What follows belongs to an exercise in optimizing a design on an open flow for small area; a production flow would make more cautious choices. Where RTL was checked, it was by simulation tests only, not by an equivalence proof against the original. Some runs may be left out. An edit can pass the tests and still lose a function that they never use. Only the layout flow was run in runs 2 to 5; the RTL was not checked for function there.

==> design/flow/design.v <==
module b9600tx(clk, reset, sig);
	input clk,reset;
	output sig;
	reg [11:0] cnt;
	wire [11:0] cntp1;
	reg sigr;
	assign cntp1 = cnt +1;
	always @(posedge clk)
	begin
		if (reset)
		begin
			cnt <= 0;
			sigr <= 0;
		end
		else
		begin
			cnt <= cntp1;
			if(cnt == 'd2604)
				sigr <= 1;
			else
				sigr <= 0;
		end
	end
	assign sig = sigr;
endmodule
module b115200tx(clk, reset, sig);
	input clk,reset;
	output sig;
	reg [7:0] cnt;
	wire [7:0] cntp1;
	reg sigr;
	assign cntp1 = cnt +1;
	always @(posedge clk)
	begin
		if (reset)
		begin
			cnt <= 0;
			sigr <= 0;
		end
		else
		begin
			cnt <= cntp1;
			if(cnt == 'd217)
				sigr <= 1;
			else
				sigr <= 0;
		end
	end
	assign sig = sigr;
endmodule
module b9600rx(clk, reset, sig);
	input clk,reset;
	output sig;
	reg [11:0] cnt;
	wire [11:0] cntp1;
	reg sigr;
	assign cntp1 = cnt +1;
	always @(posedge clk)
	begin
		if (reset)
		begin
			cnt <= 0;
			sigr <= 0;
		end
		else
		begin
			cnt <= cntp1;
			if(cnt == 11'd372)
				sigr <= 1;
			else
				sigr <= 0;
		end
	end
	assign sig = sigr;
endmodule
module b115200rx(clk, reset, sig);
	input clk,reset;
	output sig;
	reg [5:0] cnt;
	wire [5:0] cntp1;
	reg sigr;
	assign cntp1 = cnt +1;
	always @(posedge clk)
	begin
		if (reset)
		begin
			cnt <= 0;
			sigr <= 0;
		end
		else
		begin
			cnt <= cntp1;
			if(cnt == 'd30)
				sigr <= 1;
			else
				sigr <= 0;
		end
	end
	assign sig = sigr;
endmodule
module timer50u (clk, reset, enable, out1);
	parameter size = 'd13;
	input clk, reset, enable;
	output out1;
	reg [size-1:0] count;
	wire [size-1:0] countp1;
	wire eflag;
	parameter equal = 13'd2500;
	assign countp1 = count + 1;
	always @(posedge clk)
	begin
		if (reset)
			count <= 'd0;
		else if (enable)
			count <= countp1;
	end
	assign eflag = (count > equal) & ~reset;
	assign out1 = eflag;
endmodule
module counter2ms(clk, rst, ena, out);
	input clk, rst, ena;
	output out;
	wire outIntra, aXor;
	wire [5:0] cntP1;
	reg [5:0] cnt;
	reg timerRst;
	timer50u intraTimer(.clk(clk), .reset(rst | timerRst), .enable(ena), .out1(outIntra));
	always @(posedge clk)
	begin
		if(rst)
		begin
			cnt <= 'd0;
			timerRst <= 'd0;
		end
		else if(outIntra & ena)
			begin 
				cnt <= cntP1;
				timerRst <= 'd1;
			end
		else 
			timerRst <= 'd0;
	end
	assign cntP1 = cnt + 'd1;
	assign aXor = (cnt > 6'd40) & ~rst;
	assign out = aXor;
endmodule
module counter40ms (clk, reset, en, out);
	input clk, reset, en;
	output out;
	wire outIntra, aXor;
	wire [5:0] cntP1;
	reg [5:0] cnt;
	reg timerRst;
	assign cntP1 = cnt +'d1;
	counter2ms intracnt (.clk(clk), .rst(reset | timerRst), .ena(en), .out (outIntra));
	always @ (posedge clk)
	begin
		if (reset)
		begin
			cnt <='d0;
			timerRst <='d0;
		end
		else if (en & outIntra)
		begin
			cnt <= cntP1;
			timerRst <= 'd1;
		end
		else
			timerRst <= 'd0;
	end
	assign aXor = (cnt > 6'd20) & ~reset;
	assign out = aXor;
endmodule
module Tx(clk, rst, write_en, data_in, data_out, busy, baud_rate, parity_switch, data_length);
	input clk, rst, write_en, baud_rate, parity_switch, data_length;
	input [7:0] data_in;
	output data_out;
	output busy;
	reg [7:0] data_in_reg;
	reg data, parity;
	reg [3:0] state;
	reg b_clk_l_r, b_clk_h_r, busyreg, b_clk_h_r_ez, b_clk_l_r_ez, mrst;
	wire [3:0] statep1;
	wire btl, bth;
	wire b_clk_l, b_clk_h;
	assign statep1 = state + 1;
	assign data_out = data;
	assign b_clk_l = ~b_clk_l_r;
	assign b_clk_h = ~b_clk_h_r;
	assign busy = busyreg;
	b9600tx baudlowtx (.clk(clk), .reset(rst | mrst | baud_rate | btl) , .sig(btl));
	b115200tx baudhtx (.clk(clk), .reset(rst | mrst | ~baud_rate | bth), .sig(bth));
	always @(posedge clk)
	begin
		if(rst)
		begin
			data <= 1;
			parity <= 0;
			state <= 4'd0;
			b_clk_l_r <= 1;
			b_clk_h_r <= 1;
			busyreg <=0;
			b_clk_h_r_ez <=1;
			b_clk_l_r_ez <=1;
			mrst <= 1;
		end
		else
		begin
			if(btl)
			begin
				b_clk_l_r <= b_clk_l;
			end
			if(bth)
			begin
				b_clk_h_r <= b_clk_h;
			end
			else
				b_clk_h_r <= b_clk_h_r +0;
			if (write_en)
			begin 
				data_in_reg <= data_in;
				data <= 0;
				state <= 2;
				busyreg <=1;
				mrst <= 0;
			end
			if (busyreg)
			begin
				if(b_clk_l_r & (b_clk_l_r != b_clk_l_r_ez))
				begin
					b_clk_l_r_ez <=b_clk_l_r;
					if(~baud_rate)
					begin
						case(state)
							2: begin
								data <= data_in_reg[0];
								parity <= data ^ parity;
								state <= statep1;
							end
							3: begin
								data <= data_in_reg[1];
								parity <= data ^ parity;
								state <= statep1;
							end
							4: begin
								data <= data_in_reg[2];
								parity <= data ^ parity;
								state <= statep1;
							end
							5: begin
								data <= data_in_reg[3];
								parity <= data ^ parity;
								state <= statep1;
							end
							6: begin
								data <= data_in_reg[4];
								parity <= data ^ parity;
								state <= statep1;
							end
							7: begin
								data <= data_in_reg[5];
								parity <= data ^ parity;
								state <= statep1;
							end
							8: begin
								data <= data_in_reg[6];
								parity <= data ^ parity;
								state <= statep1;
							end
							9: begin
								if(data_length) 
									begin
										data <= data_in_reg[7];
										parity <= data ^ parity;
										state <= statep1;
									end
								else if(parity_switch) 
									begin
										data <= parity;
										state <= statep1;
									end
								else
									begin
										data <= 1;  
										state <= 'd0;
									end
							end
							10: begin
								if(data_length & ~parity_switch)
									begin
										data <= 1;  
										state <= 'd0;
									end
								else if(data_length & parity_switch)
									begin
										data <= parity;
										state <= statep1;
									end
								else 
									begin
										data <= 1; 
										state <= 'd0;
									end
							end
							11: begin
								data <= 1;  
								state <= 'd0;
							end
							default: begin
								data <= 1; 
								state <= 'd0;
								busyreg <= 0;
								mrst <= 1;
								b_clk_h_r <= 1;
								b_clk_h_r_ez <=0;
							end
						endcase
					end
				end
				else if(b_clk_h_r & (b_clk_h_r != b_clk_h_r_ez))
				begin
					b_clk_h_r_ez <= b_clk_h_r;
					if (baud_rate)
					begin
						case(state)
							2: begin
								data <= data_in_reg[0];
								parity <= data ^ parity;
								state <= statep1;
							end
							3: begin
								data <= data_in_reg[1];
								parity <= data ^ parity;
								state <= statep1;
							end
							4: begin
								data <= data_in_reg[2];
								parity <= data ^ parity;
								state <= statep1;
							end
							5: begin
								data <= data_in_reg[3];
								parity <= data ^ parity;
								state <= statep1;
							end
							6: begin
								data <= data_in_reg[4];
								parity <= data ^ parity;
								state <= statep1;
							end
							7: begin
								data <= data_in_reg[5];
								parity <= data ^ parity;
								state <= statep1;
							end
							8: begin
								data <= data_in_reg[6];
								parity <= data ^ parity;
								state <= statep1;
							end
							9: begin
								if(data_length) 
									begin
										data <= data_in_reg[7];
										parity <= data ^ parity;
										state <= statep1;
									end
								else if(parity_switch) 
									begin
										data <= parity;
										state <= statep1;
									end
								else
									begin
										data <= 1;  
										state <= 'd0;
									end
							end
							10: begin
								if(data_length & ~parity_switch)
									begin
										data <= 1;  
										state <= 'd0;
									end
								else if(data_length & parity_switch)
									begin
										data <= parity;
										state <= statep1;
									end
								else 
									begin
										data <= 1; 
										state <= 'd0;
									end
							end
							11: begin
								data <= 1;  
								state <= 'd0;
							end
							default: begin
								data <= 1; 
								state <= 'd0;
								busyreg <= 0;
								mrst <= 1;
								b_clk_l_r <= 1;
								b_clk_l_r_ez <=0;
							end
						endcase
					end
				end
				else
				begin
					b_clk_l_r_ez <=b_clk_l_r;
					b_clk_h_r_ez <=b_clk_h_r;
				end
			end
		end
	end
endmodule
module Rx(reset, clk, readen, rx, baudr, ps, dlr, letter, valid, framee, paritye, overrune); 
	input reset, clk, readen, rx, dlr, ps, baudr;
	output [7:0] letter;
	output valid, framee, paritye, overrune;
	reg [6:0] pulses;
	reg [2:0] pcount;
	(* KEEP = "TRUE" *) reg [2:0] Bcalc;
	reg SB, Bvalid, bclkl, bclkh, SBe;
	reg [7:0] data;
	reg [2:0] Dcnt;
	reg [3:0] Bcnt;
	reg parity, validr;
	reg framereg, parityreg, overrunreg;
	wire bl,bh;
	wire [2:0]pcountp1;
	wire pxor;
	wire [2:0]Dcntp1;
	wire bclkln;
	wire [3:0] Bcntp1;
	reg bclkhez, bclklez, readenez;
	assign pcountp1 = pcount +1;
	assign pxor = parity;
	assign Dcntp1 = Dcnt +1;
	assign letter = data;
	assign bclkln = ~bclkl;
	assign bclkhn = ~bclkh;
	assign valid = validr;
	assign paritye = parityreg;
	assign framee = framereg;
	assign overrune = overrunreg;
	assign Bcntp1 = Bcnt +1;
	b9600rx baudlowrx (.clk(clk), .reset(reset | baudr | bl ), .sig(bl));
	b115200rx baudhighrx (.clk(clk), .reset(reset | ~baudr | bh), .sig(bh));
	always @(posedge clk)
	begin
		if (reset)
		begin
			Dcnt <='d0;
			pulses <=255;
			pcount <=0;
			Bcalc <=7;
			SB <=0;
			Bvalid <=0;
			bclkh <=0;
			bclkl <=0;
			parity <=0;
			framereg <=0;
			overrunreg <=0;
			parityreg <=0;
			validr <= 0;
			SBe <=0;
			Bcnt <=0;
		end
		else
		begin
			if (bl)
				bclkl <= bclkln;
			if (bh)
				bclkh <= bclkhn;
			if ((bclkl != bclklez) & bclkl == 1)
			begin
				bclklez <= bclkl;
				if (~baudr)
				begin
					case (pcount)
						0: begin
							pulses[0] <= rx;
							pcount <= pcountp1;
							Dcnt <= Dcntp1;
							Bcalc <=  pulses[1] + pulses[2] + pulses[3] + pulses[4] + pulses[5] + pulses[6] + rx;
						end
						1: begin
							pulses[1] <= rx;
							pcount <= pcountp1;
							Dcnt <= Dcntp1;
							Bcalc <= pulses[0]  + pulses[2] + pulses[3] + pulses[4] + pulses[5] + pulses[6] + rx;
						end
						2: begin
							pulses[2] <= rx;
							pcount <= pcountp1;
							Dcnt <= Dcntp1;
							Bcalc <= pulses[0] + pulses[1]  + pulses[3] + pulses[4] + pulses[5] + pulses[6] + rx;
						end
						3: begin
							pulses[3] <= rx;
							pcount <= pcountp1;
							Dcnt <= Dcntp1;
							Bcalc <= pulses[0] + pulses[1] + pulses[2] +  pulses[4] + pulses[5] + pulses[6] + rx;
						end
						4: begin
							pulses[4] <= rx;
							pcount <= pcountp1;
							Dcnt <= Dcntp1;
							Bcalc <= pulses[0] + pulses[1] + pulses[2] + pulses[3] +  pulses[5] + pulses[6] + rx;
						end
						5: begin
							pulses[5] <= rx;
							pcount <= pcountp1;
							Dcnt <= Dcntp1;
							Bcalc <= pulses[0] + pulses[1] + pulses[2] + pulses[3] + pulses[4] +  pulses[6] + rx;
						end
						default: begin
							pulses[6] <= rx;
							pcount <= 0;
							Dcnt <= Dcntp1;
							Bcalc <= pulses[0] + pulses[1] + pulses[2] + pulses[3] + pulses[4] + pulses[5] + rx; 
						end
					endcase
				end
			end
			else
				bclklez <= bclkl;
			if ((bclkh != bclkhez) & bclkh == 1)
			begin
				bclkhez <= bclkh;
				if (baudr)
				begin
					case (pcount)
						0: begin
							pulses[0] <= rx;
							pcount <= pcountp1;
							Dcnt <= Dcntp1;
							Bcalc <= pulses[1] + pulses[2] + pulses[3] + pulses[4] + pulses[5] + pulses[6] + rx;
						end
						1: begin
							pulses[1] <= rx;
							pcount <= pcountp1;
							Dcnt <= Dcntp1;
							Bcalc <= pulses[0] + pulses[2] + pulses[3] + pulses[4] + pulses[5] + pulses[6] + rx;
						end
						2: begin
							pulses[2] <= rx;
							pcount <= pcountp1;
							Dcnt <= Dcntp1;
							Bcalc <= pulses[0] + pulses[1] + pulses[3] + pulses[4] + pulses[5] + pulses[6] + rx;
						end
						3: begin
							pulses[3] <= rx;
							pcount <= pcountp1;
							Dcnt <= Dcntp1;
							Bcalc <= pulses[0] + pulses[1] + pulses[2] + pulses[4] + pulses[5] + pulses[6] + rx;
						end
						4: begin
							pulses[4] <= rx;
							pcount <= pcountp1;
							Dcnt <= Dcntp1;
							Bcalc <= pulses[0] + pulses[1] + pulses[2] + pulses[3] + pulses[5] + pulses[6] + rx;
						end
						5: begin
							pulses[5] <= rx;
							pcount <= pcountp1;
							Dcnt <= Dcntp1;
							Bcalc <= pulses[0] + pulses[1] + pulses[2] + pulses[3] + pulses[4] + pulses[6] + rx;
						end
						default: begin
							pulses[6] <= rx;
							pcount <= 0;
							Dcnt <= Dcntp1;
							Bcalc <= pulses[0] + pulses[1] + pulses[2] + pulses[3] + pulses[4] + pulses[5] + rx; 
						end
					endcase
				end
			end
			else
				bclkhez <= bclkh;
			if(~SB)
			begin 
				Bvalid <=0;
				SBe <= 0;
				if ((Bcalc <4))
				begin
					SB <= 1;
					parity <= 0;
					Bcnt <=15;
					if (SBe == 0)
					begin
						Dcnt <=4;
						SBe <= 1;
					end
					overrunreg <= validr;
				end
			end
			else if(Dcnt == 7)
				begin
					Bvalid <=1;
				end
			if (SB & Bvalid)
			begin
				Bvalid <= 0;
				case (Bcnt)
					0: begin
						data[0] <= Bcalc > 3;
						parity <= pxor ^ (Bcalc > 3);
						Dcnt <= Dcntp1;
						Bcnt <= Bcntp1;
					end
					1: begin
						data[1] <= Bcalc > 3;
						parity <= pxor ^ (Bcalc > 3);
						Dcnt <= Dcntp1;
						Bcnt <= Bcntp1;
					end
					2: begin
						data[2] <= Bcalc > 3;
						parity <= pxor ^ (Bcalc > 3);
						Dcnt <= Dcntp1;
						Bcnt <= Bcntp1;
					end
					3: begin
						data[3] <= Bcalc > 3;
						parity <= pxor ^ (Bcalc > 3);
						Dcnt <= Dcntp1;
						Bcnt <= Bcntp1;
					end
					4: begin
						data[4] <= Bcalc > 3;
						parity <= pxor ^ (Bcalc > 3);
						Dcnt <= Dcntp1;
						Bcnt <= Bcntp1;
					end
					5: begin
						data[5] <= Bcalc > 3;
						parity <= pxor ^ (Bcalc > 3);
						Dcnt <= Dcntp1;
						Bcnt <= Bcntp1;
					end
					6: begin
						data[6] <= Bcalc > 3;
						parity <= pxor ^ (Bcalc > 3);
						Dcnt <= Dcntp1;
						Bcnt <= Bcntp1;
					end
					7: begin
						if(dlr)
						begin
							data[7] <= Bcalc > 3;
							parity <= pxor ^ (Bcalc > 3);
							Dcnt <= Dcntp1;
							Bcnt <= Bcntp1;
						end
						else
						begin
							Dcnt <= Dcntp1;
							data[7] <= 0;
							if(ps)
								begin
									Bcnt <= Bcntp1;
									if (parity == (Bcalc > 3))
										parityreg <= 0;
									else
										parityreg <= 1;
								end
							else
							begin
								SB <= 0;
								parityreg <=0;
								Bcnt <= 15;
								if (Bcalc > 3)
								begin
									framereg <= 0;
									validr <= 1;
								end
								else
								begin
									framereg <= 1;
									validr <= 0;
								end
							end
						end
					end
					8: begin
						Dcnt <= Dcntp1;
						if(dlr)
						begin
							if(ps)
							begin
								Bcnt <= Bcntp1;
								if (parity == (Bcalc > 3))
									parityreg <= 0;
								else
									parityreg <= 1;
							end
							else
							begin
								parityreg <=0;
								Bcnt <= 15;
								SB <= 0;
								validr <= Bcalc >3;
								framereg <= ~(Bcalc >3);
							end
						end
						else
						begin
							SB <= 0;
							Bcnt <= 15;
							if (Bcalc > 3)
							begin
								framereg <= 0;
								validr <= 1;
							end
							else
							begin
								framereg <= 1;
								validr <= 0;
							end
						end
					end
					9: begin
						SB <= 0;
						Bcnt <= 15;
						if (Bcalc > 3)
						begin
							framereg <= 0;
							validr <= 1;
						end
						else
						begin
							framereg <= 1;
							validr <= 0;
						end
					end
					default:
					begin
						Bcnt <= 0;
						Dcnt <= Dcntp1;
					end
				endcase
			end
			if (readenez != readen & readen == 1)
				validr <= 0;
			else
				readenez <= readen;
		end	 
	end
endmodule
module LCDc(LCD, LCDe, busy, clk, reset, lettero, LSDew);
	input [7:0] LCD;
	input LCDe, clk, reset;
	output busy, LSDew;
	output [9:0] lettero;
	reg [9:0] LSD;
	reg [7:0] LSDez;
	reg [4:0] clkcn;
	reg [4:0] tavcn;
	wire [4:0] clkcnp1;
	reg [4:0]state;
	reg busyr;
	wire [4:0]tavcnp1;
	reg en40m,en2m,en50u,LSDe,cnf;
	wire cflag40m,cflag2m,cflag50u;
	assign clkcnp1 = clkcn +1;
	assign lettero = LSD;
	assign LSDew = LSDe;
	assign busy = busyr;
	assign tavcnp1 = tavcn +1;
	counter40ms time40ms (.clk(clk), .reset(reset | ~en40m),.en(en40m), .out(cflag40m));
	counter2ms time2ms (.clk(clk), .rst(reset | ~en2m),.ena(en2m), .out(cflag2m));
	timer50u time50us (.clk(clk), .reset(reset | ~en50u),.enable(en50u), .out1(cflag50u));
	always @(reset)
	begin
	end
	always @(posedge clk)
	begin
		if (reset)
		begin
			state <=0;
			state <=1;
			busyr <= 0;
			en2m <= 0;
			en40m <= 0;
			en50u <= 0;
			clkcn <= 0;
			LSDe <= 0;
			cnf <=1;
			tavcn <= 0;
			LSDez <= 0;
			LSD <= 0;
		end
		else
		begin
			case (state)
			6'b000001: begin
				busyr <=1;
				en40m <= 1;
				if (cflag40m)
				begin
					state <= 6'd2;
					cnf <= 0;
				end
				else if (~cnf & cflag40m)
					state <= 6'd2;
				else
					state <= 6'b000001;
			end
			6'd2: begin
				en40m <=0;
				LSD <= 10'b0000110000;  
				state <= 6'd3;
				cnf <= 1;
			end
			6'd3:begin
				en50u <= 1;
				if (cnf)
					clkcn <= clkcnp1;
				else
					clkcn <= clkcn;
				if (~|(clkcn ^ 4'd3))
					LSDe <= 1;
				else if (~|(clkcn ^ 4'd15)) begin
					LSDe <= 0;
					cnf <=0;
					end
				else
					LSDe <= LSDe;
				if (cflag50u)
				begin
					state <= 6'd4;
					clkcn <= 0;
				end
				else if (~cnf & cflag50u)
					state <= 6'd4;
				else
					state <= 6'd3;  
			end
			6'd4: begin
				en50u <=0;
				LSD <= 10'b0000110000;  
				state <= 6'd5;
				cnf <= 1;
			end
			6'd5:begin
				en50u <= 1;
				if (cnf)
					clkcn <= clkcnp1;
				else
					clkcn <= clkcn;
				if (~|(clkcn ^ 4'd3))
					LSDe <= 1;
				else if (~|(clkcn ^ 4'd15)) begin
					LSDe <= 0;
					cnf <=0;
					end
				else
					LSDe <= LSDe;
				if (cflag50u)
				begin
					state <= 6'd6;
					clkcn <= 0;
				end
				else if (~cnf & cflag50u)
					state <= 6'd6;
				else
					state <= 6'd5;
			end
			6'd6: begin
				en50u <=0;
				LSD <= 10'b000001111;
				state <= 6'd7;
				cnf <= 1;
			end
			6'd7: begin
				en50u <= 1;
				if (cnf)
					clkcn <= clkcnp1;
				else
					clkcn <= clkcn;
				if (~|(clkcn ^ 4'd3))
					LSDe <= 1;
				else if (~|(clkcn ^ 4'd15)) begin
					LSDe <= 0;
					cnf <=0;
					end
				else
					LSDe <= LSDe;
				if (cflag50u)
				begin
					state <= 6'd8;
					clkcn <= 0;
				end
				else if (~cnf & cflag50u)
					state <= 6'd8;
				else
					state <= 6'd7;
			end
			6'd8: begin
				en50u <=0;
				LSD <= 10'b1;  
				state <= 6'd9;
				cnf <= 1;
			end
			6'd9: begin
				en2m <= 1;
				if (cnf)
					clkcn <= clkcnp1;
				else
					clkcn <= clkcn;
				if (~|(clkcn ^ 4'd3))
					LSDe <= 1;
				else if (~|(clkcn ^ 4'd15)) begin
					LSDe <= 0;
					cnf <=0;
					end
				else
					LSDe <= LSDe;
				if (cflag2m)
				begin
					state <= 6'd10;
					state <= 6'd10;
					clkcn <= 0;
				end
				else if (~cnf & cflag2m)
					state <= 6'd10;
				else
					state <= 6'd9;
			end
			6'd10: begin
				en2m <=0;
				LSD <= 10'b0000000110;
				state <= 6'd11;
				cnf <= 1;
			end
			6'd11: begin
				en50u <= 1;
				if (cnf)
					clkcn <= clkcnp1;
				else
					clkcn <= clkcn;
				if (~|(clkcn ^ 4'd3))
					LSDe <= 1;
				else if (~|(clkcn ^ 4'd15)) begin
					LSDe <= 0;
					cnf <=0;
					end
				else
					LSDe <= LSDe;
				if (cflag50u)
				begin
					state <= 6'd12;
					clkcn <= 0;
				end
				else if (~cnf & cflag50u)
					state <= 6'd12;
				else
					state <= 6'd11;
			end
			6'd12: begin
				en50u <=0;
				en2m <=0;
				LSD <= 10'b0000001111;  
				state <= 6'd13;
				cnf <= 1;
			end
			6'd13: begin
				en50u <= 1;
				if (cnf)
					clkcn <= clkcnp1;
				else
					clkcn <= clkcn;
				if (~|(clkcn ^ 4'd3))
					LSDe <= 1;
				else if (~|(clkcn ^ 4'd15)) begin
					LSDe <= 0;
					cnf <=0;
					end
				else
					LSDe <= LSDe;
				if (cflag50u)
				begin
					state <= 6'd14;
					clkcn <= 0;
				end
				else if (~cnf & cflag50u)
					state <= 6'd14;
				else
					state <= 6'd13;
			end
			6'd14: begin
				en50u <=0;
				en2m <=0;
				LSD <= 10'b0000000110;  
				state <= 6'd15;
				cnf <= 1;
			end
			6'd15: begin
				en50u <= 1;
				if (cnf)
					clkcn <= clkcnp1;
				else
					clkcn <= clkcn;
				if (~|(clkcn ^ 4'd3))
					LSDe <= 1;
				else if (~|(clkcn ^ 4'd15)) begin
					LSDe <= 0;
					cnf <=0;
					end
				else
					LSDe <= LSDe;
				if (cflag50u)
				begin
					state <= 6'd16;
					clkcn <= 0;
				end
				else if (~cnf & cflag50u)
					state <= 6'd16;
				else
					state <= 6'd15;
			end
			6'd16: begin
				en50u <=0;
				en2m <=0;
				busyr <= 0;
				cnf <=1;
				LSD[7:0] <= LCD;
				LSDez[7:0] <= LCD;
				LSD[8] <= 0;
				LSD[9] <= 1;
				if (LCDe)
					if(LCD == 'hd)
						state <= 6'd18;
					else if(tavcn <16)
					begin
						state <= 6'd17;
						tavcn <= tavcnp1;
					end
					else
						state <= 6'd20;
				else
					state <= 6'd16;
				end
			6'd17: begin
				en50u <= 1;
				busyr <= 1;
				if (cnf)
					clkcn <= clkcnp1;
				else
					clkcn <= clkcn;
				if (~|(clkcn ^ 4'd3))
					LSDe <= 1;
				else if (~|(clkcn ^ 4'd15)) begin
					LSDe <= 0;
					cnf <=0;
					end
				else
					LSDe <= LSDe;
				if (cflag50u)
				begin
					state <= 6'd16;
					clkcn <= 0;
				end
				else if (~cnf & cflag50u)
					state <= 6'd16;
				else
					state <= 6'd17;
				end
			6'd18: begin
				en50u <=0;
				busyr <=1;
				tavcn <= 0;
				en2m <=0;
				LSD <= 10'b1;  
				state <= 6'd19;
				cnf <= 1;
			end
			6'd19: begin
				en2m <= 1;
				if (cnf)
					clkcn <= clkcnp1;
				else
					clkcn <= clkcn;
				if (~|(clkcn ^ 4'd3))
					LSDe <= 1;
				else if (~|(clkcn ^ 4'd15)) begin
					LSDe <= 0;
					cnf <=0;
					end
				else
					LSDe <= LSDe;
				if (cflag2m)
				begin
					state <= 6'd16;
					clkcn <= 0;
				end
				else if (~cnf & cflag2m)
					state <= 6'd16;
				else
					state <= 6'd19;
			end
			6'd20: begin
				en50u <= 1;
				busyr <= 1;
				LSD <= 'h18;
				if (cnf)
					clkcn <= clkcnp1;
				else
					clkcn <= clkcn;
				if (~|(clkcn ^ 4'd3))
					LSDe <= 1;
				else if (~|(clkcn ^ 4'd15)) begin
					LSDe <= 0;
					cnf <=0;
					end
				else
					LSDe <= LSDe;
				if (cflag50u)
				begin
					state <= 6'd21;
					clkcn <= 0;
				end
				else if (~cnf & cflag50u)
				begin
					state <= 6'd21;
				end
				else
					state <= 6'd20;
			end
			6'd21: begin
				en50u <=0;
				en2m <=0;
				LSD[7:0] <= LSDez; 
				LSD[8] <= 0;
				LSD[9] <= 1;
				state <= 6'd17;
				cnf <= 1;
			end
			default : 
				state <= 6'b000001;
			endcase
		end
	end
endmodule
module control(clk, reset, paritys, bauds, dls, rxo, txo, lcdo, lcdeo, led);
	output [2:0] led;
	input clk, reset, dls, bauds, paritys, rxo;
	output [9:0]lcdo;
	output txo, lcdeo;
	reg [7:0] tx;
	wire valid, busylcd, busywr;
	reg parityreg, framereg, overunreg, xon, writeready, readenreg, lcdenreg;
	reg [2:0] newflag;
	reg [2:0] fifocn;
	reg [2:0] lcdfifocn;
	reg [2:0] txfifocn;
	reg [7:0] fifo0;
	reg [7:0] fifo1;
	reg [7:0] fifo2;
	reg [7:0] fifo3;
	reg [7:0] fifo4;
	reg [7:0] fifo5;
	reg [7:0] fifo6;
	reg [7:0] fifo7;
	wire baudso, dlso, parityso, readen, lcden , writeen, writeenregw;
	wire [2:0] fifocnp1;
	wire [2:0] lcdfifocnp1;
	wire [2:0] txfifocnp1;
	wire [7:0] rx;
	reg [7:0] data;
	assign fifocnp1 = fifocn +1;
	assign lcdfifocnp1 = lcdfifocn +1;
	assign txfifocnp1 = txfifocn +1;
	assign led[2] = framereg;
	assign led[1] = parityreg;
	assign led[0] = overunreg;
	assign baudso = bauds;
	assign dlso = dls;
	assign parityso = paritys;
	assign readen = readenreg;
	assign lcden = lcdenreg;
	assign writeen = writeenregw;
	assign writeenregw = (xon & writeready & ~busywr);
	Rx receiver(.reset(reset), .clk(clk), .readen(readen), .rx(rxo), .baudr(baudso), .ps(parityso), .dlr(dlso), .letter(rx), .valid(valid), .framee(framee), .paritye(paritye), .overrune(overune));
	Tx sender(.clk(clk), .rst(reset), .write_en(writeen), .data_in(tx), .data_out(txo), .busy(busywr), .baud_rate(baudso), .parity_switch(parityso), .data_length(dlso));
	LCDc LSD(.LCD(data), .LCDe(lcden), .busy(busylcd), .clk(clk), .reset(reset), .lettero(lcdo), .LSDew(lcdeo));
	always @(posedge clk)
	begin
		if (~reset)
		begin
			if (paritye)
				parityreg <= 1;
			if (overune)
				overunreg <= 1;
			if (framee)
				framereg <=1;
			if (busylcd)
				lcdenreg <=0;
			if (busywr)	
				writeready <= 0;
			if ((lcdfifocn != fifocn) & ~busylcd & ~lcden)
			begin
				case (lcdfifocn)
					0: data <= fifo0;
					1: data <= fifo1;
					2: data <= fifo2;
					3: data <= fifo3;
					4: data <= fifo4;
					5: data <= fifo5;
					6: data <= fifo6;
					default: data <= fifo7;
				endcase
				lcdfifocn <= lcdfifocnp1;
				lcdenreg <= 1;
			end
			else
				lcdenreg <= 0;
			if ((txfifocn != fifocn) & ~busywr & ~writeready)
			begin
				case (txfifocn)
					0: tx <= fifo0;
					1: tx <= fifo1;
					2: tx <= fifo2;
					3: tx <= fifo3;
					4: tx <= fifo4;
					5: tx <= fifo5;
					6: tx <= fifo6;
					default: tx <= fifo7;
				endcase
				txfifocn <= txfifocnp1;
				writeready <= 1;
			end
			else
				writeready <= 0;
			if(valid & ~paritye)
			begin
				readenreg <= 1;
				if (rx == 'd19)
					xon <=0;
				else if(rx == 'd17)
					xon <= 1;
				else if (newflag == fifocn)
				begin
					case (fifocn)
						0: fifo0 <= rx;
						1: fifo1 <= rx;
						2: fifo2 <= rx;
						3: fifo3 <= rx;
						4: fifo4 <= rx;
						5: fifo5 <= rx;
						6: fifo6 <= rx;
						default: fifo7 <= rx;
					endcase
					fifocn <= fifocnp1;
				end
				else
					newflag <= fifocn;
			end
			else
			begin
				readenreg <=0;
			end
			end
		else
		begin
			framereg <= 0;
			parityreg <=0;
			overunreg <=0;
			xon <= 1;
			writeready <= 0;
			lcdenreg <= 0;
			fifo0 <= 0;
			fifo1 <= 0;
			fifo2 <= 0;
			fifo3 <= 0;
			fifo4 <= 0;
			fifo5 <= 0;
			fifo6 <= 0;
			fifo7 <= 0;
			fifocn <= 0;
			lcdfifocn <= 0;
			txfifocn <= 0;
			newflag <=0;
			data <= 0;
		end
	end
endmodule
==> design/flow/run.sh <==
#!/bin/bash
# synth_recipe.tcl (not shown) runs the flow's synth.tcl, then flattens the netlist and writes it again
# the make line also repeats each setting of config.mk as NAME=value (left out here)
make -C /OpenROAD-flow-scripts/flow DESIGN_CONFIG=/design/flow/config.mk WORK_HOME=/design/flow/orfs CLKGATE_MAP_FILE= SYNTH_SCRIPT=/design/flow/synth_recipe.tcl finish
==> design/flow/config.mk <==
export PLATFORM = sky130hd
export DESIGN_NAME = control
export DESIGN_NICKNAME = control
export VERILOG_FILES = /design/flow/design.v
export SDC_FILE = /design/flow/constraint.sdc
export NUM_CORES = 4
export LEC_CHECK = 0
export CAP_MARGIN = 20
export CORE_MARGIN = 2
export CORE_UTILIZATION = 40
export SLEW_MARGIN = 20
==> design/flow/constraint.sdc <==
create_clock -name core_clock -period 20.0 [get_ports {clk}]
set_input_delay 4.0000 -clock core_clock [delete_from_list [all_inputs] [get_ports {clk}]]
set_output_delay 4.0000 -clock core_clock [all_outputs]
set_load 0.01 [all_outputs]
Fig. 1: run 1, clock distribution
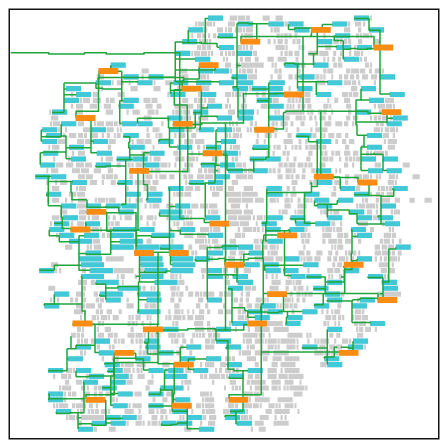
[cyan] flip-flops | count: 298
[orange] cells driving clock nets | count: 34
[green] clock wires | length: 3,970 um
flops lie	widely spread

Fig. 2: run 1, routing congestion
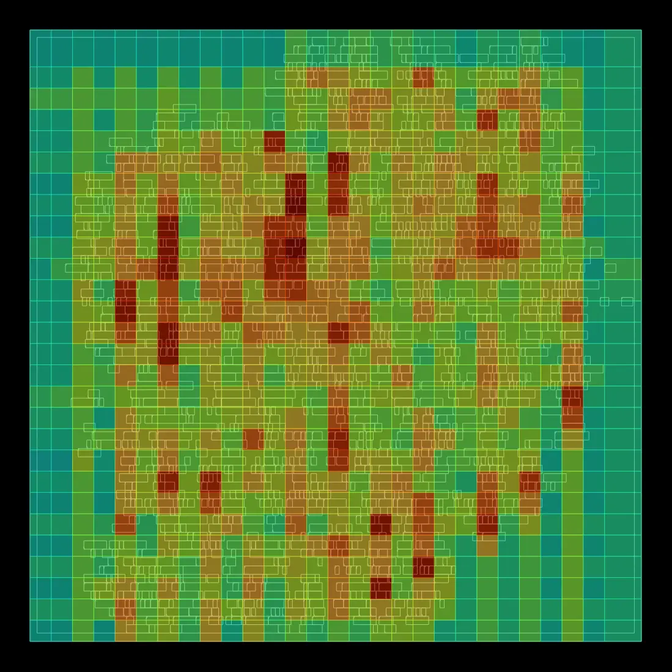
utilization after layout: 0.446
GRT met2 Usage: 0.286

Fig. 3: run 1, wiring by layer
Scale bar: 50 um.
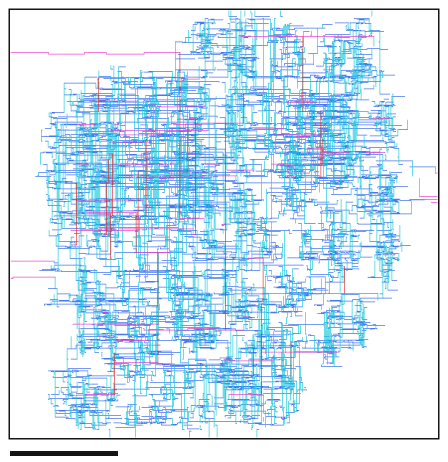
color	layer	wire length
magenta	met3	1,580 um
red	met4	718 um
blue	met1	15,700 um
cyan	met2	15,300 um

==> results.py, run 1 <==
metrics = {
    "status": {
        "outcome": "complete, no violations",
    },
    "route": {
        "detail-route-antenna-nets": 0,
        "wl_um": 33300,
        "drt_iter0_drc": 747,
        "routed-wl-met3_um": 1580,
        "firstDrtPassIters": 5,
    },
    "placed_design": {
        "post-dp-hpwl_um": 22500,
        "io_buffers": 19,
        "place_area_sq_mm": 0.0155,
    },
    "synthesis": {
        "synth_cells": 1643,
        "ys_warn_count": 15,
        "ys_async_sr_fraction": 0,
        "synth_xor_area_frac": 0.0574,
        "synth_seq_area_share": 0.414,
        "ys_top_cells_by_area": "dfxtp_1, nor2_1, ha_1",
        "netlist_area_sq_mm": 0.0151,
    },
    "setup_path": {
        "rr_endpoint": "receiver.Bcalc[2]$_SDFF_PP1_",
        "crit_fanout": 12,
        "reg2reg_slack_ps": 16710,
        "path_depth": 13,
        "slowest_delay_ps": 520,
        "cp_slowest_cell": "fa_1",
    },
    "sta": {
        "hold_viol": 0,
        "finalWorstSetupSlack_ps": 13080,
        "fin_worst_skew_ps": 14.4,
        "tightest_slew_ps": 966,
        "max_freq_ghz": 0.144,
        "rsz0062_at_grt": "false",
    },
    "floorplanning": {
        "io_pins": 21,
        "nWellTaps": 511,
        "die_y_um": 198,
        "dieArea_sq_mm": 0.0393,
        "start_util": 0.404,
    },
    "clocking": {
        "h-tree-depth": 2,
        "path_clk_slew_ps": 60,
        "cts_buffers": 34,
        "insertion_delay_ps": 520,
        "ctsHoldBuffers": 0,
    },
    "layout": {
        "n_all_buffers": 27,
        "inverters": 97,
        "layout_common_cells": "dfxtp_1, nor2_1, nand2_1",
        "flops_and_latches": 298,
        "fin_area_sq_mm": 0.0167,
        "multi_input_area_share": 0.482,
        "nets": 1714,
        "multiInputGateArea_sq_mm": 0.00804,
        "clock_buffers": 47,
        "fill_cells": 3593,
        "layout-drive-gt1-share": 0.0638,
    },
    "global_routing": {
        "grt_antenna_before_repair": 0,
        "grt-ovfl-total": 0,
        "grt_usage": 0.174,
        "busiest_layer": "met2",
    },
    "hold_path": {
        "hold_start": "tx[6]$_DFFE_PP_",
        "hold_path_class": "reg -> reg",
    },
}
Fig. 4: run 1, ports around the boundary
Pins as bars across the die edge, other pins in gray.
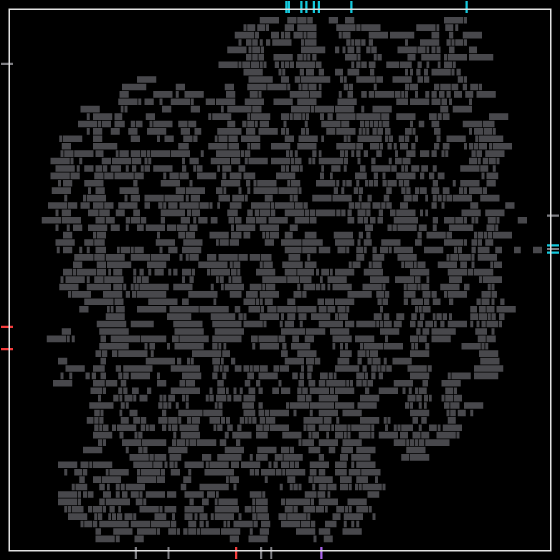

--- run 2 (changed files replaced; the others as in run 1) ---
==> design/flow/design.v <==
module Tx(clk, rst, write_en, load, data_in, data_out, busy, baud_rate, parity_switch, data_length);
	input clk, rst, write_en, load, baud_rate, parity_switch, data_length;
	input [7:0] data_in;
	output data_out;
	output busy;
	reg [7:0] data_in_reg;
	reg data, parity, busyreg;
	reg [3:0] state;
	reg [12:0] cnt;
	wire zero = (cnt == 13'd2504);
	wire ev = busyreg & zero;
	assign data_out = data;
	assign busy = busyreg;
	always @(posedge clk)
		if (load)
			data_in_reg <= data_in;
	always @(posedge clk) begin
		if (write_en)
			cnt <= baud_rate ? 13'd127 : 13'd5119;
		else if (zero)
			cnt <= baud_rate ? 13'd254 : 13'd2046;
		else
			cnt <= {cnt[11:0], cnt[12] ^ cnt[9]};
	end
	always @(posedge clk) begin
		if (rst) begin
			data <= 1;
			parity <= 0;
			state <= 0;
			busyreg <= 0;
		end else if (write_en) begin
			data <= 0;
			state <= 2;
			busyreg <= 1;
		end else if (ev) begin
			case (state)
				2, 3, 4, 5, 6, 7, 8: begin
					data <= data_in_reg[state - 4'd2];
					parity <= data ^ parity;
					state <= state + 1'b1;
				end
				9: begin
					if (data_length) begin
						data <= data_in_reg[7];
						parity <= data ^ parity;
						state <= 10;
					end else if (parity_switch) begin
						data <= parity;
						state <= 10;
					end else begin
						data <= 1;
						state <= 0;
					end
				end
				10: begin
					if (data_length & parity_switch) begin
						data <= parity;
						state <= 11;
					end else begin
						data <= 1;
						state <= 0;
					end
				end
				11: begin
					data <= 1;
					state <= 0;
				end
				default: begin
					data <= 1;
					state <= 0;
					busyreg <= 0;
				end
			endcase
		end
	end
endmodule
module Rx(reset, clk, readen, rx, baudr, ps, dlr, letter, valid, framee, paritye, overrune);
	input reset, clk, readen, rx, dlr, ps, baudr;
	output [7:0] letter;
	output valid, framee, paritye, overrune;
	reg [9:0] bcnt;
	wire tick = (bcnt == 10'd234);
	reg [6:0] pulses;	 
	reg [2:0] Dcnt;
	reg [3:0] Bcnt;
	reg SB, Bvalid, SBe, parity, validr, framereg, parityreg, overrunreg;
	reg [7:0] data;
	wire [2:0] s0 = pulses[0] + pulses[1] + pulses[2];
	wire [2:0] s1 = pulses[3] + pulses[4] + pulses[5];
	wire [3:0] sum = s0 + s1 + pulses[6];
	wire maj = sum[3] | sum[2];
	wire [2:0] Dcntp1 = Dcnt + 1'b1;
	wire proc = SB & Bvalid;
	assign letter = data;
	assign valid = validr;
	assign paritye = parityreg;
	assign framee = framereg;
	assign overrune = overrunreg;
	always @(posedge clk) begin
		if (reset) begin
			bcnt <= baudr ? 10'd925 : 10'd521;
			pulses <= 7'h7f;
			Dcnt <= 0;
			SB <= 0;
			Bvalid <= 0;
			parity <= 0;
			framereg <= 0;
			overrunreg <= 0;
			parityreg <= 0;
			validr <= 0;
			SBe <= 0;
			Bcnt <= 0;
		end else begin
			if (tick)
				bcnt <= baudr ? 10'd653 : 10'd77;
			else
				bcnt <= {bcnt[8:0], bcnt[9] ^ bcnt[8]};
			if (tick) begin
				pulses <= {pulses[5:0], rx};
				Dcnt <= Dcntp1;
			end
			if (~SB) begin
				Bvalid <= 0;
				SBe <= 0;
				if (~maj) begin
					SB <= 1;
					parity <= 0;
					Bcnt <= 15;
					if (~SBe) begin
						Dcnt <= 4;
						SBe <= 1;
					end
					overrunreg <= validr;
				end
			end else if (Dcnt == 7)
				Bvalid <= 1;
			if (proc) begin
				Bvalid <= 0;
				case (Bcnt)
					0, 1, 2, 3, 4, 5, 6: begin
						data <= {maj, data[7:1]};
						parity <= parity ^ maj;
						Dcnt <= Dcntp1;
						Bcnt <= Bcnt + 1'b1;
					end
					7: begin
						Dcnt <= Dcntp1;
						if (dlr) begin
							data <= {maj, data[7:1]};
							parity <= parity ^ maj;
							Bcnt <= Bcnt + 1'b1;
						end else begin
							data <= {1'b0, data[7:1]};
							if (ps) begin
								Bcnt <= Bcnt + 1'b1;
								parityreg <= parity ^ maj;
							end else begin
								SB <= 0;
								parityreg <= 0;
								Bcnt <= 15;
								framereg <= ~maj;
								validr <= maj;
							end
						end
					end
					8: begin
						Dcnt <= Dcntp1;
						if (dlr & ps) begin
							Bcnt <= Bcnt + 1'b1;
							parityreg <= parity ^ maj;
						end else begin
							if (dlr)
								parityreg <= 0;
							SB <= 0;
							Bcnt <= 15;
							framereg <= ~maj;
							validr <= maj;
						end
					end
					9: begin
						SB <= 0;
						Bcnt <= 15;
						framereg <= ~maj;
						validr <= maj;
					end
					default: begin
						Bcnt <= 0;
						Dcnt <= Dcntp1;
					end
				endcase
			end
			if (readen)
				validr <= 0;
		end
	end
endmodule
module LCDc(LCD, LCDe, busy, clk, reset, lettero, LSDew);
	input [7:0] LCD;
	input LCDe, clk, reset;
	output busy, LSDew;
	output [9:0] lettero;
	localparam S1 = 5'd1, S16 = 5'd16, S17 = 5'd17, S18 = 5'd18, S19 = 5'd19,
		S21 = 5'd20, S20 = 5'd21;
	reg [4:0] state;
	reg [11:0] T;
	reg [9:0] LSD;
	reg [7:0] LSDez;
	reg [4:0] tavcn;
	reg busyr;
	wire timed = state[0];
	wire s40 = (state == S1);
	wire s2m = (state == 5'd9) | (state == S19);
	wire longw = s40 | s2m;
	wire c12 = &T;
	wire e40 = LSDez[4] & tavcn[3] & tavcn[2] & tavcn[1] & T[9] & T[6] & T[5];		 
	wire e2m = tavcn[4] & tavcn[3] & tavcn[0] & T[7] & T[6] & T[4] & T[3] & T[2] & T[1] & T[0];	 
	wire e50 = T[11] & T[8] & T[7] & T[6] & T[2] & T[1];			 
	wire done = s40 ? e40 : s2m ? e2m : e50;
	assign lettero = LSD;
	assign busy = busyr;
	assign LSDew = timed & ~s40 & (T[11:4] == 0) & (T[3] | T[2]) & ~(s2m & (|tavcn));
	wire tinc = (state == S16) & LCDe & (LCD != 8'h0d) & ~tavcn[4];
	always @(posedge clk) begin
		if (reset) begin
			state <= S1;
			T <= 0;
			busyr <= 0;
			tavcn <= 0;
			LSD <= 0;
			LSDez[4:0] <= 0;
		end else begin
			T <= timed ? T + 1'b1 : 12'd0;
			if ((state == S18) | (longw & done))
				tavcn <= 0;
			else if (tinc | (longw & c12))
				tavcn <= tavcn + 1'b1;
			if (s40 & c12 & (&tavcn))
				LSDez[4:0] <= LSDez[4:0] + 1'b1;
			busyr <= (state != S16);
			case (state)
				S16: begin
					LSD <= {2'b10, LCD};
					LSDez <= LCD;
					if (LCDe) begin
						if (LCD == 8'h0d)
							state <= S18;
						else if (~tavcn[4])
							state <= S17;
						else
							state <= S20;
					end
				end
				S17: if (done) state <= S16;
				S18: begin
					LSD <= 10'h001;
					state <= S19;
				end
				S19: if (done) state <= S16;
				S20: begin
					LSD <= 10'h018;
					if (done) state <= S21;
				end
				S21: begin
					LSD <= {2'b10, LSDez};
					state <= S17;
				end
				5'd2, 5'd4: begin LSD <= 10'h030; state <= state + 1'b1; end
				5'd6, 5'd12: begin LSD <= 10'h00f; state <= state + 1'b1; end
				5'd8: begin LSD <= 10'h001; state <= state + 1'b1; end
				5'd10, 5'd14: begin LSD <= 10'h006; state <= state + 1'b1; end
				5'd1, 5'd3, 5'd5, 5'd7, 5'd9, 5'd11, 5'd13, 5'd15:
					if (done) state <= state + 1'b1;
				default: state <= S1;
			endcase
		end
	end
endmodule
module control(clk, reset, paritys, bauds, dls, rxo, txo, lcdo, lcdeo, led);
	output [2:0] led;
	input clk, reset, dls, bauds, paritys, rxo;
	output [9:0] lcdo;
	output txo, lcdeo;
	wire valid, busylcd, busywr, framee, paritye, overrune;
	wire [7:0] rx;
	reg parityreg, framereg, overunreg, xon, writeready, readenreg, lcdenreg, pend;
	reg [2:0] fifocn, lcdfifocn, txfifocn;
	reg [7:0] fifo [0:7];
	reg [7:0] data;
	wire lcdrd = (lcdfifocn != fifocn) & ~busylcd & ~lcdenreg;
	wire txrd = (txfifocn != fifocn) & ~busywr & ~writeready;
	wire wen = xon & writeready & ~busywr;
	assign led = {framereg, parityreg, overunreg};
	Rx receiver(.reset(reset), .clk(clk), .readen(readenreg), .rx(rxo), .baudr(bauds), .ps(paritys), .dlr(dls),
		.letter(rx), .valid(valid), .framee(framee), .paritye(paritye), .overrune(overrune));
	Tx sender(.clk(clk), .rst(reset), .write_en(wen), .load(txrd), .data_in(fifo[txfifocn]), .data_out(txo), .busy(busywr),
		.baud_rate(bauds), .parity_switch(paritys), .data_length(dls));
	LCDc LSD(.LCD(data), .LCDe(lcdenreg), .busy(busylcd), .clk(clk), .reset(reset), .lettero(lcdo), .LSDew(lcdeo));
	always @(posedge clk) begin
		if (reset) begin
			framereg <= 0;
			parityreg <= 0;
			overunreg <= 0;
			xon <= 1;
			writeready <= 0;
			lcdenreg <= 0;
			fifocn <= 0;
			lcdfifocn <= 0;
			txfifocn <= 0;
			pend <= 0;
			data <= 0;
		end else begin
			if (paritye) parityreg <= 1;
			if (overrune) overunreg <= 1;
			if (framee) framereg <= 1;
			lcdenreg <= lcdrd;
			if (lcdrd) begin
				data <= fifo[lcdfifocn];
				lcdfifocn <= lcdfifocn + 1'b1;
			end
			writeready <= txrd;
			if (txrd)
				txfifocn <= txfifocn + 1'b1;
			if (valid & ~paritye) begin
				if (rx == 8'd19)
					xon <= 0;
				else if (rx == 8'd17)
					xon <= 1;
				else if (~pend) begin
					fifo[fifocn] <= rx;
					fifocn <= fifocn + 1'b1;
					pend <= 1;
				end else
					pend <= 0;
			end
		end
		readenreg <= valid & ~paritye;
	end
endmodule
==> design/flow/config.mk <==
export PLATFORM = sky130hd
export DESIGN_NAME = control
export DESIGN_NICKNAME = control
export VERILOG_FILES = /design/flow/design.v
export SDC_FILE = /design/flow/constraint.sdc
export NUM_CORES = 4
export LEC_CHECK = 0
export CAP_MARGIN = 20
export CORE_MARGIN = 2
export CORE_UTILIZATION = 40
export CTS_BUF_LIST = sky130_fd_sc_hd__clkbuf_4 sky130_fd_sc_hd__clkbuf_8
export SLEW_MARGIN = 20
Fig. 5: run 2, ports around the boundary
Pins as bars across the die edge, other pins in gray.
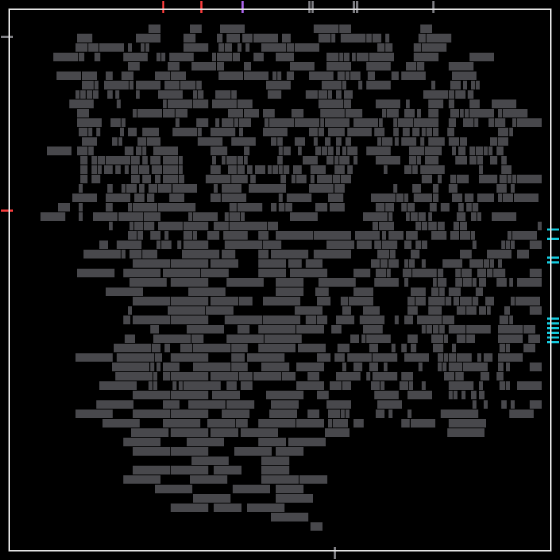
color	port	pins	direction	edge
cyan	lcdo	10	output	east
purple	rxo	1	input	north
red	led	3	output	2 north, 1 west

Fig. 6: run 2, wiring by layer
Scale bar: 50 um.
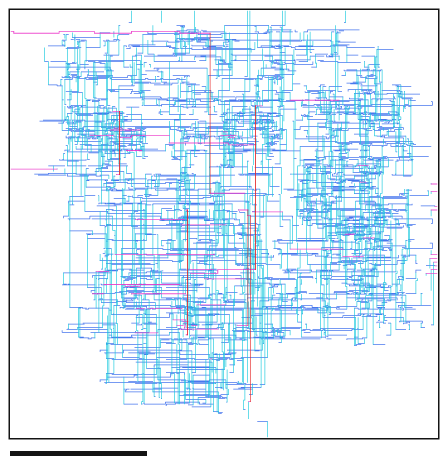
color	layer	wire length
magenta	met3	541 um
blue	met1	9,170 um
cyan	met2	8,720 um
red	met4	297 um

Fig. 7: run 2, routing congestion
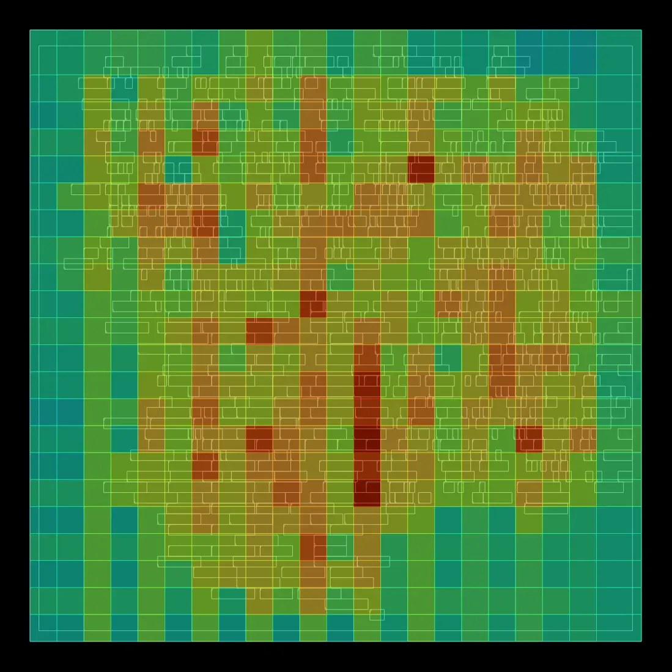
gr usage total: 0.162
utilization after layout: 0.446
GRT met2 Usage: 0.254

Fig. 8: run 2, sequential cells grouped by signal name
Other sequential cells in the stronger gray, the rest of the logic in the fainter gray.
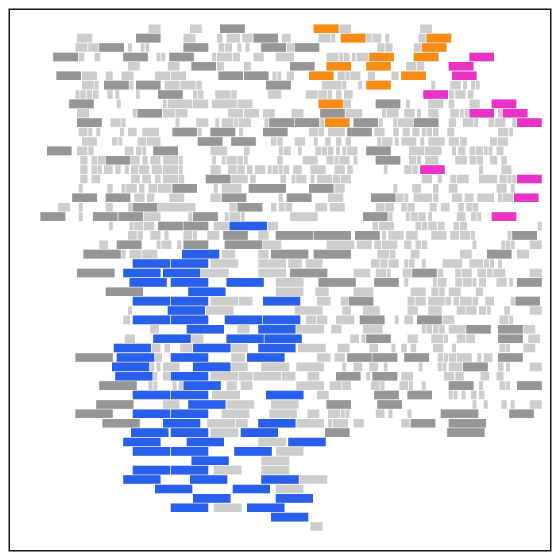
color	signal	placed flops
blue	fifo	64
magenta	LSD.T	12
orange	sender.cnt	13

==> run 2 against run 1 <==
Worst hold slack better by 25 ps; global-route usage is 1.2 points lower; largest cell class is now sequential cells; setup slack better by 340 ps; sequential cell count is 101 lower; non-clock buffer count is 1 lower; final cell count is 48% lower.
==> results.py, run 2 <==
metrics = {
    "status": {
        "outcome": "complete, no violations",
    },
    "clocking": {
        "postCtsResizedCells": 0,
        "h-tree-depth": 4,
        "insertion_delay_ps": 480,
        "path_clk_slew_ps": 120,
        "cts_buffers": 17,
        "cts_tree": "built",
        "cts_sinks": 197,
    },
    "placed_design": {
        "place_area_sq_mm": 0.00969,
        "routabilityCongestion": 0.793,
        "post-dp-hpwl_um": 13000,
        "io_buffers": 19,
    },
    "floorplanning": {
        "rows": 55,
        "die_y_um": 156,
        "io_pins": 21,
        "dieArea_sq_mm": 0.0245,
    },
    "layout": {
        "flops_and_latches": 197,
        "nMultiInputCombCells": 546,
        "multiInputGateArea_sq_mm": 0.00423,
        "nets": 858,
        "n_all_buffers": 26,
        "fill_cells": 2094,
        "layout_common_cells": "dfxtp_1, nor2_1, edfxtp_1",
        "inverters": 27,
        "layout-drive-gt1-share": 0.134,
        "fin_area_sq_mm": 0.0101,
        "multi_input_area_share": 0.418,
    },
    "setup_path": {
        "reg2reg_slack_ps": 16890,
        "crit_fanout": 26,
        "rr_startpoint": "LSD.state[0]$_SDFFE_PP1P_",
        "path_depth": 5,
        "rr_endpoint": "LSD.tavcn[2]$_SDFFE_PP0P_",
        "cp_slowest_cell": "dfxtp_1",
        "slowest_delay_ps": 840,
    },
    "route": {
        "highest_layer": "met4",
        "met1_length_um": 9170,
        "routed-wl-met3_um": 541,
        "detail-route-antenna-nets": 0,
        "wl_um": 18700,
        "firstDrtPassIters": 5,
        "drt_iter0_drc": 505,
    },
    "synthesis": {
        "ys_top_cells_by_area": "edfxtp_1, dfxtp_1, mux4_2",
        "synth_cells": 817,
        "netlist_area_sq_mm": 0.00929,
        "ys_async_sr_fraction": 0,
        "synth_compound_area_frac": 0.0981,
        "synth_xor_area_frac": 0.0302,
        "ys_warn_count": 4,
    },
    "hold_path": {
        "hold_start": "readenreg$_DFF_P_",
        "hold_path_class": "reg -> reg",
    },
    "sta": {
        "hold_viol": 0,
        "slew_headroom": 0.297,
        "rsz0062_at_grt": "false",
        "fin_worst_skew_ps": 24.1,
        "finalWorstSetupSlack_ps": 13410,
        "tightest_slew_ps": 1050,
        "max_freq_ghz": 0.152,
    },
    "global_routing": {
        "grt_antenna_before_repair": 0,
        "grt_pass1_vias": 5714,
        "busiest_layer": "met2",
        "grt-ovfl-total": 0,
    },
}
Fig. 9: run 2, placed cells, one color a class
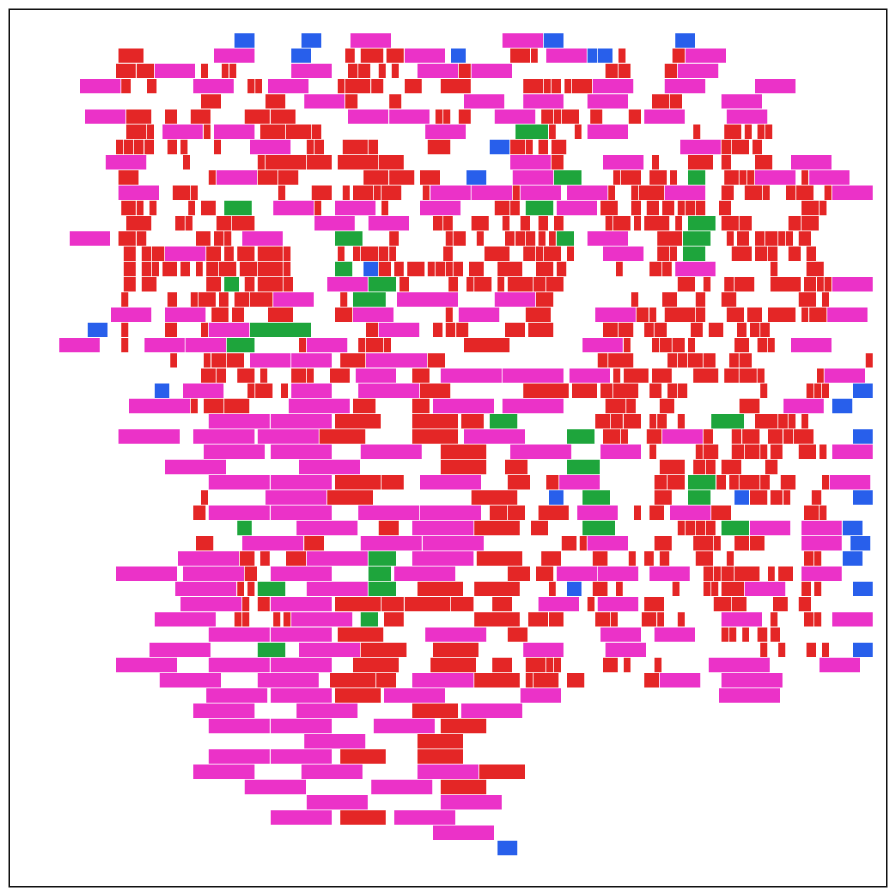

--- run 3 (diff from run 2) ---
--- a/design/flow/design.v
+++ b/design/flow/design.v
@@ -286,13 +286,25 @@
 	reg [2:0] fifocn, lcdfifocn, txfifocn;
 	reg [7:0] fifo [0:7];
 	reg [7:0] data;
+	wire [7:0] lsel = 8'd1 << lcdfifocn;
+	wire [7:0] tsel = 8'd1 << txfifocn;
+	reg [7:0] lword, tword;
+	integer k;
+	always @* begin
+		lword = 0;
+		tword = 0;
+		for (k = 0; k < 8; k = k + 1) begin
+			lword = lword | ({8{lsel[k]}} & fifo[k]);
+			tword = tword | ({8{tsel[k]}} & fifo[k]);
+		end
+	end
 	wire lcdrd = (lcdfifocn != fifocn) & ~busylcd & ~lcdenreg;
 	wire txrd = (txfifocn != fifocn) & ~busywr & ~writeready;
 	wire wen = xon & writeready & ~busywr;
 	assign led = {framereg, parityreg, overunreg};
 	Rx receiver(.reset(reset), .clk(clk), .readen(readenreg), .rx(rxo), .baudr(bauds), .ps(paritys), .dlr(dls),
 		.letter(rx), .valid(valid), .framee(framee), .paritye(paritye), .overrune(overrune));
-	Tx sender(.clk(clk), .rst(reset), .write_en(wen), .load(txrd), .data_in(fifo[txfifocn]), .data_out(txo), .busy(busywr),
+	Tx sender(.clk(clk), .rst(reset), .write_en(wen), .load(txrd), .data_in(tword), .data_out(txo), .busy(busywr),
 		.baud_rate(bauds), .parity_switch(paritys), .data_length(dls));
 	LCDc LSD(.LCD(data), .LCDe(lcdenreg), .busy(busylcd), .clk(clk), .reset(reset), .lettero(lcdo), .LSDew(lcdeo));
 	always @(posedge clk) begin
@@ -314,7 +326,7 @@
 			if (framee) framereg <= 1;
 			lcdenreg <= lcdrd;
 			if (lcdrd) begin
-				data <= fifo[lcdfifocn];
+				data <= lword;
 				lcdfifocn <= lcdfifocn + 1'b1;
 			end
 			writeready <= txrd;
--- a/design/flow/config.mk
+++ b/design/flow/config.mk
@@ -8,5 +8,6 @@
 export CAP_MARGIN = 20
 export CORE_MARGIN = 2
 export CORE_UTILIZATION = 40
-export CTS_BUF_LIST = sky130_fd_sc_hd__clkbuf_4 sky130_fd_sc_hd__clkbuf_8
+export CTS_BUF_LIST = sky130_fd_sc_hd__clkbuf_8
+export CTS_CLUSTER_SIZE = 20
 export SLEW_MARGIN = 20
Fig. 10: run 3, placed cells, one color a class
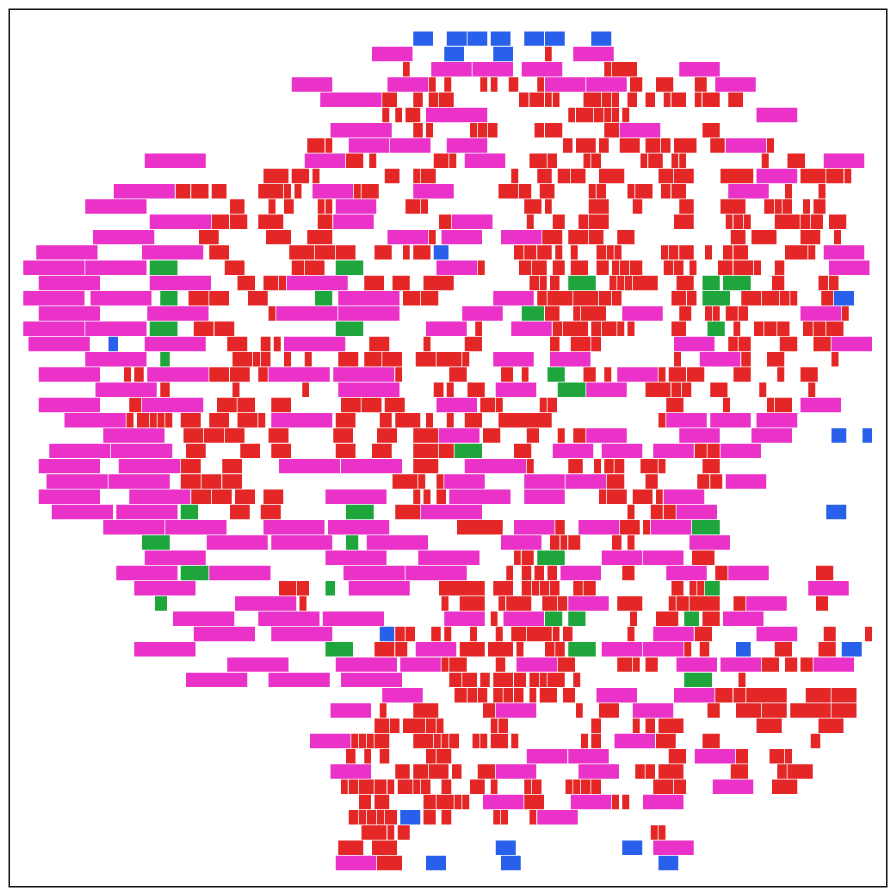
color	class	cells
magenta	flops	197
blue	other buffers and delay cells	24
green	clock drivers and dummy loads	32
red	all other logic	623

Fig. 11: run 3, sequential cells grouped by signal name
Other sequential cells in the stronger gray, the rest of the logic in the fainter gray.
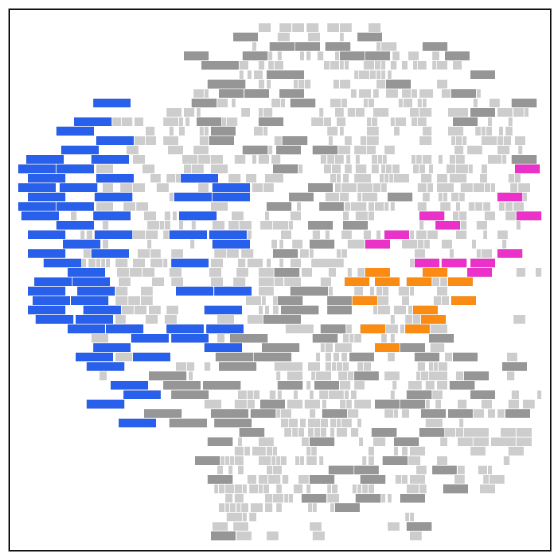
color	signal	placed flops	where
orange	sender.cnt	13	east
magenta	LSD.T	12	east
blue	fifo	64	west

==> run 3 against run 2 <==
Non-clock buffer count down 2; still clean on timing, DRC and antenna; clock-buffer cell count did not move; register-to-register slack worse by 60 ps; cell area decreased by 1.8%; first-iteration DRC count rose by 50%; critical endpoint unchanged; die area decreased by 0.42%; global-route usage increased by 1.3 points; utilization is 0.68 points lower.
==> results.py, run 3 <==
metrics = {
    "floorplanning": {
        "io_pins": 21,
        "rows": 55,
        "dieArea_sq_mm": 0.0244,
        "core-area_sq_mm": 0.0226,
        "die_y_um": 156,
        "chipWidth_um": 156,
    },
    "synthesis": {
        "synth-edff-count": 83,
        "netlist_area_sq_mm": 0.00925,
        "synth_compound_area_frac": 0.168,
        "ys_top_cells_by_area": "edfxtp_1, dfxtp_1, ha_1",
        "synth_cells": 872,
        "ys_warn_count": 4,
        "synth_xor_area_frac": 0.0256,
        "avgSynthCellArea_sq_um": 10.6,
        "ys_async_sr_fraction": 0,
        "synth_top_area_frac": 0.269,
        "synthSimpleGateAreaFrac": 0.153,
        "synth_top_family_by_area": "compound AO/OA/AOI/OAI gates",
        "synthAdderAreaFrac": 0.0652,
    },
    "layout": {
        "multiInputGateArea_sq_mm": 0.00412,
        "layout-drive-gt1-share": 0.0788,
        "area_share_nonclk_buffers": 0.0221,
        "layout_common_cells": "dfxtp_1, nor2_1, edfxtp_1",
        "fill_cells": 2093,
        "n_all_buffers": 24,
        "inverters": 34,
        "nets": 916,
        "diodes": 0,
        "fin_area_sq_mm": 0.00995,
        "multi_input_area_share": 0.414,
        "largestRegisters": "fifo (64), sender.cnt (13), LSD.T (12)",
        "flops_and_latches": 197,
        "nMultiInputCombCells": 589,
        "fin_cells": 1161,
        "area_delta_synth_final_pct": 7.56,
        "regArea_sq_mm": 0.00477,
        "clkCellAreaFrac": 0.0355,
    },
    "sta": {
        "tightest_slew_ps": 1000,
        "final.setup.tns_ps": 0,
        "finalCriticalPeriod_ps": 6580,
        "hold_viol": 0,
        "fin_worst_skew_ps": 16.0,
        "slew_headroom": 0.326,
        "finalSetupViolations": 0,
        "max_freq_ghz": 0.152,
        "rsz0062_at_grt": "false",
        "finalWorstSetupSlack_ps": 13420,
    },
    "clocking": {
        "cts_tree": "built",
        "ctsHoldBuffers": 0,
        "postCtsSetupRepairBufs": 0,
        "cts_sinks": 197,
        "h-tree-depth": 4,
        "cts_buffers": 17,
        "path_clk_slew_ps": 100,
        "insertion_delay_ps": 490,
        "postCtsResizedCells": 0,
    },
    "setup_path": {
        "crit_fanout": 24,
        "rr_startpoint": "receiver.data[4]$_DFFE_PP_",
        "reg2reg_slack_ps": 16830,
        "start_kind": "flop",
        "slowest_delay_ps": 870,
        "rr_endpoint": "fifo[1][5]$_DFFE_PP_",
        "path_depth": 5,
        "cp_slowest_cell": "dfxtp_1",
        "critPathRequiredTime_ps": 16000,
    },
    "route": {
        "detail-route-antenna-nets": 0,
        "met1_length_um": 9860,
        "routed-wl-met3_um": 1060,
        "drt_iter0_drc": 758,
        "highest_layer": "met4",
        "drc": 0,
        "firstDrtPassIters": 9,
        "wl_met2_um": 9330,
        "vias_per_cell": 5.66,
        "wl_um": 20600,
    },
    "global_routing": {
        "grt_pass1_vias": 6124,
        "grt_pass1_wl_um": 33400,
        "grt_usage": 0.175,
        "grt_antenna_before_repair": 0,
        "busiest_layer": "met2",
        "grt_util_met2": 0.269,
        "grt-ovfl-total": 0,
    },
    "placed_design": {
        "place_inst": 1128,
        "place_area_sq_mm": 0.00957,
        "post-dp-hpwl_um": 14400,
        "routabilityCongestion": 0.937,
        "io_buffers": 19,
    },
    "flow_run": {
        "cap_viol_max_count": 0,
    },
    "status": {
        "outcome": "complete, no violations",
    },
    "hold_path": {
        "hold_start": "receiver.Bvalid$_SDFFE_PP0N_",
        "hold_path_class": "reg -> reg",
    },
}
Fig. 12: run 3, wiring by layer
Scale bar: 50 um.
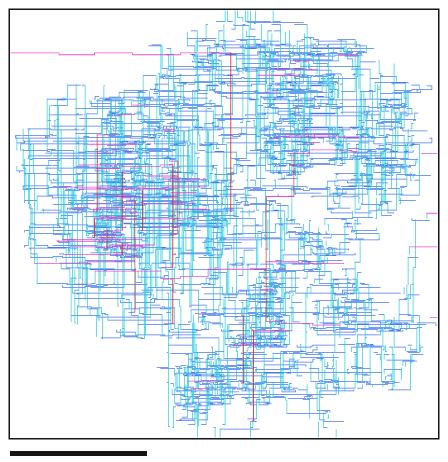
color	layer	wire length
blue	met1	9,860 um
red	met4	378 um
cyan	met2	9,330 um
magenta	met3	1,060 um

Fig. 13: run 3, routing congestion
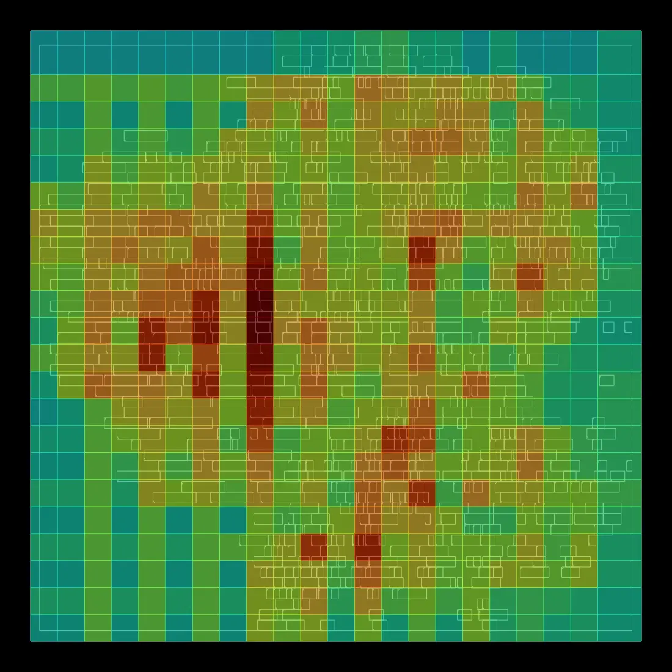
utilization after layout: 0.439
met1 Track Usage GR: 0.248
wire per inst: 17.8 um
met3 Resource Use GR: 0.0397

Fig. 14: run 3, ports around the boundary
Pins as bars across the die edge, other pins in gray.
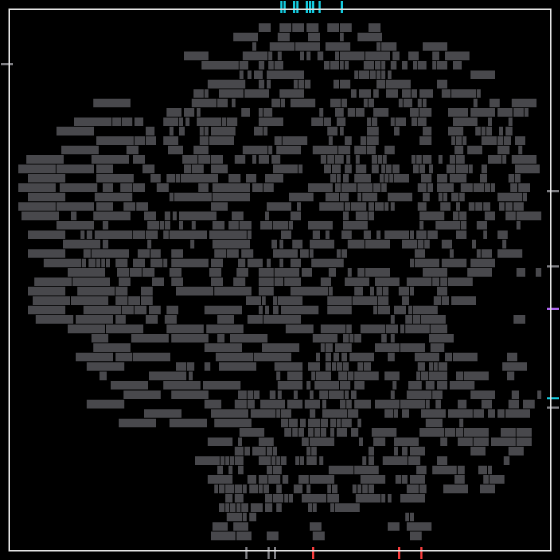

==> run 4: a larger rewrite; changed files in full <==
removed: design/flow/run.sh
==> design/flow/design.v <==
module Tx(clk, rst, write_en, load, data_in, data_out, busy, baud_rate, parity_switch, data_length);
	input clk, rst, write_en, load, baud_rate, parity_switch, data_length;
	input [7:0] data_in;
	output data_out;
	output busy;
	reg [7:0] data_in_reg;
	reg data, parity, busyreg;
	reg [3:0] state;
	reg [12:0] cnt;
	wire zero = (cnt == 13'd2504);
	wire ev = busyreg & zero;
	assign data_out = data;
	assign busy = busyreg;
	always @(posedge clk)
		if (load)
			data_in_reg <= data_in;
	always @(posedge clk) begin
		if (write_en)
			cnt <= baud_rate ? 13'd127 : 13'd5119;
		else if (zero)
			cnt <= baud_rate ? 13'd254 : 13'd2046;
		else
			cnt <= {cnt[11:0], cnt[12] ^ cnt[9]};
	end
	wire dbit = ~state[3] & ((state[2:0] != 3'd7) | data_length);
	wire s8 = state[3] & ~state[2] & ~state[0];
	wire s9 = state[3] & ~state[2] & state[0];
	wire last = state[3] & state[2];
	always @(posedge clk) begin
		if (write_en)
			state <= 0;
		else if (ev) begin
			if (dbit | (~state[3] & parity_switch) | (s8 & data_length & parity_switch))
				state <= state + 1'b1;
			else
				state <= 4'd12;
		end
	end
	always @(posedge clk) begin
		if (rst) begin
			data <= 1;
			parity <= 0;
			busyreg <= 0;
		end else if (write_en) begin
			data <= 0;
			busyreg <= 1;
		end else if (ev) begin
			if (dbit) begin
				data <= data_in_reg[state[2:0]];
				parity <= data ^ parity;
			end else if ((~state[3] & parity_switch) | (s8 & data_length & parity_switch))
				data <= parity;
			else
				data <= 1;
			if (last)
				busyreg <= 0;
		end
	end
endmodule
module Rx(reset, clk, readen, rx, baudr, ps, dlr, letter, valid, framee, paritye, overrune);
	input reset, clk, readen, rx, dlr, ps, baudr;
	output [7:0] letter;
	output valid, framee, paritye, overrune;
	reg [9:0] bcnt;
	wire tick = (bcnt == 10'd234);
	reg [6:0] pulses;	 
	reg [2:0] Dcnt;
	reg [3:0] Bcnt;
	reg SB, Bvalid, SBe, parity, validr, framereg, parityreg, overrunreg;
	reg [7:0] data;
	wire [2:0] s0 = pulses[0] + pulses[1] + pulses[2];
	wire [2:0] s1 = pulses[3] + pulses[4] + pulses[5];
	wire [3:0] sum = s0 + s1 + pulses[6];
	wire maj = sum[3] | sum[2];
	wire [2:0] Dcntp1 = {Dcnt[1:0], Dcnt[2] ^ (Dcnt[1] | ~Dcnt[0])};
	wire proc = SB & Bvalid;
	assign letter = data;
	assign valid = validr;
	assign paritye = parityreg;
	assign framee = framereg;
	assign overrune = overrunreg;
	reg [2:0] nDcnt;
	reg [3:0] nBcnt;
	reg b7, b8, b9, fin;
	reg nSB, nBvalid, nSBe, nparity, nvalidr, nframereg, nparityreg, noverrunreg, shift, shbit;
	always @* begin
		nDcnt = tick ? Dcntp1 : Dcnt;
		nBcnt = Bcnt;
		nSB = SB;
		nBvalid = Bvalid;
		nSBe = SBe;
		nparity = parity;
		nvalidr = validr;
		nframereg = framereg;
		nparityreg = parityreg;
		noverrunreg = overrunreg;
		shift = 0;
		shbit = maj;
		b7 = 0; b8 = 0; b9 = 0; fin = 0;
		if (~SB) begin
			nBvalid = 0;
			nSBe = 0;
			if (~maj) begin
				nSB = 1;
				nparity = 0;
				nBcnt = 15;
				if (~SBe) begin
					nDcnt = 3'b000;
					nSBe = 1;
				end
				noverrunreg = validr;
			end
		end else if (Dcnt == 3'b101)
			nBvalid = 1;
		if (proc) begin
			nBvalid = 0;
			b7 = ~Bcnt[3] & (&Bcnt[2:0]);
			b8 = Bcnt[3] & ~Bcnt[1] & ~Bcnt[0];
			b9 = Bcnt[3] & ~Bcnt[1] & Bcnt[0];
			fin = (b7 & ~dlr & ~ps) | (b8 & ~(dlr & ps)) | b9;
			nBcnt = fin ? 4'd15 : Bcnt + 1'b1;
			if (~b9)
				nDcnt = Dcntp1;
			shift = ~Bcnt[3];
			shbit = maj & ~(b7 & ~dlr);
			if ((~Bcnt[3] & ~b7) | (b7 & dlr))
				nparity = parity ^ maj;
			if ((b7 & ~dlr & ps) | (b8 & dlr & ps))
				nparityreg = parity ^ maj;
			if ((b7 & ~dlr & ~ps) | (b8 & dlr & ~ps))
				nparityreg = 0;
			if (fin) begin
				nSB = 0;
				nframereg = ~maj;
				nvalidr = maj;
			end
		end
		if (readen)
			nvalidr = 0;
	end
	always @(posedge clk) begin
		Dcnt <= nDcnt;
		Bcnt <= nBcnt;
		Bvalid <= nBvalid;
		SBe <= nSBe;
		parity <= nparity;
		if (shift)
			data <= {shbit, data[7:1]};
	end
	always @(posedge clk) begin
		if (reset) begin
			bcnt <= baudr ? 10'd925 : 10'd521;
			pulses <= 7'h7f;
			SB <= 0;
			framereg <= 0;
			overrunreg <= 0;
			parityreg <= 0;
			validr <= 0;
		end else begin
			if (tick) begin
				bcnt <= baudr ? 10'd653 : 10'd77;
				pulses <= {pulses[5:0], rx};
			end else
				bcnt <= {bcnt[8:0], bcnt[9] ^ bcnt[8]};
			SB <= nSB;
			framereg <= nframereg;
			overrunreg <= noverrunreg;
			parityreg <= nparityreg;
			validr <= nvalidr;
		end
	end
endmodule
module LCDc(LCD, LCDe, busy, clk, reset, lettero, LSDew, inc40, clr40);
	input [7:0] LCD;
	input LCDe, clk, reset;
	output busy, LSDew, inc40, clr40;
	output [9:0] lettero;
	localparam S1 = 5'd1, S16 = 5'd16, S17 = 5'd17, S18 = 5'd18, S19 = 5'd19,
		S21 = 5'd20, S20 = 5'd21;
	reg [4:0] state;
	reg [11:0] T;
	reg [9:0] LSD;
	reg [4:0] tavcn;
	reg busyr;
	wire timed = state[0];
	wire s40 = (state == S1);
	wire s2m = (state == 5'd9) | (state == S19);
	wire longw = s40 | s2m;
	wire c12 = &T;
	wire e40 = LCD[4] & tavcn[3] & tavcn[2] & tavcn[1] & T[9] & T[6] & T[5];		 
	wire e2m = tavcn[4] & tavcn[3] & tavcn[0] & T[7] & T[6] & T[4] & T[3] & T[2] & T[1] & T[0];	 
	wire e50 = T[11] & T[8] & T[7] & T[6] & T[2] & T[1];			 
	wire done = s40 ? e40 : s2m ? e2m : e50;
	wire ov = busyr & ((state == S20) | (state == S21));
	assign lettero = ov ? 10'h018 : LSD;
	assign inc40 = s40 & c12 & (&tavcn);
	assign clr40 = s40 & done;
	assign busy = busyr;
	assign LSDew = timed & ~s40 & (T[11:4] == 0) & (T[3] | T[2]) & ~(s2m & (|tavcn));
	wire tinc = (state == S16) & LCDe & (LCD != 8'h0d) & ~tavcn[4];
	always @(posedge clk) begin
		if (reset) begin
			state <= S1;
			T <= 0;
			busyr <= 0;
			tavcn <= 0;
			LSD <= 0;
		end else begin
			T <= timed ? T + 1'b1 : 12'd0;
			if ((state == S18) | (longw & done))
				tavcn <= 0;
			else if (tinc | (longw & c12))
				tavcn <= tavcn + 1'b1;
			busyr <= (state != S16);
			case (state)
				S16: begin
					LSD <= {2'b10, LCD};
					if (LCDe) begin
						if (LCD == 8'h0d)
							state <= S18;
						else if (~tavcn[4])
							state <= S17;
						else
							state <= S20;
					end
				end
				S17: if (done) state <= S16;
				S18: begin
					LSD <= 10'h001;
					state <= S19;
				end
				S19: if (done) state <= S16;
				S20: if (done) state <= S21;
				S21: state <= S17;
				5'd2, 5'd4: begin LSD <= 10'h030; state <= state + 1'b1; end
				5'd6, 5'd12: begin LSD <= 10'h00f; state <= state + 1'b1; end
				5'd8: begin LSD <= 10'h001; state <= state + 1'b1; end
				5'd10, 5'd14: begin LSD <= 10'h006; state <= state + 1'b1; end
				5'd1, 5'd3, 5'd5, 5'd7, 5'd9, 5'd11, 5'd13, 5'd15:
					if (done) state <= state + 1'b1;
				default: state <= S1;
			endcase
		end
	end
endmodule
module control(clk, reset, paritys, bauds, dls, rxo, txo, lcdo, lcdeo, led);
	output [2:0] led;
	input clk, reset, dls, bauds, paritys, rxo;
	output [9:0] lcdo;
	output txo, lcdeo;
	wire valid, busylcd, busywr, framee, paritye, overrune;
	wire [7:0] rx;
	reg parityreg, framereg, overunreg, xon, writeready, readenreg, lcdenreg, pend;
	reg [2:0] fifocn, lcdfifocn, txfifocn;
	function [2:0] pnext(input [2:0] p);
		pnext = {p[1:0], p[2] ^ (p[1] | ~p[0])};
	endfunction
	reg [7:0] fifo [0:7];
	reg [7:0] data;
	wire [7:0] lsel = 8'd1 << lcdfifocn;
	wire [7:0] tsel = 8'd1 << txfifocn;
	reg [7:0] lword, tword;
	integer k;
	always @* begin
		lword = 0;
		tword = 0;
		for (k = 0; k < 8; k = k + 1) begin
			lword = lword | ({8{lsel[k]}} & fifo[k]);
			tword = tword | ({8{tsel[k]}} & fifo[k]);
		end
	end
	wire lcdrd = (lcdfifocn != fifocn) & ~busylcd & ~lcdenreg;
	wire txrd = (txfifocn != fifocn) & ~busywr & ~writeready;
	wire wen = xon & writeready & ~busywr;
	assign led = {framereg, parityreg, overunreg};
	Rx receiver(.reset(reset), .clk(clk), .readen(readenreg), .rx(rxo), .baudr(bauds), .ps(paritys), .dlr(dls),
		.letter(rx), .valid(valid), .framee(framee), .paritye(paritye), .overrune(overrune));
	Tx sender(.clk(clk), .rst(reset), .write_en(wen), .load(txrd), .data_in(tword), .data_out(txo), .busy(busywr),
		.baud_rate(bauds), .parity_switch(paritys), .data_length(dls));
	wire inc40, clr40;
	LCDc LSD(.LCD(data), .LCDe(lcdenreg), .busy(busylcd), .clk(clk), .reset(reset), .lettero(lcdo), .LSDew(lcdeo),
		.inc40(inc40), .clr40(clr40));
	always @(posedge clk) begin
		if (reset) begin
			framereg <= 0;
			parityreg <= 0;
			overunreg <= 0;
			xon <= 1;
			writeready <= 0;
			fifocn <= 0;
			lcdfifocn <= 0;
			txfifocn <= 0;
			pend <= 0;
			data <= 0;
		end else begin
			if (paritye) parityreg <= 1;
			if (overrune) overunreg <= 1;
			if (framee) framereg <= 1;
			if (clr40)
				data <= 0;
			else if (inc40)
				data[4:0] <= data[4:0] + 1'b1;
			if (lcdrd) begin
				data <= lword;
				lcdfifocn <= pnext(lcdfifocn);
			end
			writeready <= txrd;
			if (txrd)
				txfifocn <= pnext(txfifocn);
			if (valid & ~paritye) begin
				if (rx == 8'd19)
					xon <= 0;
				else if (rx == 8'd17)
					xon <= 1;
				else if (~pend) begin
					fifo[fifocn] <= rx;
					fifocn <= pnext(fifocn);
					pend <= 1;
				end else
					pend <= 0;
			end
		end
		readenreg <= valid & ~paritye;
		lcdenreg <= lcdrd;
	end
endmodule
==> design/flow/flow/run.sh <==
#!/bin/bash
# Layout: the standard ORFS flow (standard.sh) with three changes:
#  - synthesis maps logic with an area-oriented ABC script (flow/abc.script);
#    registers are mapped before ABC, exactly as in the standard synthesis;
#  - clock tree synthesis uses small clock buffers and no dummy loads;
#  - port buffers use the smallest buffer cell.
# Each tool's output goes to flow.log in the work folder.
set -euo pipefail
here=$(pwd)
export OWN_ABC_SCRIPT="$here/flow/abc.script"
export CTS_ARGS="-sink_clustering_enable -repair_clock_nets -dont_use_dummy_load -sink_clustering_size 20 -sink_clustering_max_diameter 100 -buf_list {sky130_fd_sc_hd__clkbuf_8}"
export BUFFER_PORTS_ARGS="-buffer_cell sky130_fd_sc_hd__buf_1"
sed "s#SYNTH_SCRIPT=[^ ]*#SYNTH_SCRIPT=$here/flow/synth.tcl#" standard.sh > own_standard.sh
grep -q "SYNTH_SCRIPT=$here/flow/synth.tcl" own_standard.sh
bash own_standard.sh > flow.log 2>&1
==> design/flow/flow/abc.script <==
&get -n
&st
&deepsyn -T 20
&dch
&nf -a -p
&put
==> design/flow/flow/synth.tcl <==
# The standard synthesis script (synth_recipe.tcl), with one change: the
# ABC technology-mapping step runs the area-oriented script in abc.script.
proc synth {args} { yosys synth -nofsm -noshare {*}$args }
proc abc {args} {
  set i [lsearch $args -script]
  if {$i >= 0 && [info exists ::env(OWN_ABC_SCRIPT)]} {
    lset args [expr {$i + 1}] $::env(OWN_ABC_SCRIPT)
  }
  yosys abc {*}$args
}
source $::env(SCRIPTS_DIR)/synth.tcl
# left out here: clear keep_hierarchy, flatten, clean up, hide names made inside functions, write 1_2_yosys.v
==> design/flow/standard.sh <==
#!/bin/bash
# synth_recipe.tcl (not shown) runs the flow's synth.tcl, then flattens the netlist and writes it again
# the make line also repeats each setting of config.mk as NAME=value (left out here)
make -C /OpenROAD-flow-scripts/flow DESIGN_CONFIG=/design/flow/config.mk WORK_HOME=/design/flow/orfs CLKGATE_MAP_FILE= SYNTH_SCRIPT=/design/flow/synth_recipe.tcl "${@:-finish}"
==> design/flow/config.mk <==
export PLATFORM = sky130hd
export DESIGN_NAME = control
export DESIGN_NICKNAME = control
export VERILOG_FILES = /design/flow/design.v
export SDC_FILE = /design/flow/constraint.sdc
export NUM_CORES = 4
export LEC_CHECK = 0
export CAP_MARGIN = 20
export CORE_MARGIN = 2
export CORE_UTILIZATION = 40
export SLEW_MARGIN = 20
Fig. 15: run 4, ports around the boundary
Pins as bars across the die edge, other pins in gray.
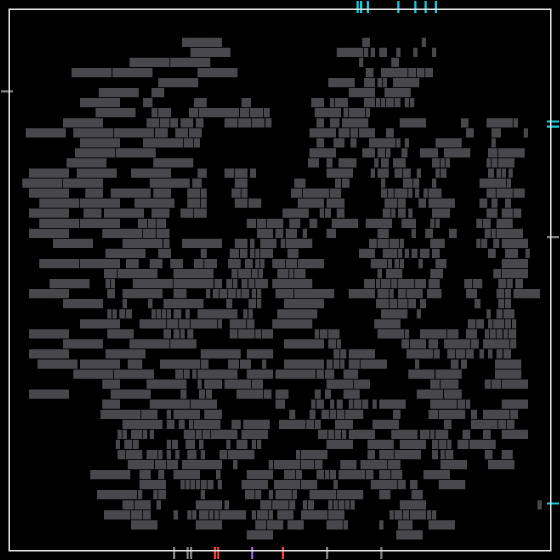
color	port	pins	direction	edge
cyan	lcdo	10	output	7 north, 3 east
red	led	3	output	south
purple	rxo	1	input	south
all pins by edge	9 south, 7 north, 4 east, 1 west

Fig. 16: run 4, wiring by layer
Scale bar: 50 um.
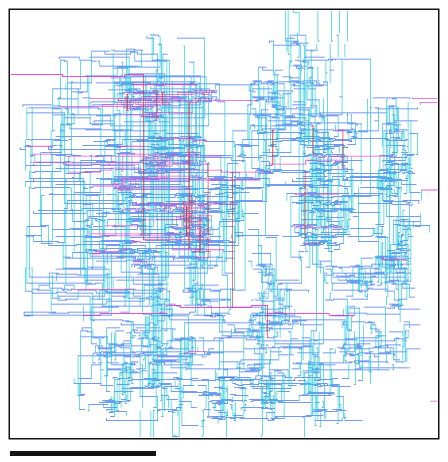
color	layer	wire length
cyan	met2	9,300 um
blue	met1	8,670 um
magenta	met3	1,330 um
red	met4	311 um

Fig. 17: run 4, routing congestion
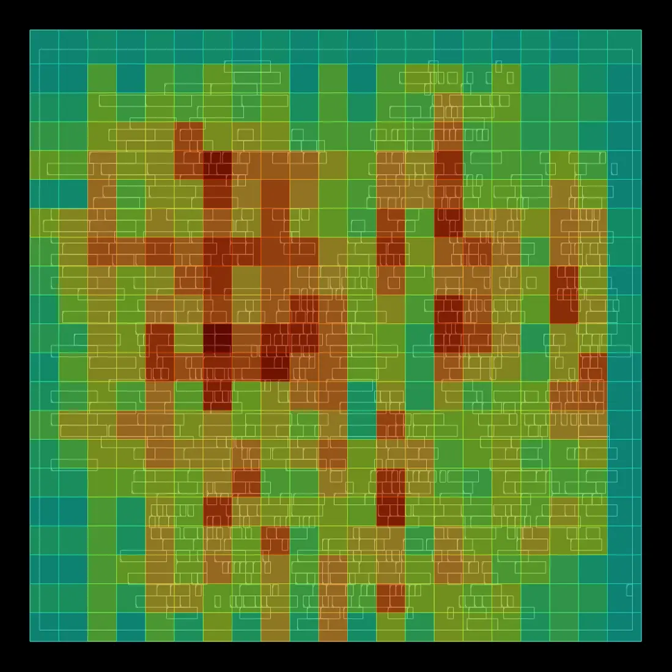
GRT met2 Usage: 0.308
gr busiest metal: met2
gr usage total: 0.188

Fig. 18: run 4, sequential cells grouped by signal name
Other sequential cells in the stronger gray, the rest of the logic in the fainter gray.
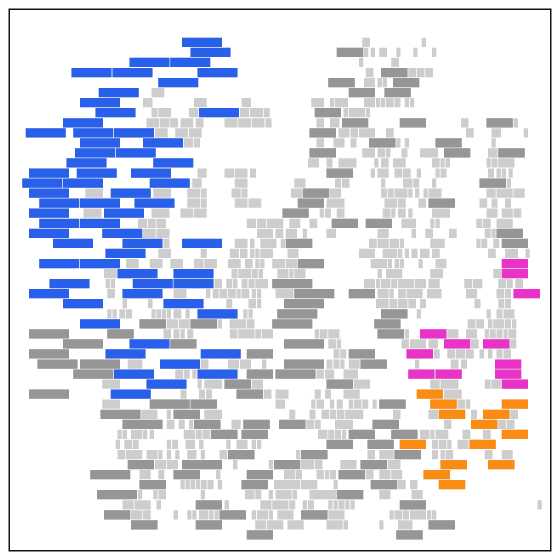
color	signal	placed flops
orange	sender.cnt	13
magenta	LSD.T	12
blue	fifo	64
not colored	100

==> run 4 against run 3 <==
Setup slack improved by 350 ps; sequential share of layout area rose by 5.1 points; synthesized area fell by 13%; maximum frequency rose by 5.6%; critical path type unchanged; critical endpoint unchanged; largest cell class unchanged.
==> results.py, run 4 <==
metrics = {
    "route": {
        "wl_per_cell_um": 19.3,
        "routed-wl-met3_um": 1330,
        "highest_layer": "met4",
        "vias_per_cell": 5.92,
        "drc": 0,
        "firstDrtPassIters": 7,
        "wl_um": 19600,
        "met1_length_um": 8670,
        "wl_met2_um": 9300,
        "drt_iter0_drc": 792,
        "detail-route-antenna-nets": 0,
    },
    "setup_path": {
        "slowest_delay_ps": 480,
        "rr_startpoint": "LSD.state[0]$_SDFFE_PP1P_",
        "reg2reg_slack_ps": 16980,
        "critPathRequiredTime_ps": 16000,
        "rr_endpoint": "LSD.tavcn[1]$_SDFFE_PP0P_",
        "crit_end": "lcdeo",
        "crit_fanout": 8,
        "path_depth": 5,
        "cp_slowest_cell": "dfxtp_1",
    },
    "clocking": {
        "cts_tree": "built",
        "postCtsResizedCells": 0,
        "cts_buffers": 17,
        "h-tree-depth": 4,
        "cts_sinks": 189,
        "ctsHoldBuffers": 0,
        "postCtsSetupRepairBufs": 0,
    },
    "sta": {
        "finalCriticalPeriod_ps": 6230,
        "finalSetupViolations": 0,
        "fin_worst_skew_ps": 29.5,
        "hold_viol": 0,
        "final.setup.tns_ps": 0,
        "rsz0062_at_grt": "false",
        "max_freq_ghz": 0.160,
        "tightest_slew_ps": 920,
        "slew_headroom": 0.382,
    },
    "floorplanning": {
        "chipWidth_um": 146,
        "dieArea_sq_mm": 0.0213,
        "rows": 51,
        "die_y_um": 146,
        "core-area_sq_mm": 0.0197,
        "io_pins": 21,
    },
    "synthesis": {
        "avgSynthCellArea_sq_um": 11.2,
        "synth_compound_area_frac": 0.173,
        "synth_cells": 719,
        "synthSimpleGateAreaFrac": 0.173,
        "synth_top_family_by_area": "compound AO/OA/AOI/OAI gates",
        "ys_warn_count": 4,
        "synth-edff-count": 85,
        "synth_xor_area_frac": 0.00434,
        "ys_async_sr_fraction": 0,
        "synthAdderAreaFrac": 0.0514,
        "netlist_area_sq_mm": 0.00808,
        "ys_top_cells_by_area": "edfxtp_1, dfxtp_1, ha_1",
    },
    "layout": {
        "area_delta_synth_final_pct": 8.13,
        "largestRegisters": "fifo (64), sender.cnt (13), LSD.T (12)",
        "fin_cells": 1018,
        "final_core_util": 0.444,
        "multiInputGateArea_sq_mm": 0.00333,
        "inverters": 31,
        "diodes": 0,
        "clkCellAreaFrac": 0.0268,
        "flops_and_latches": 189,
        "regArea_sq_mm": 0.00463,
        "nets": 793,
        "fill_cells": 1820,
        "layout-drive-gt1-share": 0.0345,
        "n_all_buffers": 21,
        "area_share_nonclk_buffers": 0.00988,
        "nMultiInputCombCells": 495,
        "layout_common_cells": "dfxtp_1, edfxtp_1, nor2_1",
    },
    "placed_design": {
        "place_area_sq_mm": 0.00849,
        "post-dp-hpwl_um": 14100,
        "place_inst": 1001,
        "io_buffers": 19,
        "routabilityCongestion": 0.911,
    },
    "status": {
        "outcome": "complete, no violations",
    },
    "global_routing": {
        "grt_pass1_vias": 5776,
        "grt-ovfl-total": 0,
        "grt_pass1_wl_um": 31800,
        "grt_antenna_before_repair": 0,
        "grt_use_met1": 0.248,
    },
    "hold_path": {
        "hold_start": "readenreg$_DFF_P_",
        "hold_path_class": "reg -> reg",
    },
    "flow_run": {
        "cap_viol_max_count": 0,
    },
}
Fig. 19: run 4, placed cells, one color a class
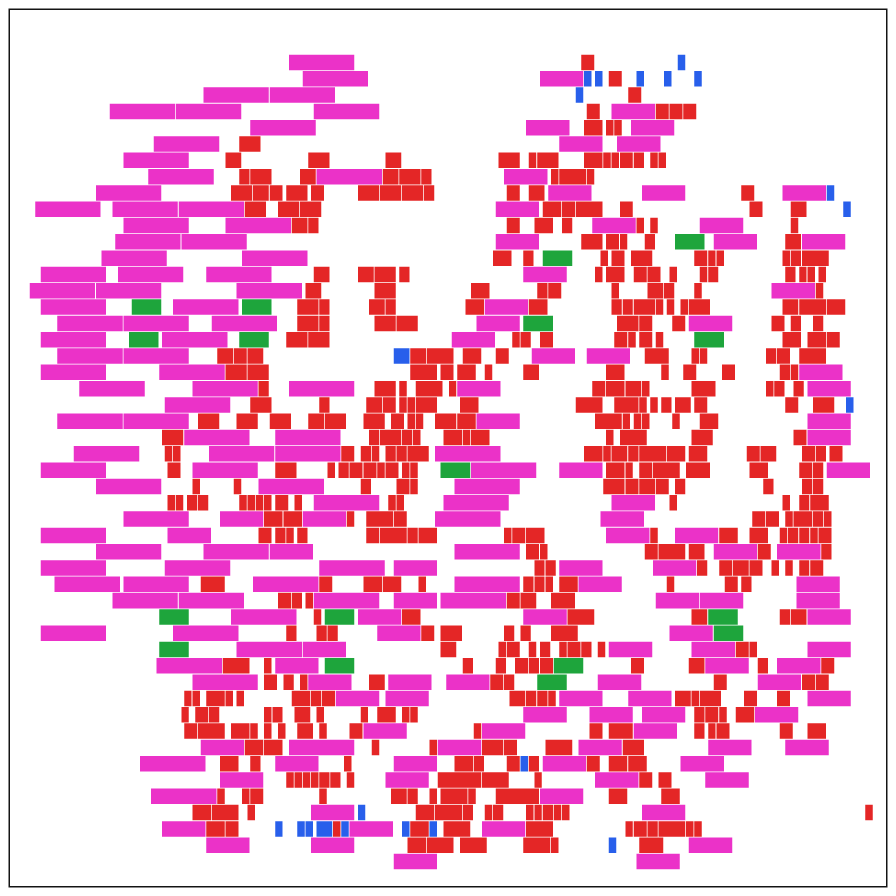

--- run 5 (diff from run 4) ---
--- a/design/flow/flow/run.sh
+++ b/design/flow/flow/run.sh
@@ -8,7 +8,7 @@
 set -euo pipefail
 here=$(pwd)
 export OWN_ABC_SCRIPT="$here/flow/abc.script"
-export CTS_ARGS="-sink_clustering_enable -repair_clock_nets -dont_use_dummy_load -sink_clustering_size 20 -sink_clustering_max_diameter 100 -buf_list {sky130_fd_sc_hd__clkbuf_8}"
+export CTS_ARGS="-sink_clustering_enable -repair_clock_nets -dont_use_dummy_load -sink_clustering_size 30 -sink_clustering_max_diameter 120 -buf_list {sky130_fd_sc_hd__clkbuf_16}"
 export BUFFER_PORTS_ARGS="-buffer_cell sky130_fd_sc_hd__buf_1"
 sed "s#SYNTH_SCRIPT=[^ ]*#SYNTH_SCRIPT=$here/flow/synth.tcl#" standard.sh > own_standard.sh
 grep -q "SYNTH_SCRIPT=$here/flow/synth.tcl" own_standard.sh
Fig. 20: run 5, placed cells, one color a class
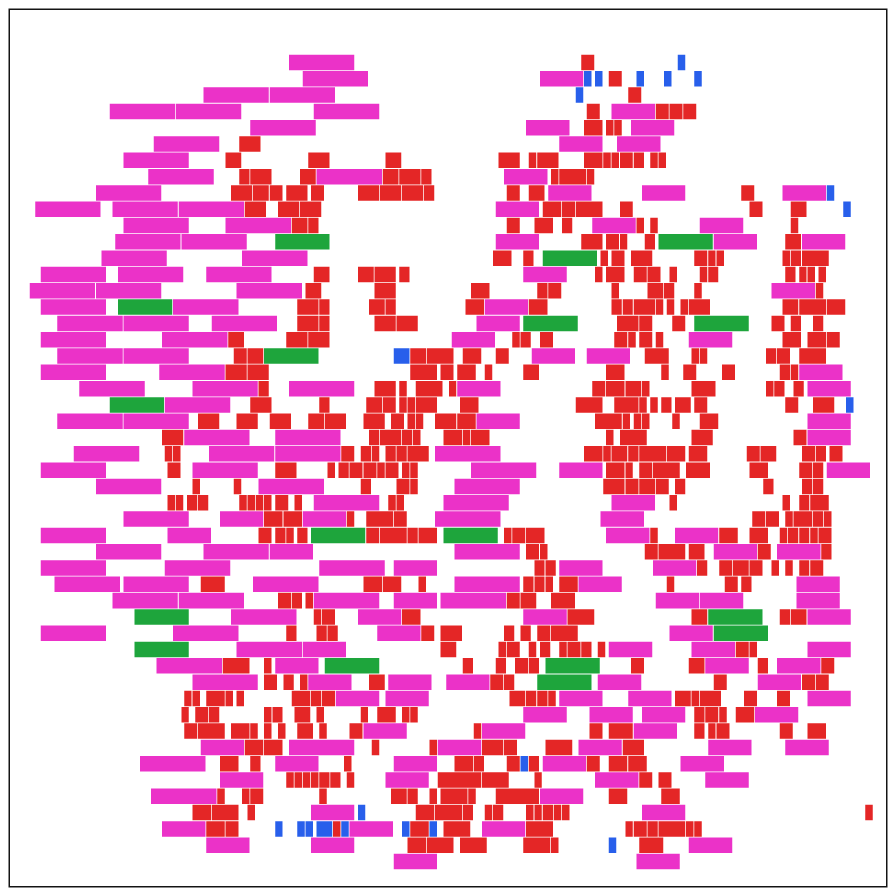
color	class	cells
green	cells driving clock nets	17
magenta	flops	189
blue	other buffers and delay cells	21
red	all other logic	526

Fig. 21: run 5, sequential cells grouped by signal name
Other sequential cells in the stronger gray, the rest of the logic in the fainter gray.
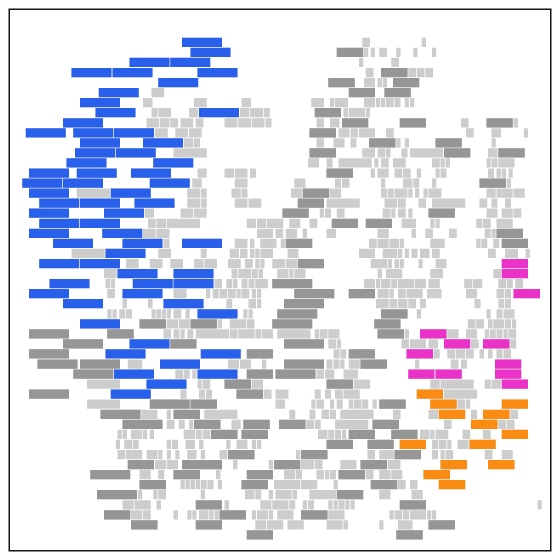
color	signal	placed flops
blue	fifo	64
magenta	LSD.T	12
orange	sender.cnt	13
not colored	100

==> run 5 against run 4 <==
Register-to-register slack about the same; non-clock buffer count unchanged; via count down 0.17%; die area unchanged; first-iteration DRC count up 4.0%; worst hold slack worse by 2.9 ps; routed wire length up 0.13%; global-route usage up 0.14 points; clock-buffer cell count unchanged; setup slack better by 32 ps; critical path depth unchanged; critical endpoint unchanged.
==> results.py, run 5 <==
metrics = {
    "status": {
        "outcome": "complete, no violations",
    },
    "route": {
        "vias_per_cell": 5.91,
        "met1_length_um": 8790,
        "firstDrtPassIters": 9,
        "wl_met2_um": 9370,
        "routed-wl-met3_um": 1200,
        "drc": 0,
        "wl_um": 19600,
        "highest_layer": "met4",
        "detail-route-antenna-nets": 0,
    },
    "synthesis": {
        "synthAdderAreaFrac": 0.0514,
        "netlist_area_sq_mm": 0.00808,
        "ys_warn_count": 4,
        "synth_cells": 719,
        "synth_compound_area_frac": 0.173,
        "yosys_most_used_dff": "dfxtp_1",
        "synth-edff-count": 85,
        "ys_async_sr_fraction": 0,
        "avgSynthCellArea_sq_um": 11.2,
        "ys_top_cells_by_area": "edfxtp_1, dfxtp_1, ha_1",
    },
    "placed_design": {
        "place_inst": 1001,
        "io_buffers": 19,
        "post-dp-hpwl_um": 14100,
        "routabilityCongestion": 0.911,
    },
    "layout": {
        "largestRegisters": "fifo (64), sender.cnt (13), LSD.T (12)",
        "nets": 793,
        "fin_cells": 1018,
        "clkCellAreaFrac": 0.0477,
        "nMultiInputCombCells": 495,
        "regArea_sq_mm": 0.00463,
        "flops_and_latches": 189,
        "diodes": 0,
        "area_delta_synth_final_pct": 10.5,
        "area_share_nonclk_buffers": 0.00967,
        "layout-drive-gt1-share": 0.0345,
        "multiInputGateArea_sq_mm": 0.00333,
        "fill_cells": 1795,
    },
    "sta": {
        "finalCriticalPeriod_ps": 6200,
        "fin_worst_skew_ps": 19.5,
        "hold_viol": 0,
        "max_freq_ghz": 0.161,
        "rsz0062_at_grt": "false",
        "slew_headroom": 0.362,
    },
    "hold_path": {
        "hold_path_class": "reg -> reg",
        "hold_start": "readenreg$_DFF_P_",
    },
    "setup_path": {
        "reg2reg_slack_ps": 16970,
        "rr_startpoint": "LSD.state[0]$_SDFFE_PP1P_",
        "slowest_delay_ps": 480,
        "crit_end": "lcdeo",
        "path_depth": 5,
        "critPathRequiredTime_ps": 16000,
        "rr_endpoint": "LSD.state[0]$_SDFFE_PP1P_",
        "cp_slowest_cell": "dfxtp_1",
        "crit_fanout": 8,
    },
    "clocking": {
        "cts_buffers": 17,
        "cts_sinks": 189,
        "postCtsResizedCells": 0,
        "h-tree-depth": 4,
        "cts_tree": "built",
        "postCtsSetupRepairBufs": 0,
    },
    "global_routing": {
        "grt-ovfl-total": 0,
        "grt_antenna_before_repair": 0,
        "grt_util_met2": 0.307,
        "grt_pass1_vias": 5820,
        "grt_usage": 0.189,
        "busiest_layer": "met2",
        "grt_pass1_wl_um": 31800,
        "grt_use_met1": 0.249,
    },
    "floorplanning": {
        "rows": 51,
        "io_pins": 21,
        "dieArea_sq_mm": 0.0213,
        "die_y_um": 146,
        "core-area_sq_mm": 0.0197,
    },
}
Fig. 22: run 5, routing congestion
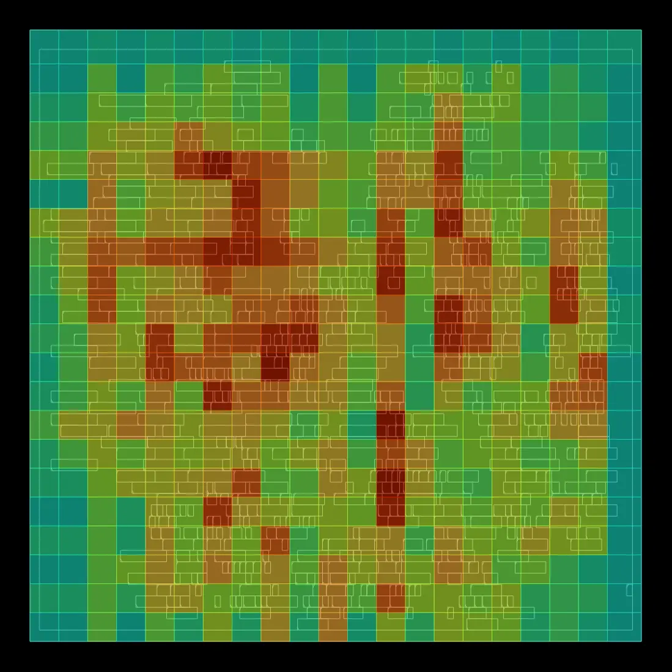
utilization after layout: 0.454
wire per inst: 19.3 um

Fig. 23: run 5, ports around the boundary
Pins as bars across the die edge, other pins in gray.
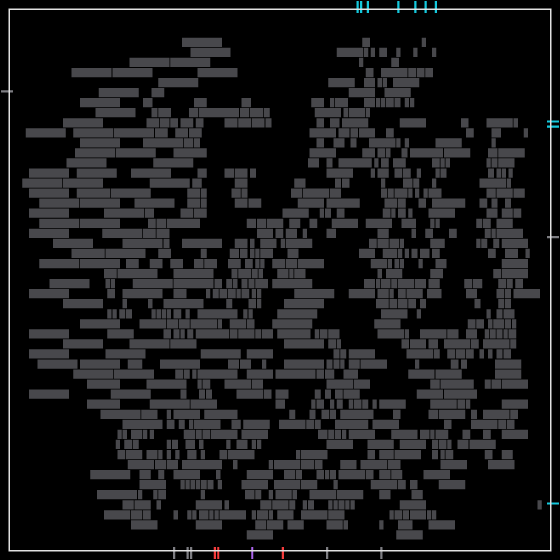
color	port	pins	direction	edge
purple	rxo	1	input	south
cyan	lcdo	10	output	7 north, 3 east
red	led	3	output	south
all pins by edge	9 south, 7 north, 4 east, 1 west

Fig. 24: run 5, wiring by layer
Scale bar: 50 um.
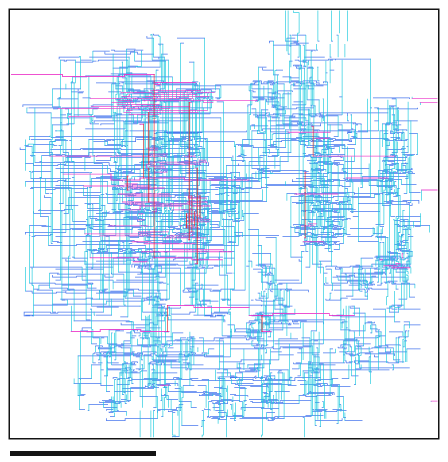

--- run 6 (diff from run 5) ---
--- a/design/flow/design.v
+++ b/design/flow/design.v
@@ -22,18 +22,22 @@
 		else
 			cnt <= {cnt[11:0], cnt[12] ^ cnt[9]};
 	end
-	wire dbit = ~state[3] & ((state[2:0] != 3'd7) | data_length);
-	wire s8 = state[3] & ~state[2] & ~state[0];
-	wire s9 = state[3] & ~state[2] & state[0];
-	wire last = state[3] & state[2];
+	wire [2:0] snext = {state[1:0], state[2] ^ (state[1] | ~state[0])};
+	wire [7:0] pr = {data_in_reg[5], data_in_reg[6], data_in_reg[3], data_in_reg[7],
+		data_in_reg[4], data_in_reg[2], data_in_reg[1], data_in_reg[0]};
+	wire k7 = ~state[3] & state[2] & ~state[1] & ~state[0];
+	wire dbit = ~state[3] & (~k7 | data_length);
+	wire s8 = state[3] & ~state[1] & ~state[0];
+	wire last = state[3] & state[1];
+	wire adv = dbit | (~state[3] & parity_switch) | (s8 & data_length & parity_switch);
 	always @(posedge clk) begin
 		if (write_en)
 			state <= 0;
 		else if (ev) begin
-			if (dbit | (~state[3] & parity_switch) | (s8 & data_length & parity_switch))
-				state <= state + 1'b1;
+			if (adv)
+				state <= {state[3] | k7, snext};
 			else
-				state <= 4'd12;
+				state <= 4'b1010;
 		end
 	end
 	always @(posedge clk) begin
@@ -46,9 +50,9 @@
 			busyreg <= 1;
 		end else if (ev) begin
 			if (dbit) begin
-				data <= data_in_reg[state[2:0]];
+				data <= pr[state[2:0]];
 				parity <= data ^ parity;
-			end else if ((~state[3] & parity_switch) | (s8 & data_length & parity_switch))
+			end else if (adv)
 				data <= parity;
 			else
 				data <= 1;
@@ -257,25 +261,23 @@
 	endfunction
 	reg [7:0] fifo [0:7];
 	reg [7:0] data;
-	wire [7:0] lsel = 8'd1 << lcdfifocn;
-	wire [7:0] tsel = 8'd1 << txfifocn;
-	reg [7:0] lword, tword;
+	wire lcdrd = (lcdfifocn != fifocn) & ~busylcd & ~lcdenreg;
+	wire txrd = (txfifocn != fifocn) & ~busywr & ~writeready;
+	reg txlate;
+	wire tload = (txrd & ~lcdrd) | txlate;
+	wire [7:0] rsel = 8'd1 << (lcdrd ? lcdfifocn : txfifocn);
+	reg [7:0] rword;
 	integer k;
 	always @* begin
-		lword = 0;
-		tword = 0;
-		for (k = 0; k < 8; k = k + 1) begin
-			lword = lword | ({8{lsel[k]}} & fifo[k]);
-			tword = tword | ({8{tsel[k]}} & fifo[k]);
-		end
+		rword = 0;
+		for (k = 0; k < 8; k = k + 1)
+			rword = rword | ({8{rsel[k]}} & fifo[k]);
 	end
-	wire lcdrd = (lcdfifocn != fifocn) & ~busylcd & ~lcdenreg;
-	wire txrd = (txfifocn != fifocn) & ~busywr & ~writeready;
 	wire wen = xon & writeready & ~busywr;
 	assign led = {framereg, parityreg, overunreg};
 	Rx receiver(.reset(reset), .clk(clk), .readen(readenreg), .rx(rxo), .baudr(bauds), .ps(paritys), .dlr(dls),
 		.letter(rx), .valid(valid), .framee(framee), .paritye(paritye), .overrune(overrune));
-	Tx sender(.clk(clk), .rst(reset), .write_en(wen), .load(txrd), .data_in(tword), .data_out(txo), .busy(busywr),
+	Tx sender(.clk(clk), .rst(reset), .write_en(wen), .load(tload), .data_in(rword), .data_out(txo), .busy(busywr),
 		.baud_rate(bauds), .parity_switch(paritys), .data_length(dls));
 	wire inc40, clr40;
 	LCDc LSD(.LCD(data), .LCDe(lcdenreg), .busy(busylcd), .clk(clk), .reset(reset), .lettero(lcdo), .LSDew(lcdeo),
@@ -290,6 +292,7 @@
 			fifocn <= 0;
 			lcdfifocn <= 0;
 			txfifocn <= 0;
+			txlate <= 0;
 			pend <= 0;
 			data <= 0;
 		end else begin
@@ -301,11 +304,12 @@
 			else if (inc40)
 				data[4:0] <= data[4:0] + 1'b1;
 			if (lcdrd) begin
-				data <= lword;
+				data <= rword;
 				lcdfifocn <= pnext(lcdfifocn);
 			end
 			writeready <= txrd;
-			if (txrd)
+			txlate <= txrd & lcdrd;
+			if (tload)
 				txfifocn <= pnext(txfifocn);
 			if (valid & ~paritye) begin
 				if (rx == 8'd19)
==> design/flow/flow/run.sh (replaced) <==
#!/bin/bash
# Layout: the standard ORFS flow (standard.sh) with three changes:
#  - synthesis maps logic with several area-oriented ABC scripts
#    (flow/abc_*.script) and keeps the smallest result (flow/synth.tcl);
#    registers are mapped before ABC, exactly as in the standard synthesis;
#  - clock tree synthesis uses clkbuf_8 buffers and no dummy loads;
#  - port buffers use the smallest buffer cell.
# All tool output goes to flow.log in the work folder.
set -euo pipefail
here=$(pwd)
export OWN_ABC_SCRIPTS="$(ls "$here"/flow/abc_*.script | tr '\n' ' ')"
export CTS_ARGS="-sink_clustering_enable -sink_clustering_levels 1 -sink_clustering_size 24 -sink_clustering_max_diameter 80 -repair_clock_nets -dont_use_dummy_load -buf_list {sky130_fd_sc_hd__clkbuf_8}"
export BUFFER_PORTS_ARGS="-buffer_cell sky130_fd_sc_hd__buf_1"
sed "s#SYNTH_SCRIPT=[^ ]*#SYNTH_SCRIPT=$here/flow/synth.tcl#" standard.sh > own_standard.sh
grep -q "SYNTH_SCRIPT=$here/flow/synth.tcl" own_standard.sh
bash own_standard.sh > flow.log 2>&1
==> design/flow/flow/abc_ds1.script (new file) <==
&get -n
&st
&deepsyn -T 20 -S 1
&dch
&nf -a -p
&put
==> design/flow/flow/abc_ds2.script (new file) <==
&get -n
&st
&deepsyn -T 20 -S 2
&dch
&nf -a -p
&put
==> design/flow/flow/abc_ds3.script (new file) <==
&get -n
&st
&deepsyn -T 20 -S 3
&dch
&nf -a -p
&put
==> design/flow/flow/abc_ds4.script (new file) <==
&get -n
&st
&deepsyn -T 20 -S 4
&dch
&nf -a -p
&put
==> design/flow/flow/abc_ds5.script (new file) <==
&get -n
&st
&deepsyn -T 20 -S 5
&dch
&nf -a -p
&put
==> design/flow/flow/abc_ds6.script (new file) <==
&get -n
&st
&deepsyn -T 20 -S 6
&dch
&nf -a -p
&put
==> design/flow/flow/abc_nf.script (new file) <==
&get -n
&st
&dch
&nf -a -p
&st
&dch
&nf -a -p
&put
==> design/flow/flow/synth.tcl (replaced) <==
# The standard synthesis script (synth_recipe.tcl), with one change: the
# ABC technology-mapping step is run with several area-oriented ABC scripts
# (flow/abc_*.script) on the same netlist, and the smallest result is kept.
# Registers are mapped before ABC, exactly as in the standard synthesis.
proc synth {args} { yosys synth -nofsm -noshare {*}$args }
proc abc {args} {
  set i [lsearch $args -script]
  set l [lsearch $args -liberty]
  if {$i < 0 || $l < 0 || ![info exists ::env(OWN_ABC_SCRIPTS)]} {
    yosys abc {*}$args
    return
  }
  set lib [lindex $args [expr {$l + 1}]]
  set tmp $::env(RESULTS_DIR)/own_abc_stat.txt
  set best -1
  yosys design -save own_pre_abc
  foreach script $::env(OWN_ABC_SCRIPTS) {
    yosys design -load own_pre_abc
    lset args [expr {$i + 1}] $script
    if {[catch {yosys abc {*}$args} err]} {
      puts "own abc: $script failed: $err"
      continue
    }
    yosys tee -q -o $tmp stat -liberty $lib
    set f [open $tmp r]
    set txt [read $f]
    close $f
    if {![regexp {Chip area for module [^:]*: ([0-9.]+)} $txt -> area]} { continue }
    puts "own abc: $script area $area"
    if {$best < 0 || $area < $best} {
      set best $area
      yosys design -save own_best_abc
    }
  }
  if {$best < 0} {
    yosys design -load own_pre_abc
    yosys abc {*}$args
  } else {
    puts "own abc: kept area $best"
    yosys design -load own_best_abc
  }
}
source $::env(SCRIPTS_DIR)/synth.tcl
# left out here: clear keep_hierarchy, flatten, clean up, hide names made inside functions, write 1_2_yosys.v
removed: design/flow/flow/abc.script
Fig. 25: run 6, wiring by layer
Scale bar: 50 um.
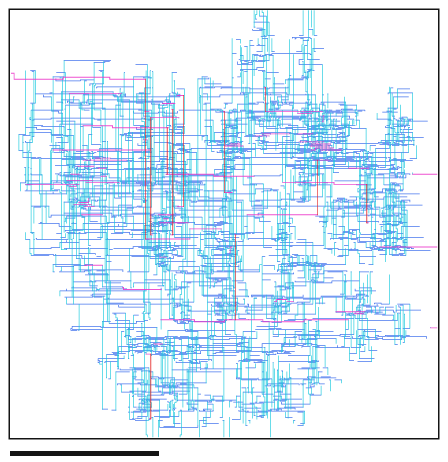
color	layer	wire length
blue	met1	7,580 um
red	met4	305 um
cyan	met2	8,420 um
magenta	met3	618 um

Fig. 26: run 6, placed cells, one color a class
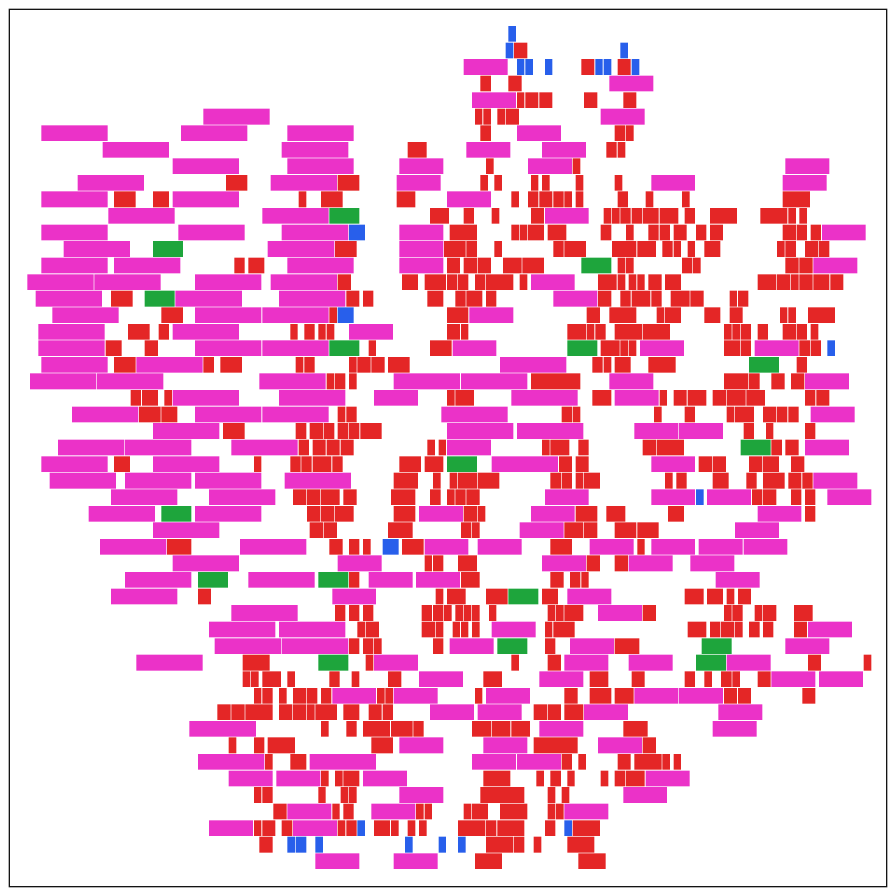
color	class	cells
green	cells driving clock nets	17
magenta	flops	190
blue	other buffers and delay cells	22
red	all other logic	505

==> run 6 against run 5 <==
Still clean; synthesized cell count shrank 2.8%; cell area shrank 5.0%; critical path depth is the same; synthesized area shrank 2.9%; critical path type unchanged.
==> results.py, run 6 <==
metrics = {
    "placed_design": {
        "place_area_sq_mm": 0.00824,
        "io_buffers": 19,
        "post-dp-hpwl_um": 12100,
        "place_inst": 982,
        "routabilityCongestion": 0.851,
    },
    "setup_path": {
        "reg2reg_slack_ps": 16200,
        "crit_end": "lcdo[3]",
        "path_depth": 5,
        "crit_fanout": 15,
        "slowest_delay_ps": 630,
        "cp_slowest_cell": "dfxtp_1",
        "critPathRequiredTime_ps": 16000,
        "start_kind": "flop",
        "rr_startpoint": "fifocn[1]$_SDFFE_PP0P_",
    },
    "floorplanning": {
        "dieArea_sq_mm": 0.0207,
        "io_pins": 21,
        "rows": 51,
        "die_y_um": 144,
        "core-area_sq_mm": 0.0193,
    },
    "clocking": {
        "h-tree-depth": 4,
        "cts_tree": "built",
        "insertion_delay_ps": 460,
        "postCtsSetupRepairBufs": 0,
        "cts_sinks": 190,
        "postCtsResizedCells": 0,
    },
    "sta": {
        "slew_viol_final": 0,
        "fin_worst_skew_ps": 38.2,
        "max_freq_ghz": 0.161,
        "slew_headroom": 0.271,
        "hold_viol": 0,
        "finalCriticalPeriod_ps": 6220,
        "holdWs_ps": 405,
        "rsz0062_at_grt": "false",
    },
    "layout": {
        "area_share_nonclk_buffers": 0.0112,
        "fill_cells": 1820,
        "fin_cells": 999,
        "multiInputGateArea_sq_mm": 0.00305,
        "fin_area_sq_mm": 0.00848,
        "largestRegisters": "fifo (64), sender.cnt (13), LSD.T (12)",
        "clkCellAreaFrac": 0.0276,
        "diodes": 0,
        "final_core_util": 0.438,
        "nMultiInputCombCells": 475,
        "clock_buffers": 17,
        "layout-drive-gt1-share": 0.0313,
        "nets": 769,
        "area_delta_synth_final_pct": 8.11,
    },
    "synthesis": {
        "ys_async_sr_fraction": 0,
        "synth-edff-count": 85,
        "synthAdderAreaFrac": 0.0463,
        "ys_top_cells_by_area": "edfxtp_1, dfxtp_1, ha_1",
        "synth_compound_area_frac": 0.138,
        "avgSynthCellArea_sq_um": 11.2,
        "netlist_area_sq_mm": 0.00784,
        "yosys_most_used_dff": "dfxtp_1",
        "synth_cells": 699,
        "ys_warn_count": 4,
    },
    "global_routing": {
        "grt-ovfl-total": 0,
        "grt_antenna_before_repair": 0,
        "grt_usage": 0.168,
        "grt_use_met1": 0.207,
        "use_met3": 0.0407,
        "busiest_layer": "met2",
        "grt_pass1_wl_um": 26800,
    },
    "route": {
        "detail-route-antenna-nets": 0,
        "vias_per_cell": 5.57,
        "wl_met2_um": 8420,
        "wl_per_cell_um": 16.9,
        "drc": 0,
        "highest_layer": "met4",
        "firstDrtPassIters": 4,
        "routed-wl-met3_um": 617,
        "wl_um": 16900,
        "met1_length_um": 7580,
    },
    "status": {
        "outcome": "complete, no violations",
    },
    "hold_path": {
        "hold_start": "readenreg$_DFF_P_",
        "hold_path_class": "reg -> reg",
    },
}
Fig. 27: run 6, sequential cells grouped by signal name
Other sequential cells in the stronger gray, the rest of the logic in the fainter gray.
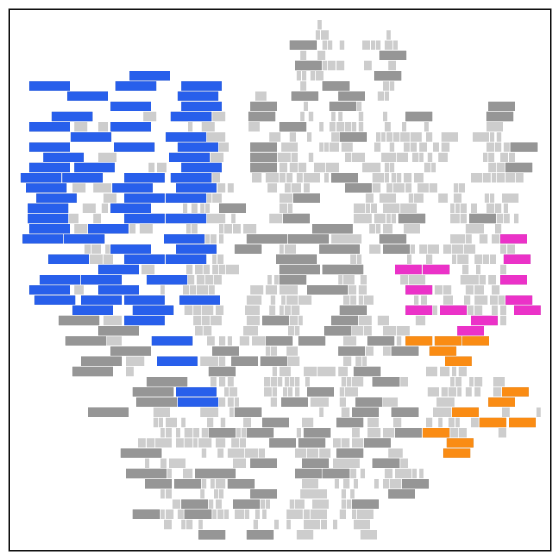
color	signal	placed flops
magenta	LSD.T	12
orange	sender.cnt	13
blue	fifo	64

Fig. 28: run 6, ports around the boundary
Pins as bars across the die edge, other pins in gray.
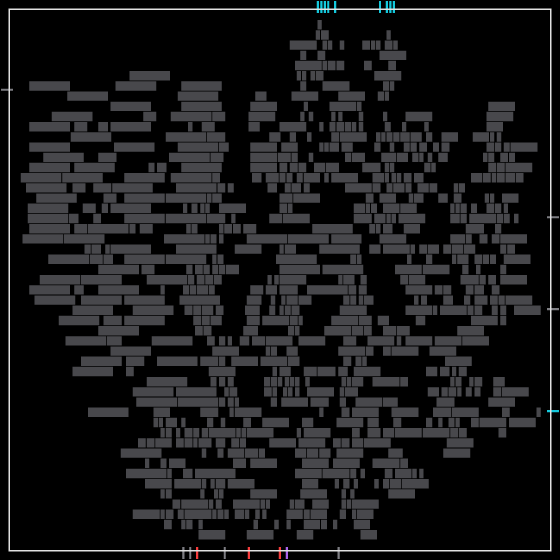
color	port	pins	direction	edge
red	led	3	output	south
purple	rxo	1	input	south
cyan	lcdo	10	output	9 north, 1 east

separate check: timing with driven ports:
In the flow no input, the clock included, has a driving cell. The finished layouts below were timed again as built, in two steps. Step 1: set_driving_cell puts a clkbuf_16 on clk and a buf_2 on each other input, an assumption about the parent block. Step 2 times the ports against the registers' clock, not the clock port: input delays grow and output delays shrink by t, the midpoint of the rising clock arrivals with the driver on. Three values: no drivers, after step 1, after step 2; two values: the first two.
| run | t (ns) | setup WS [ns] | worst register clock-pin slew, ns | pins driven straight from the clock port |
|---|---|---|---|---|
| run 1 | 0.566 | 13.077 / 13.107 / 12.541 | 0.06 / 0.06 | 1 |
| run 2 | 0.505 | 13.414 / 13.372 / 13.481 | 0.12 / 0.12 | 1 |
| run 3 | 0.516 | 13.422 / 13.383 / 13.880 | 0.11 / 0.11 | 1 |
| run 4 | 0.487 | 13.768 / 13.725 / 14.006 | 0.10 / 0.10 | 1 |
| run 5 | 0.470 | 13.800 / 13.752 / 13.993 | 0.07 / 0.07 | 1 |
| run 6 | 0.482 | 13.780 / 13.739 / 13.584 | 0.10 / 0.10 | 1 |
After both steps setup and hold are still met in every run listed. The setup slack of run 1, which loses most, moves by +0.030 ns with the drivers and by -0.536 ns with both steps.
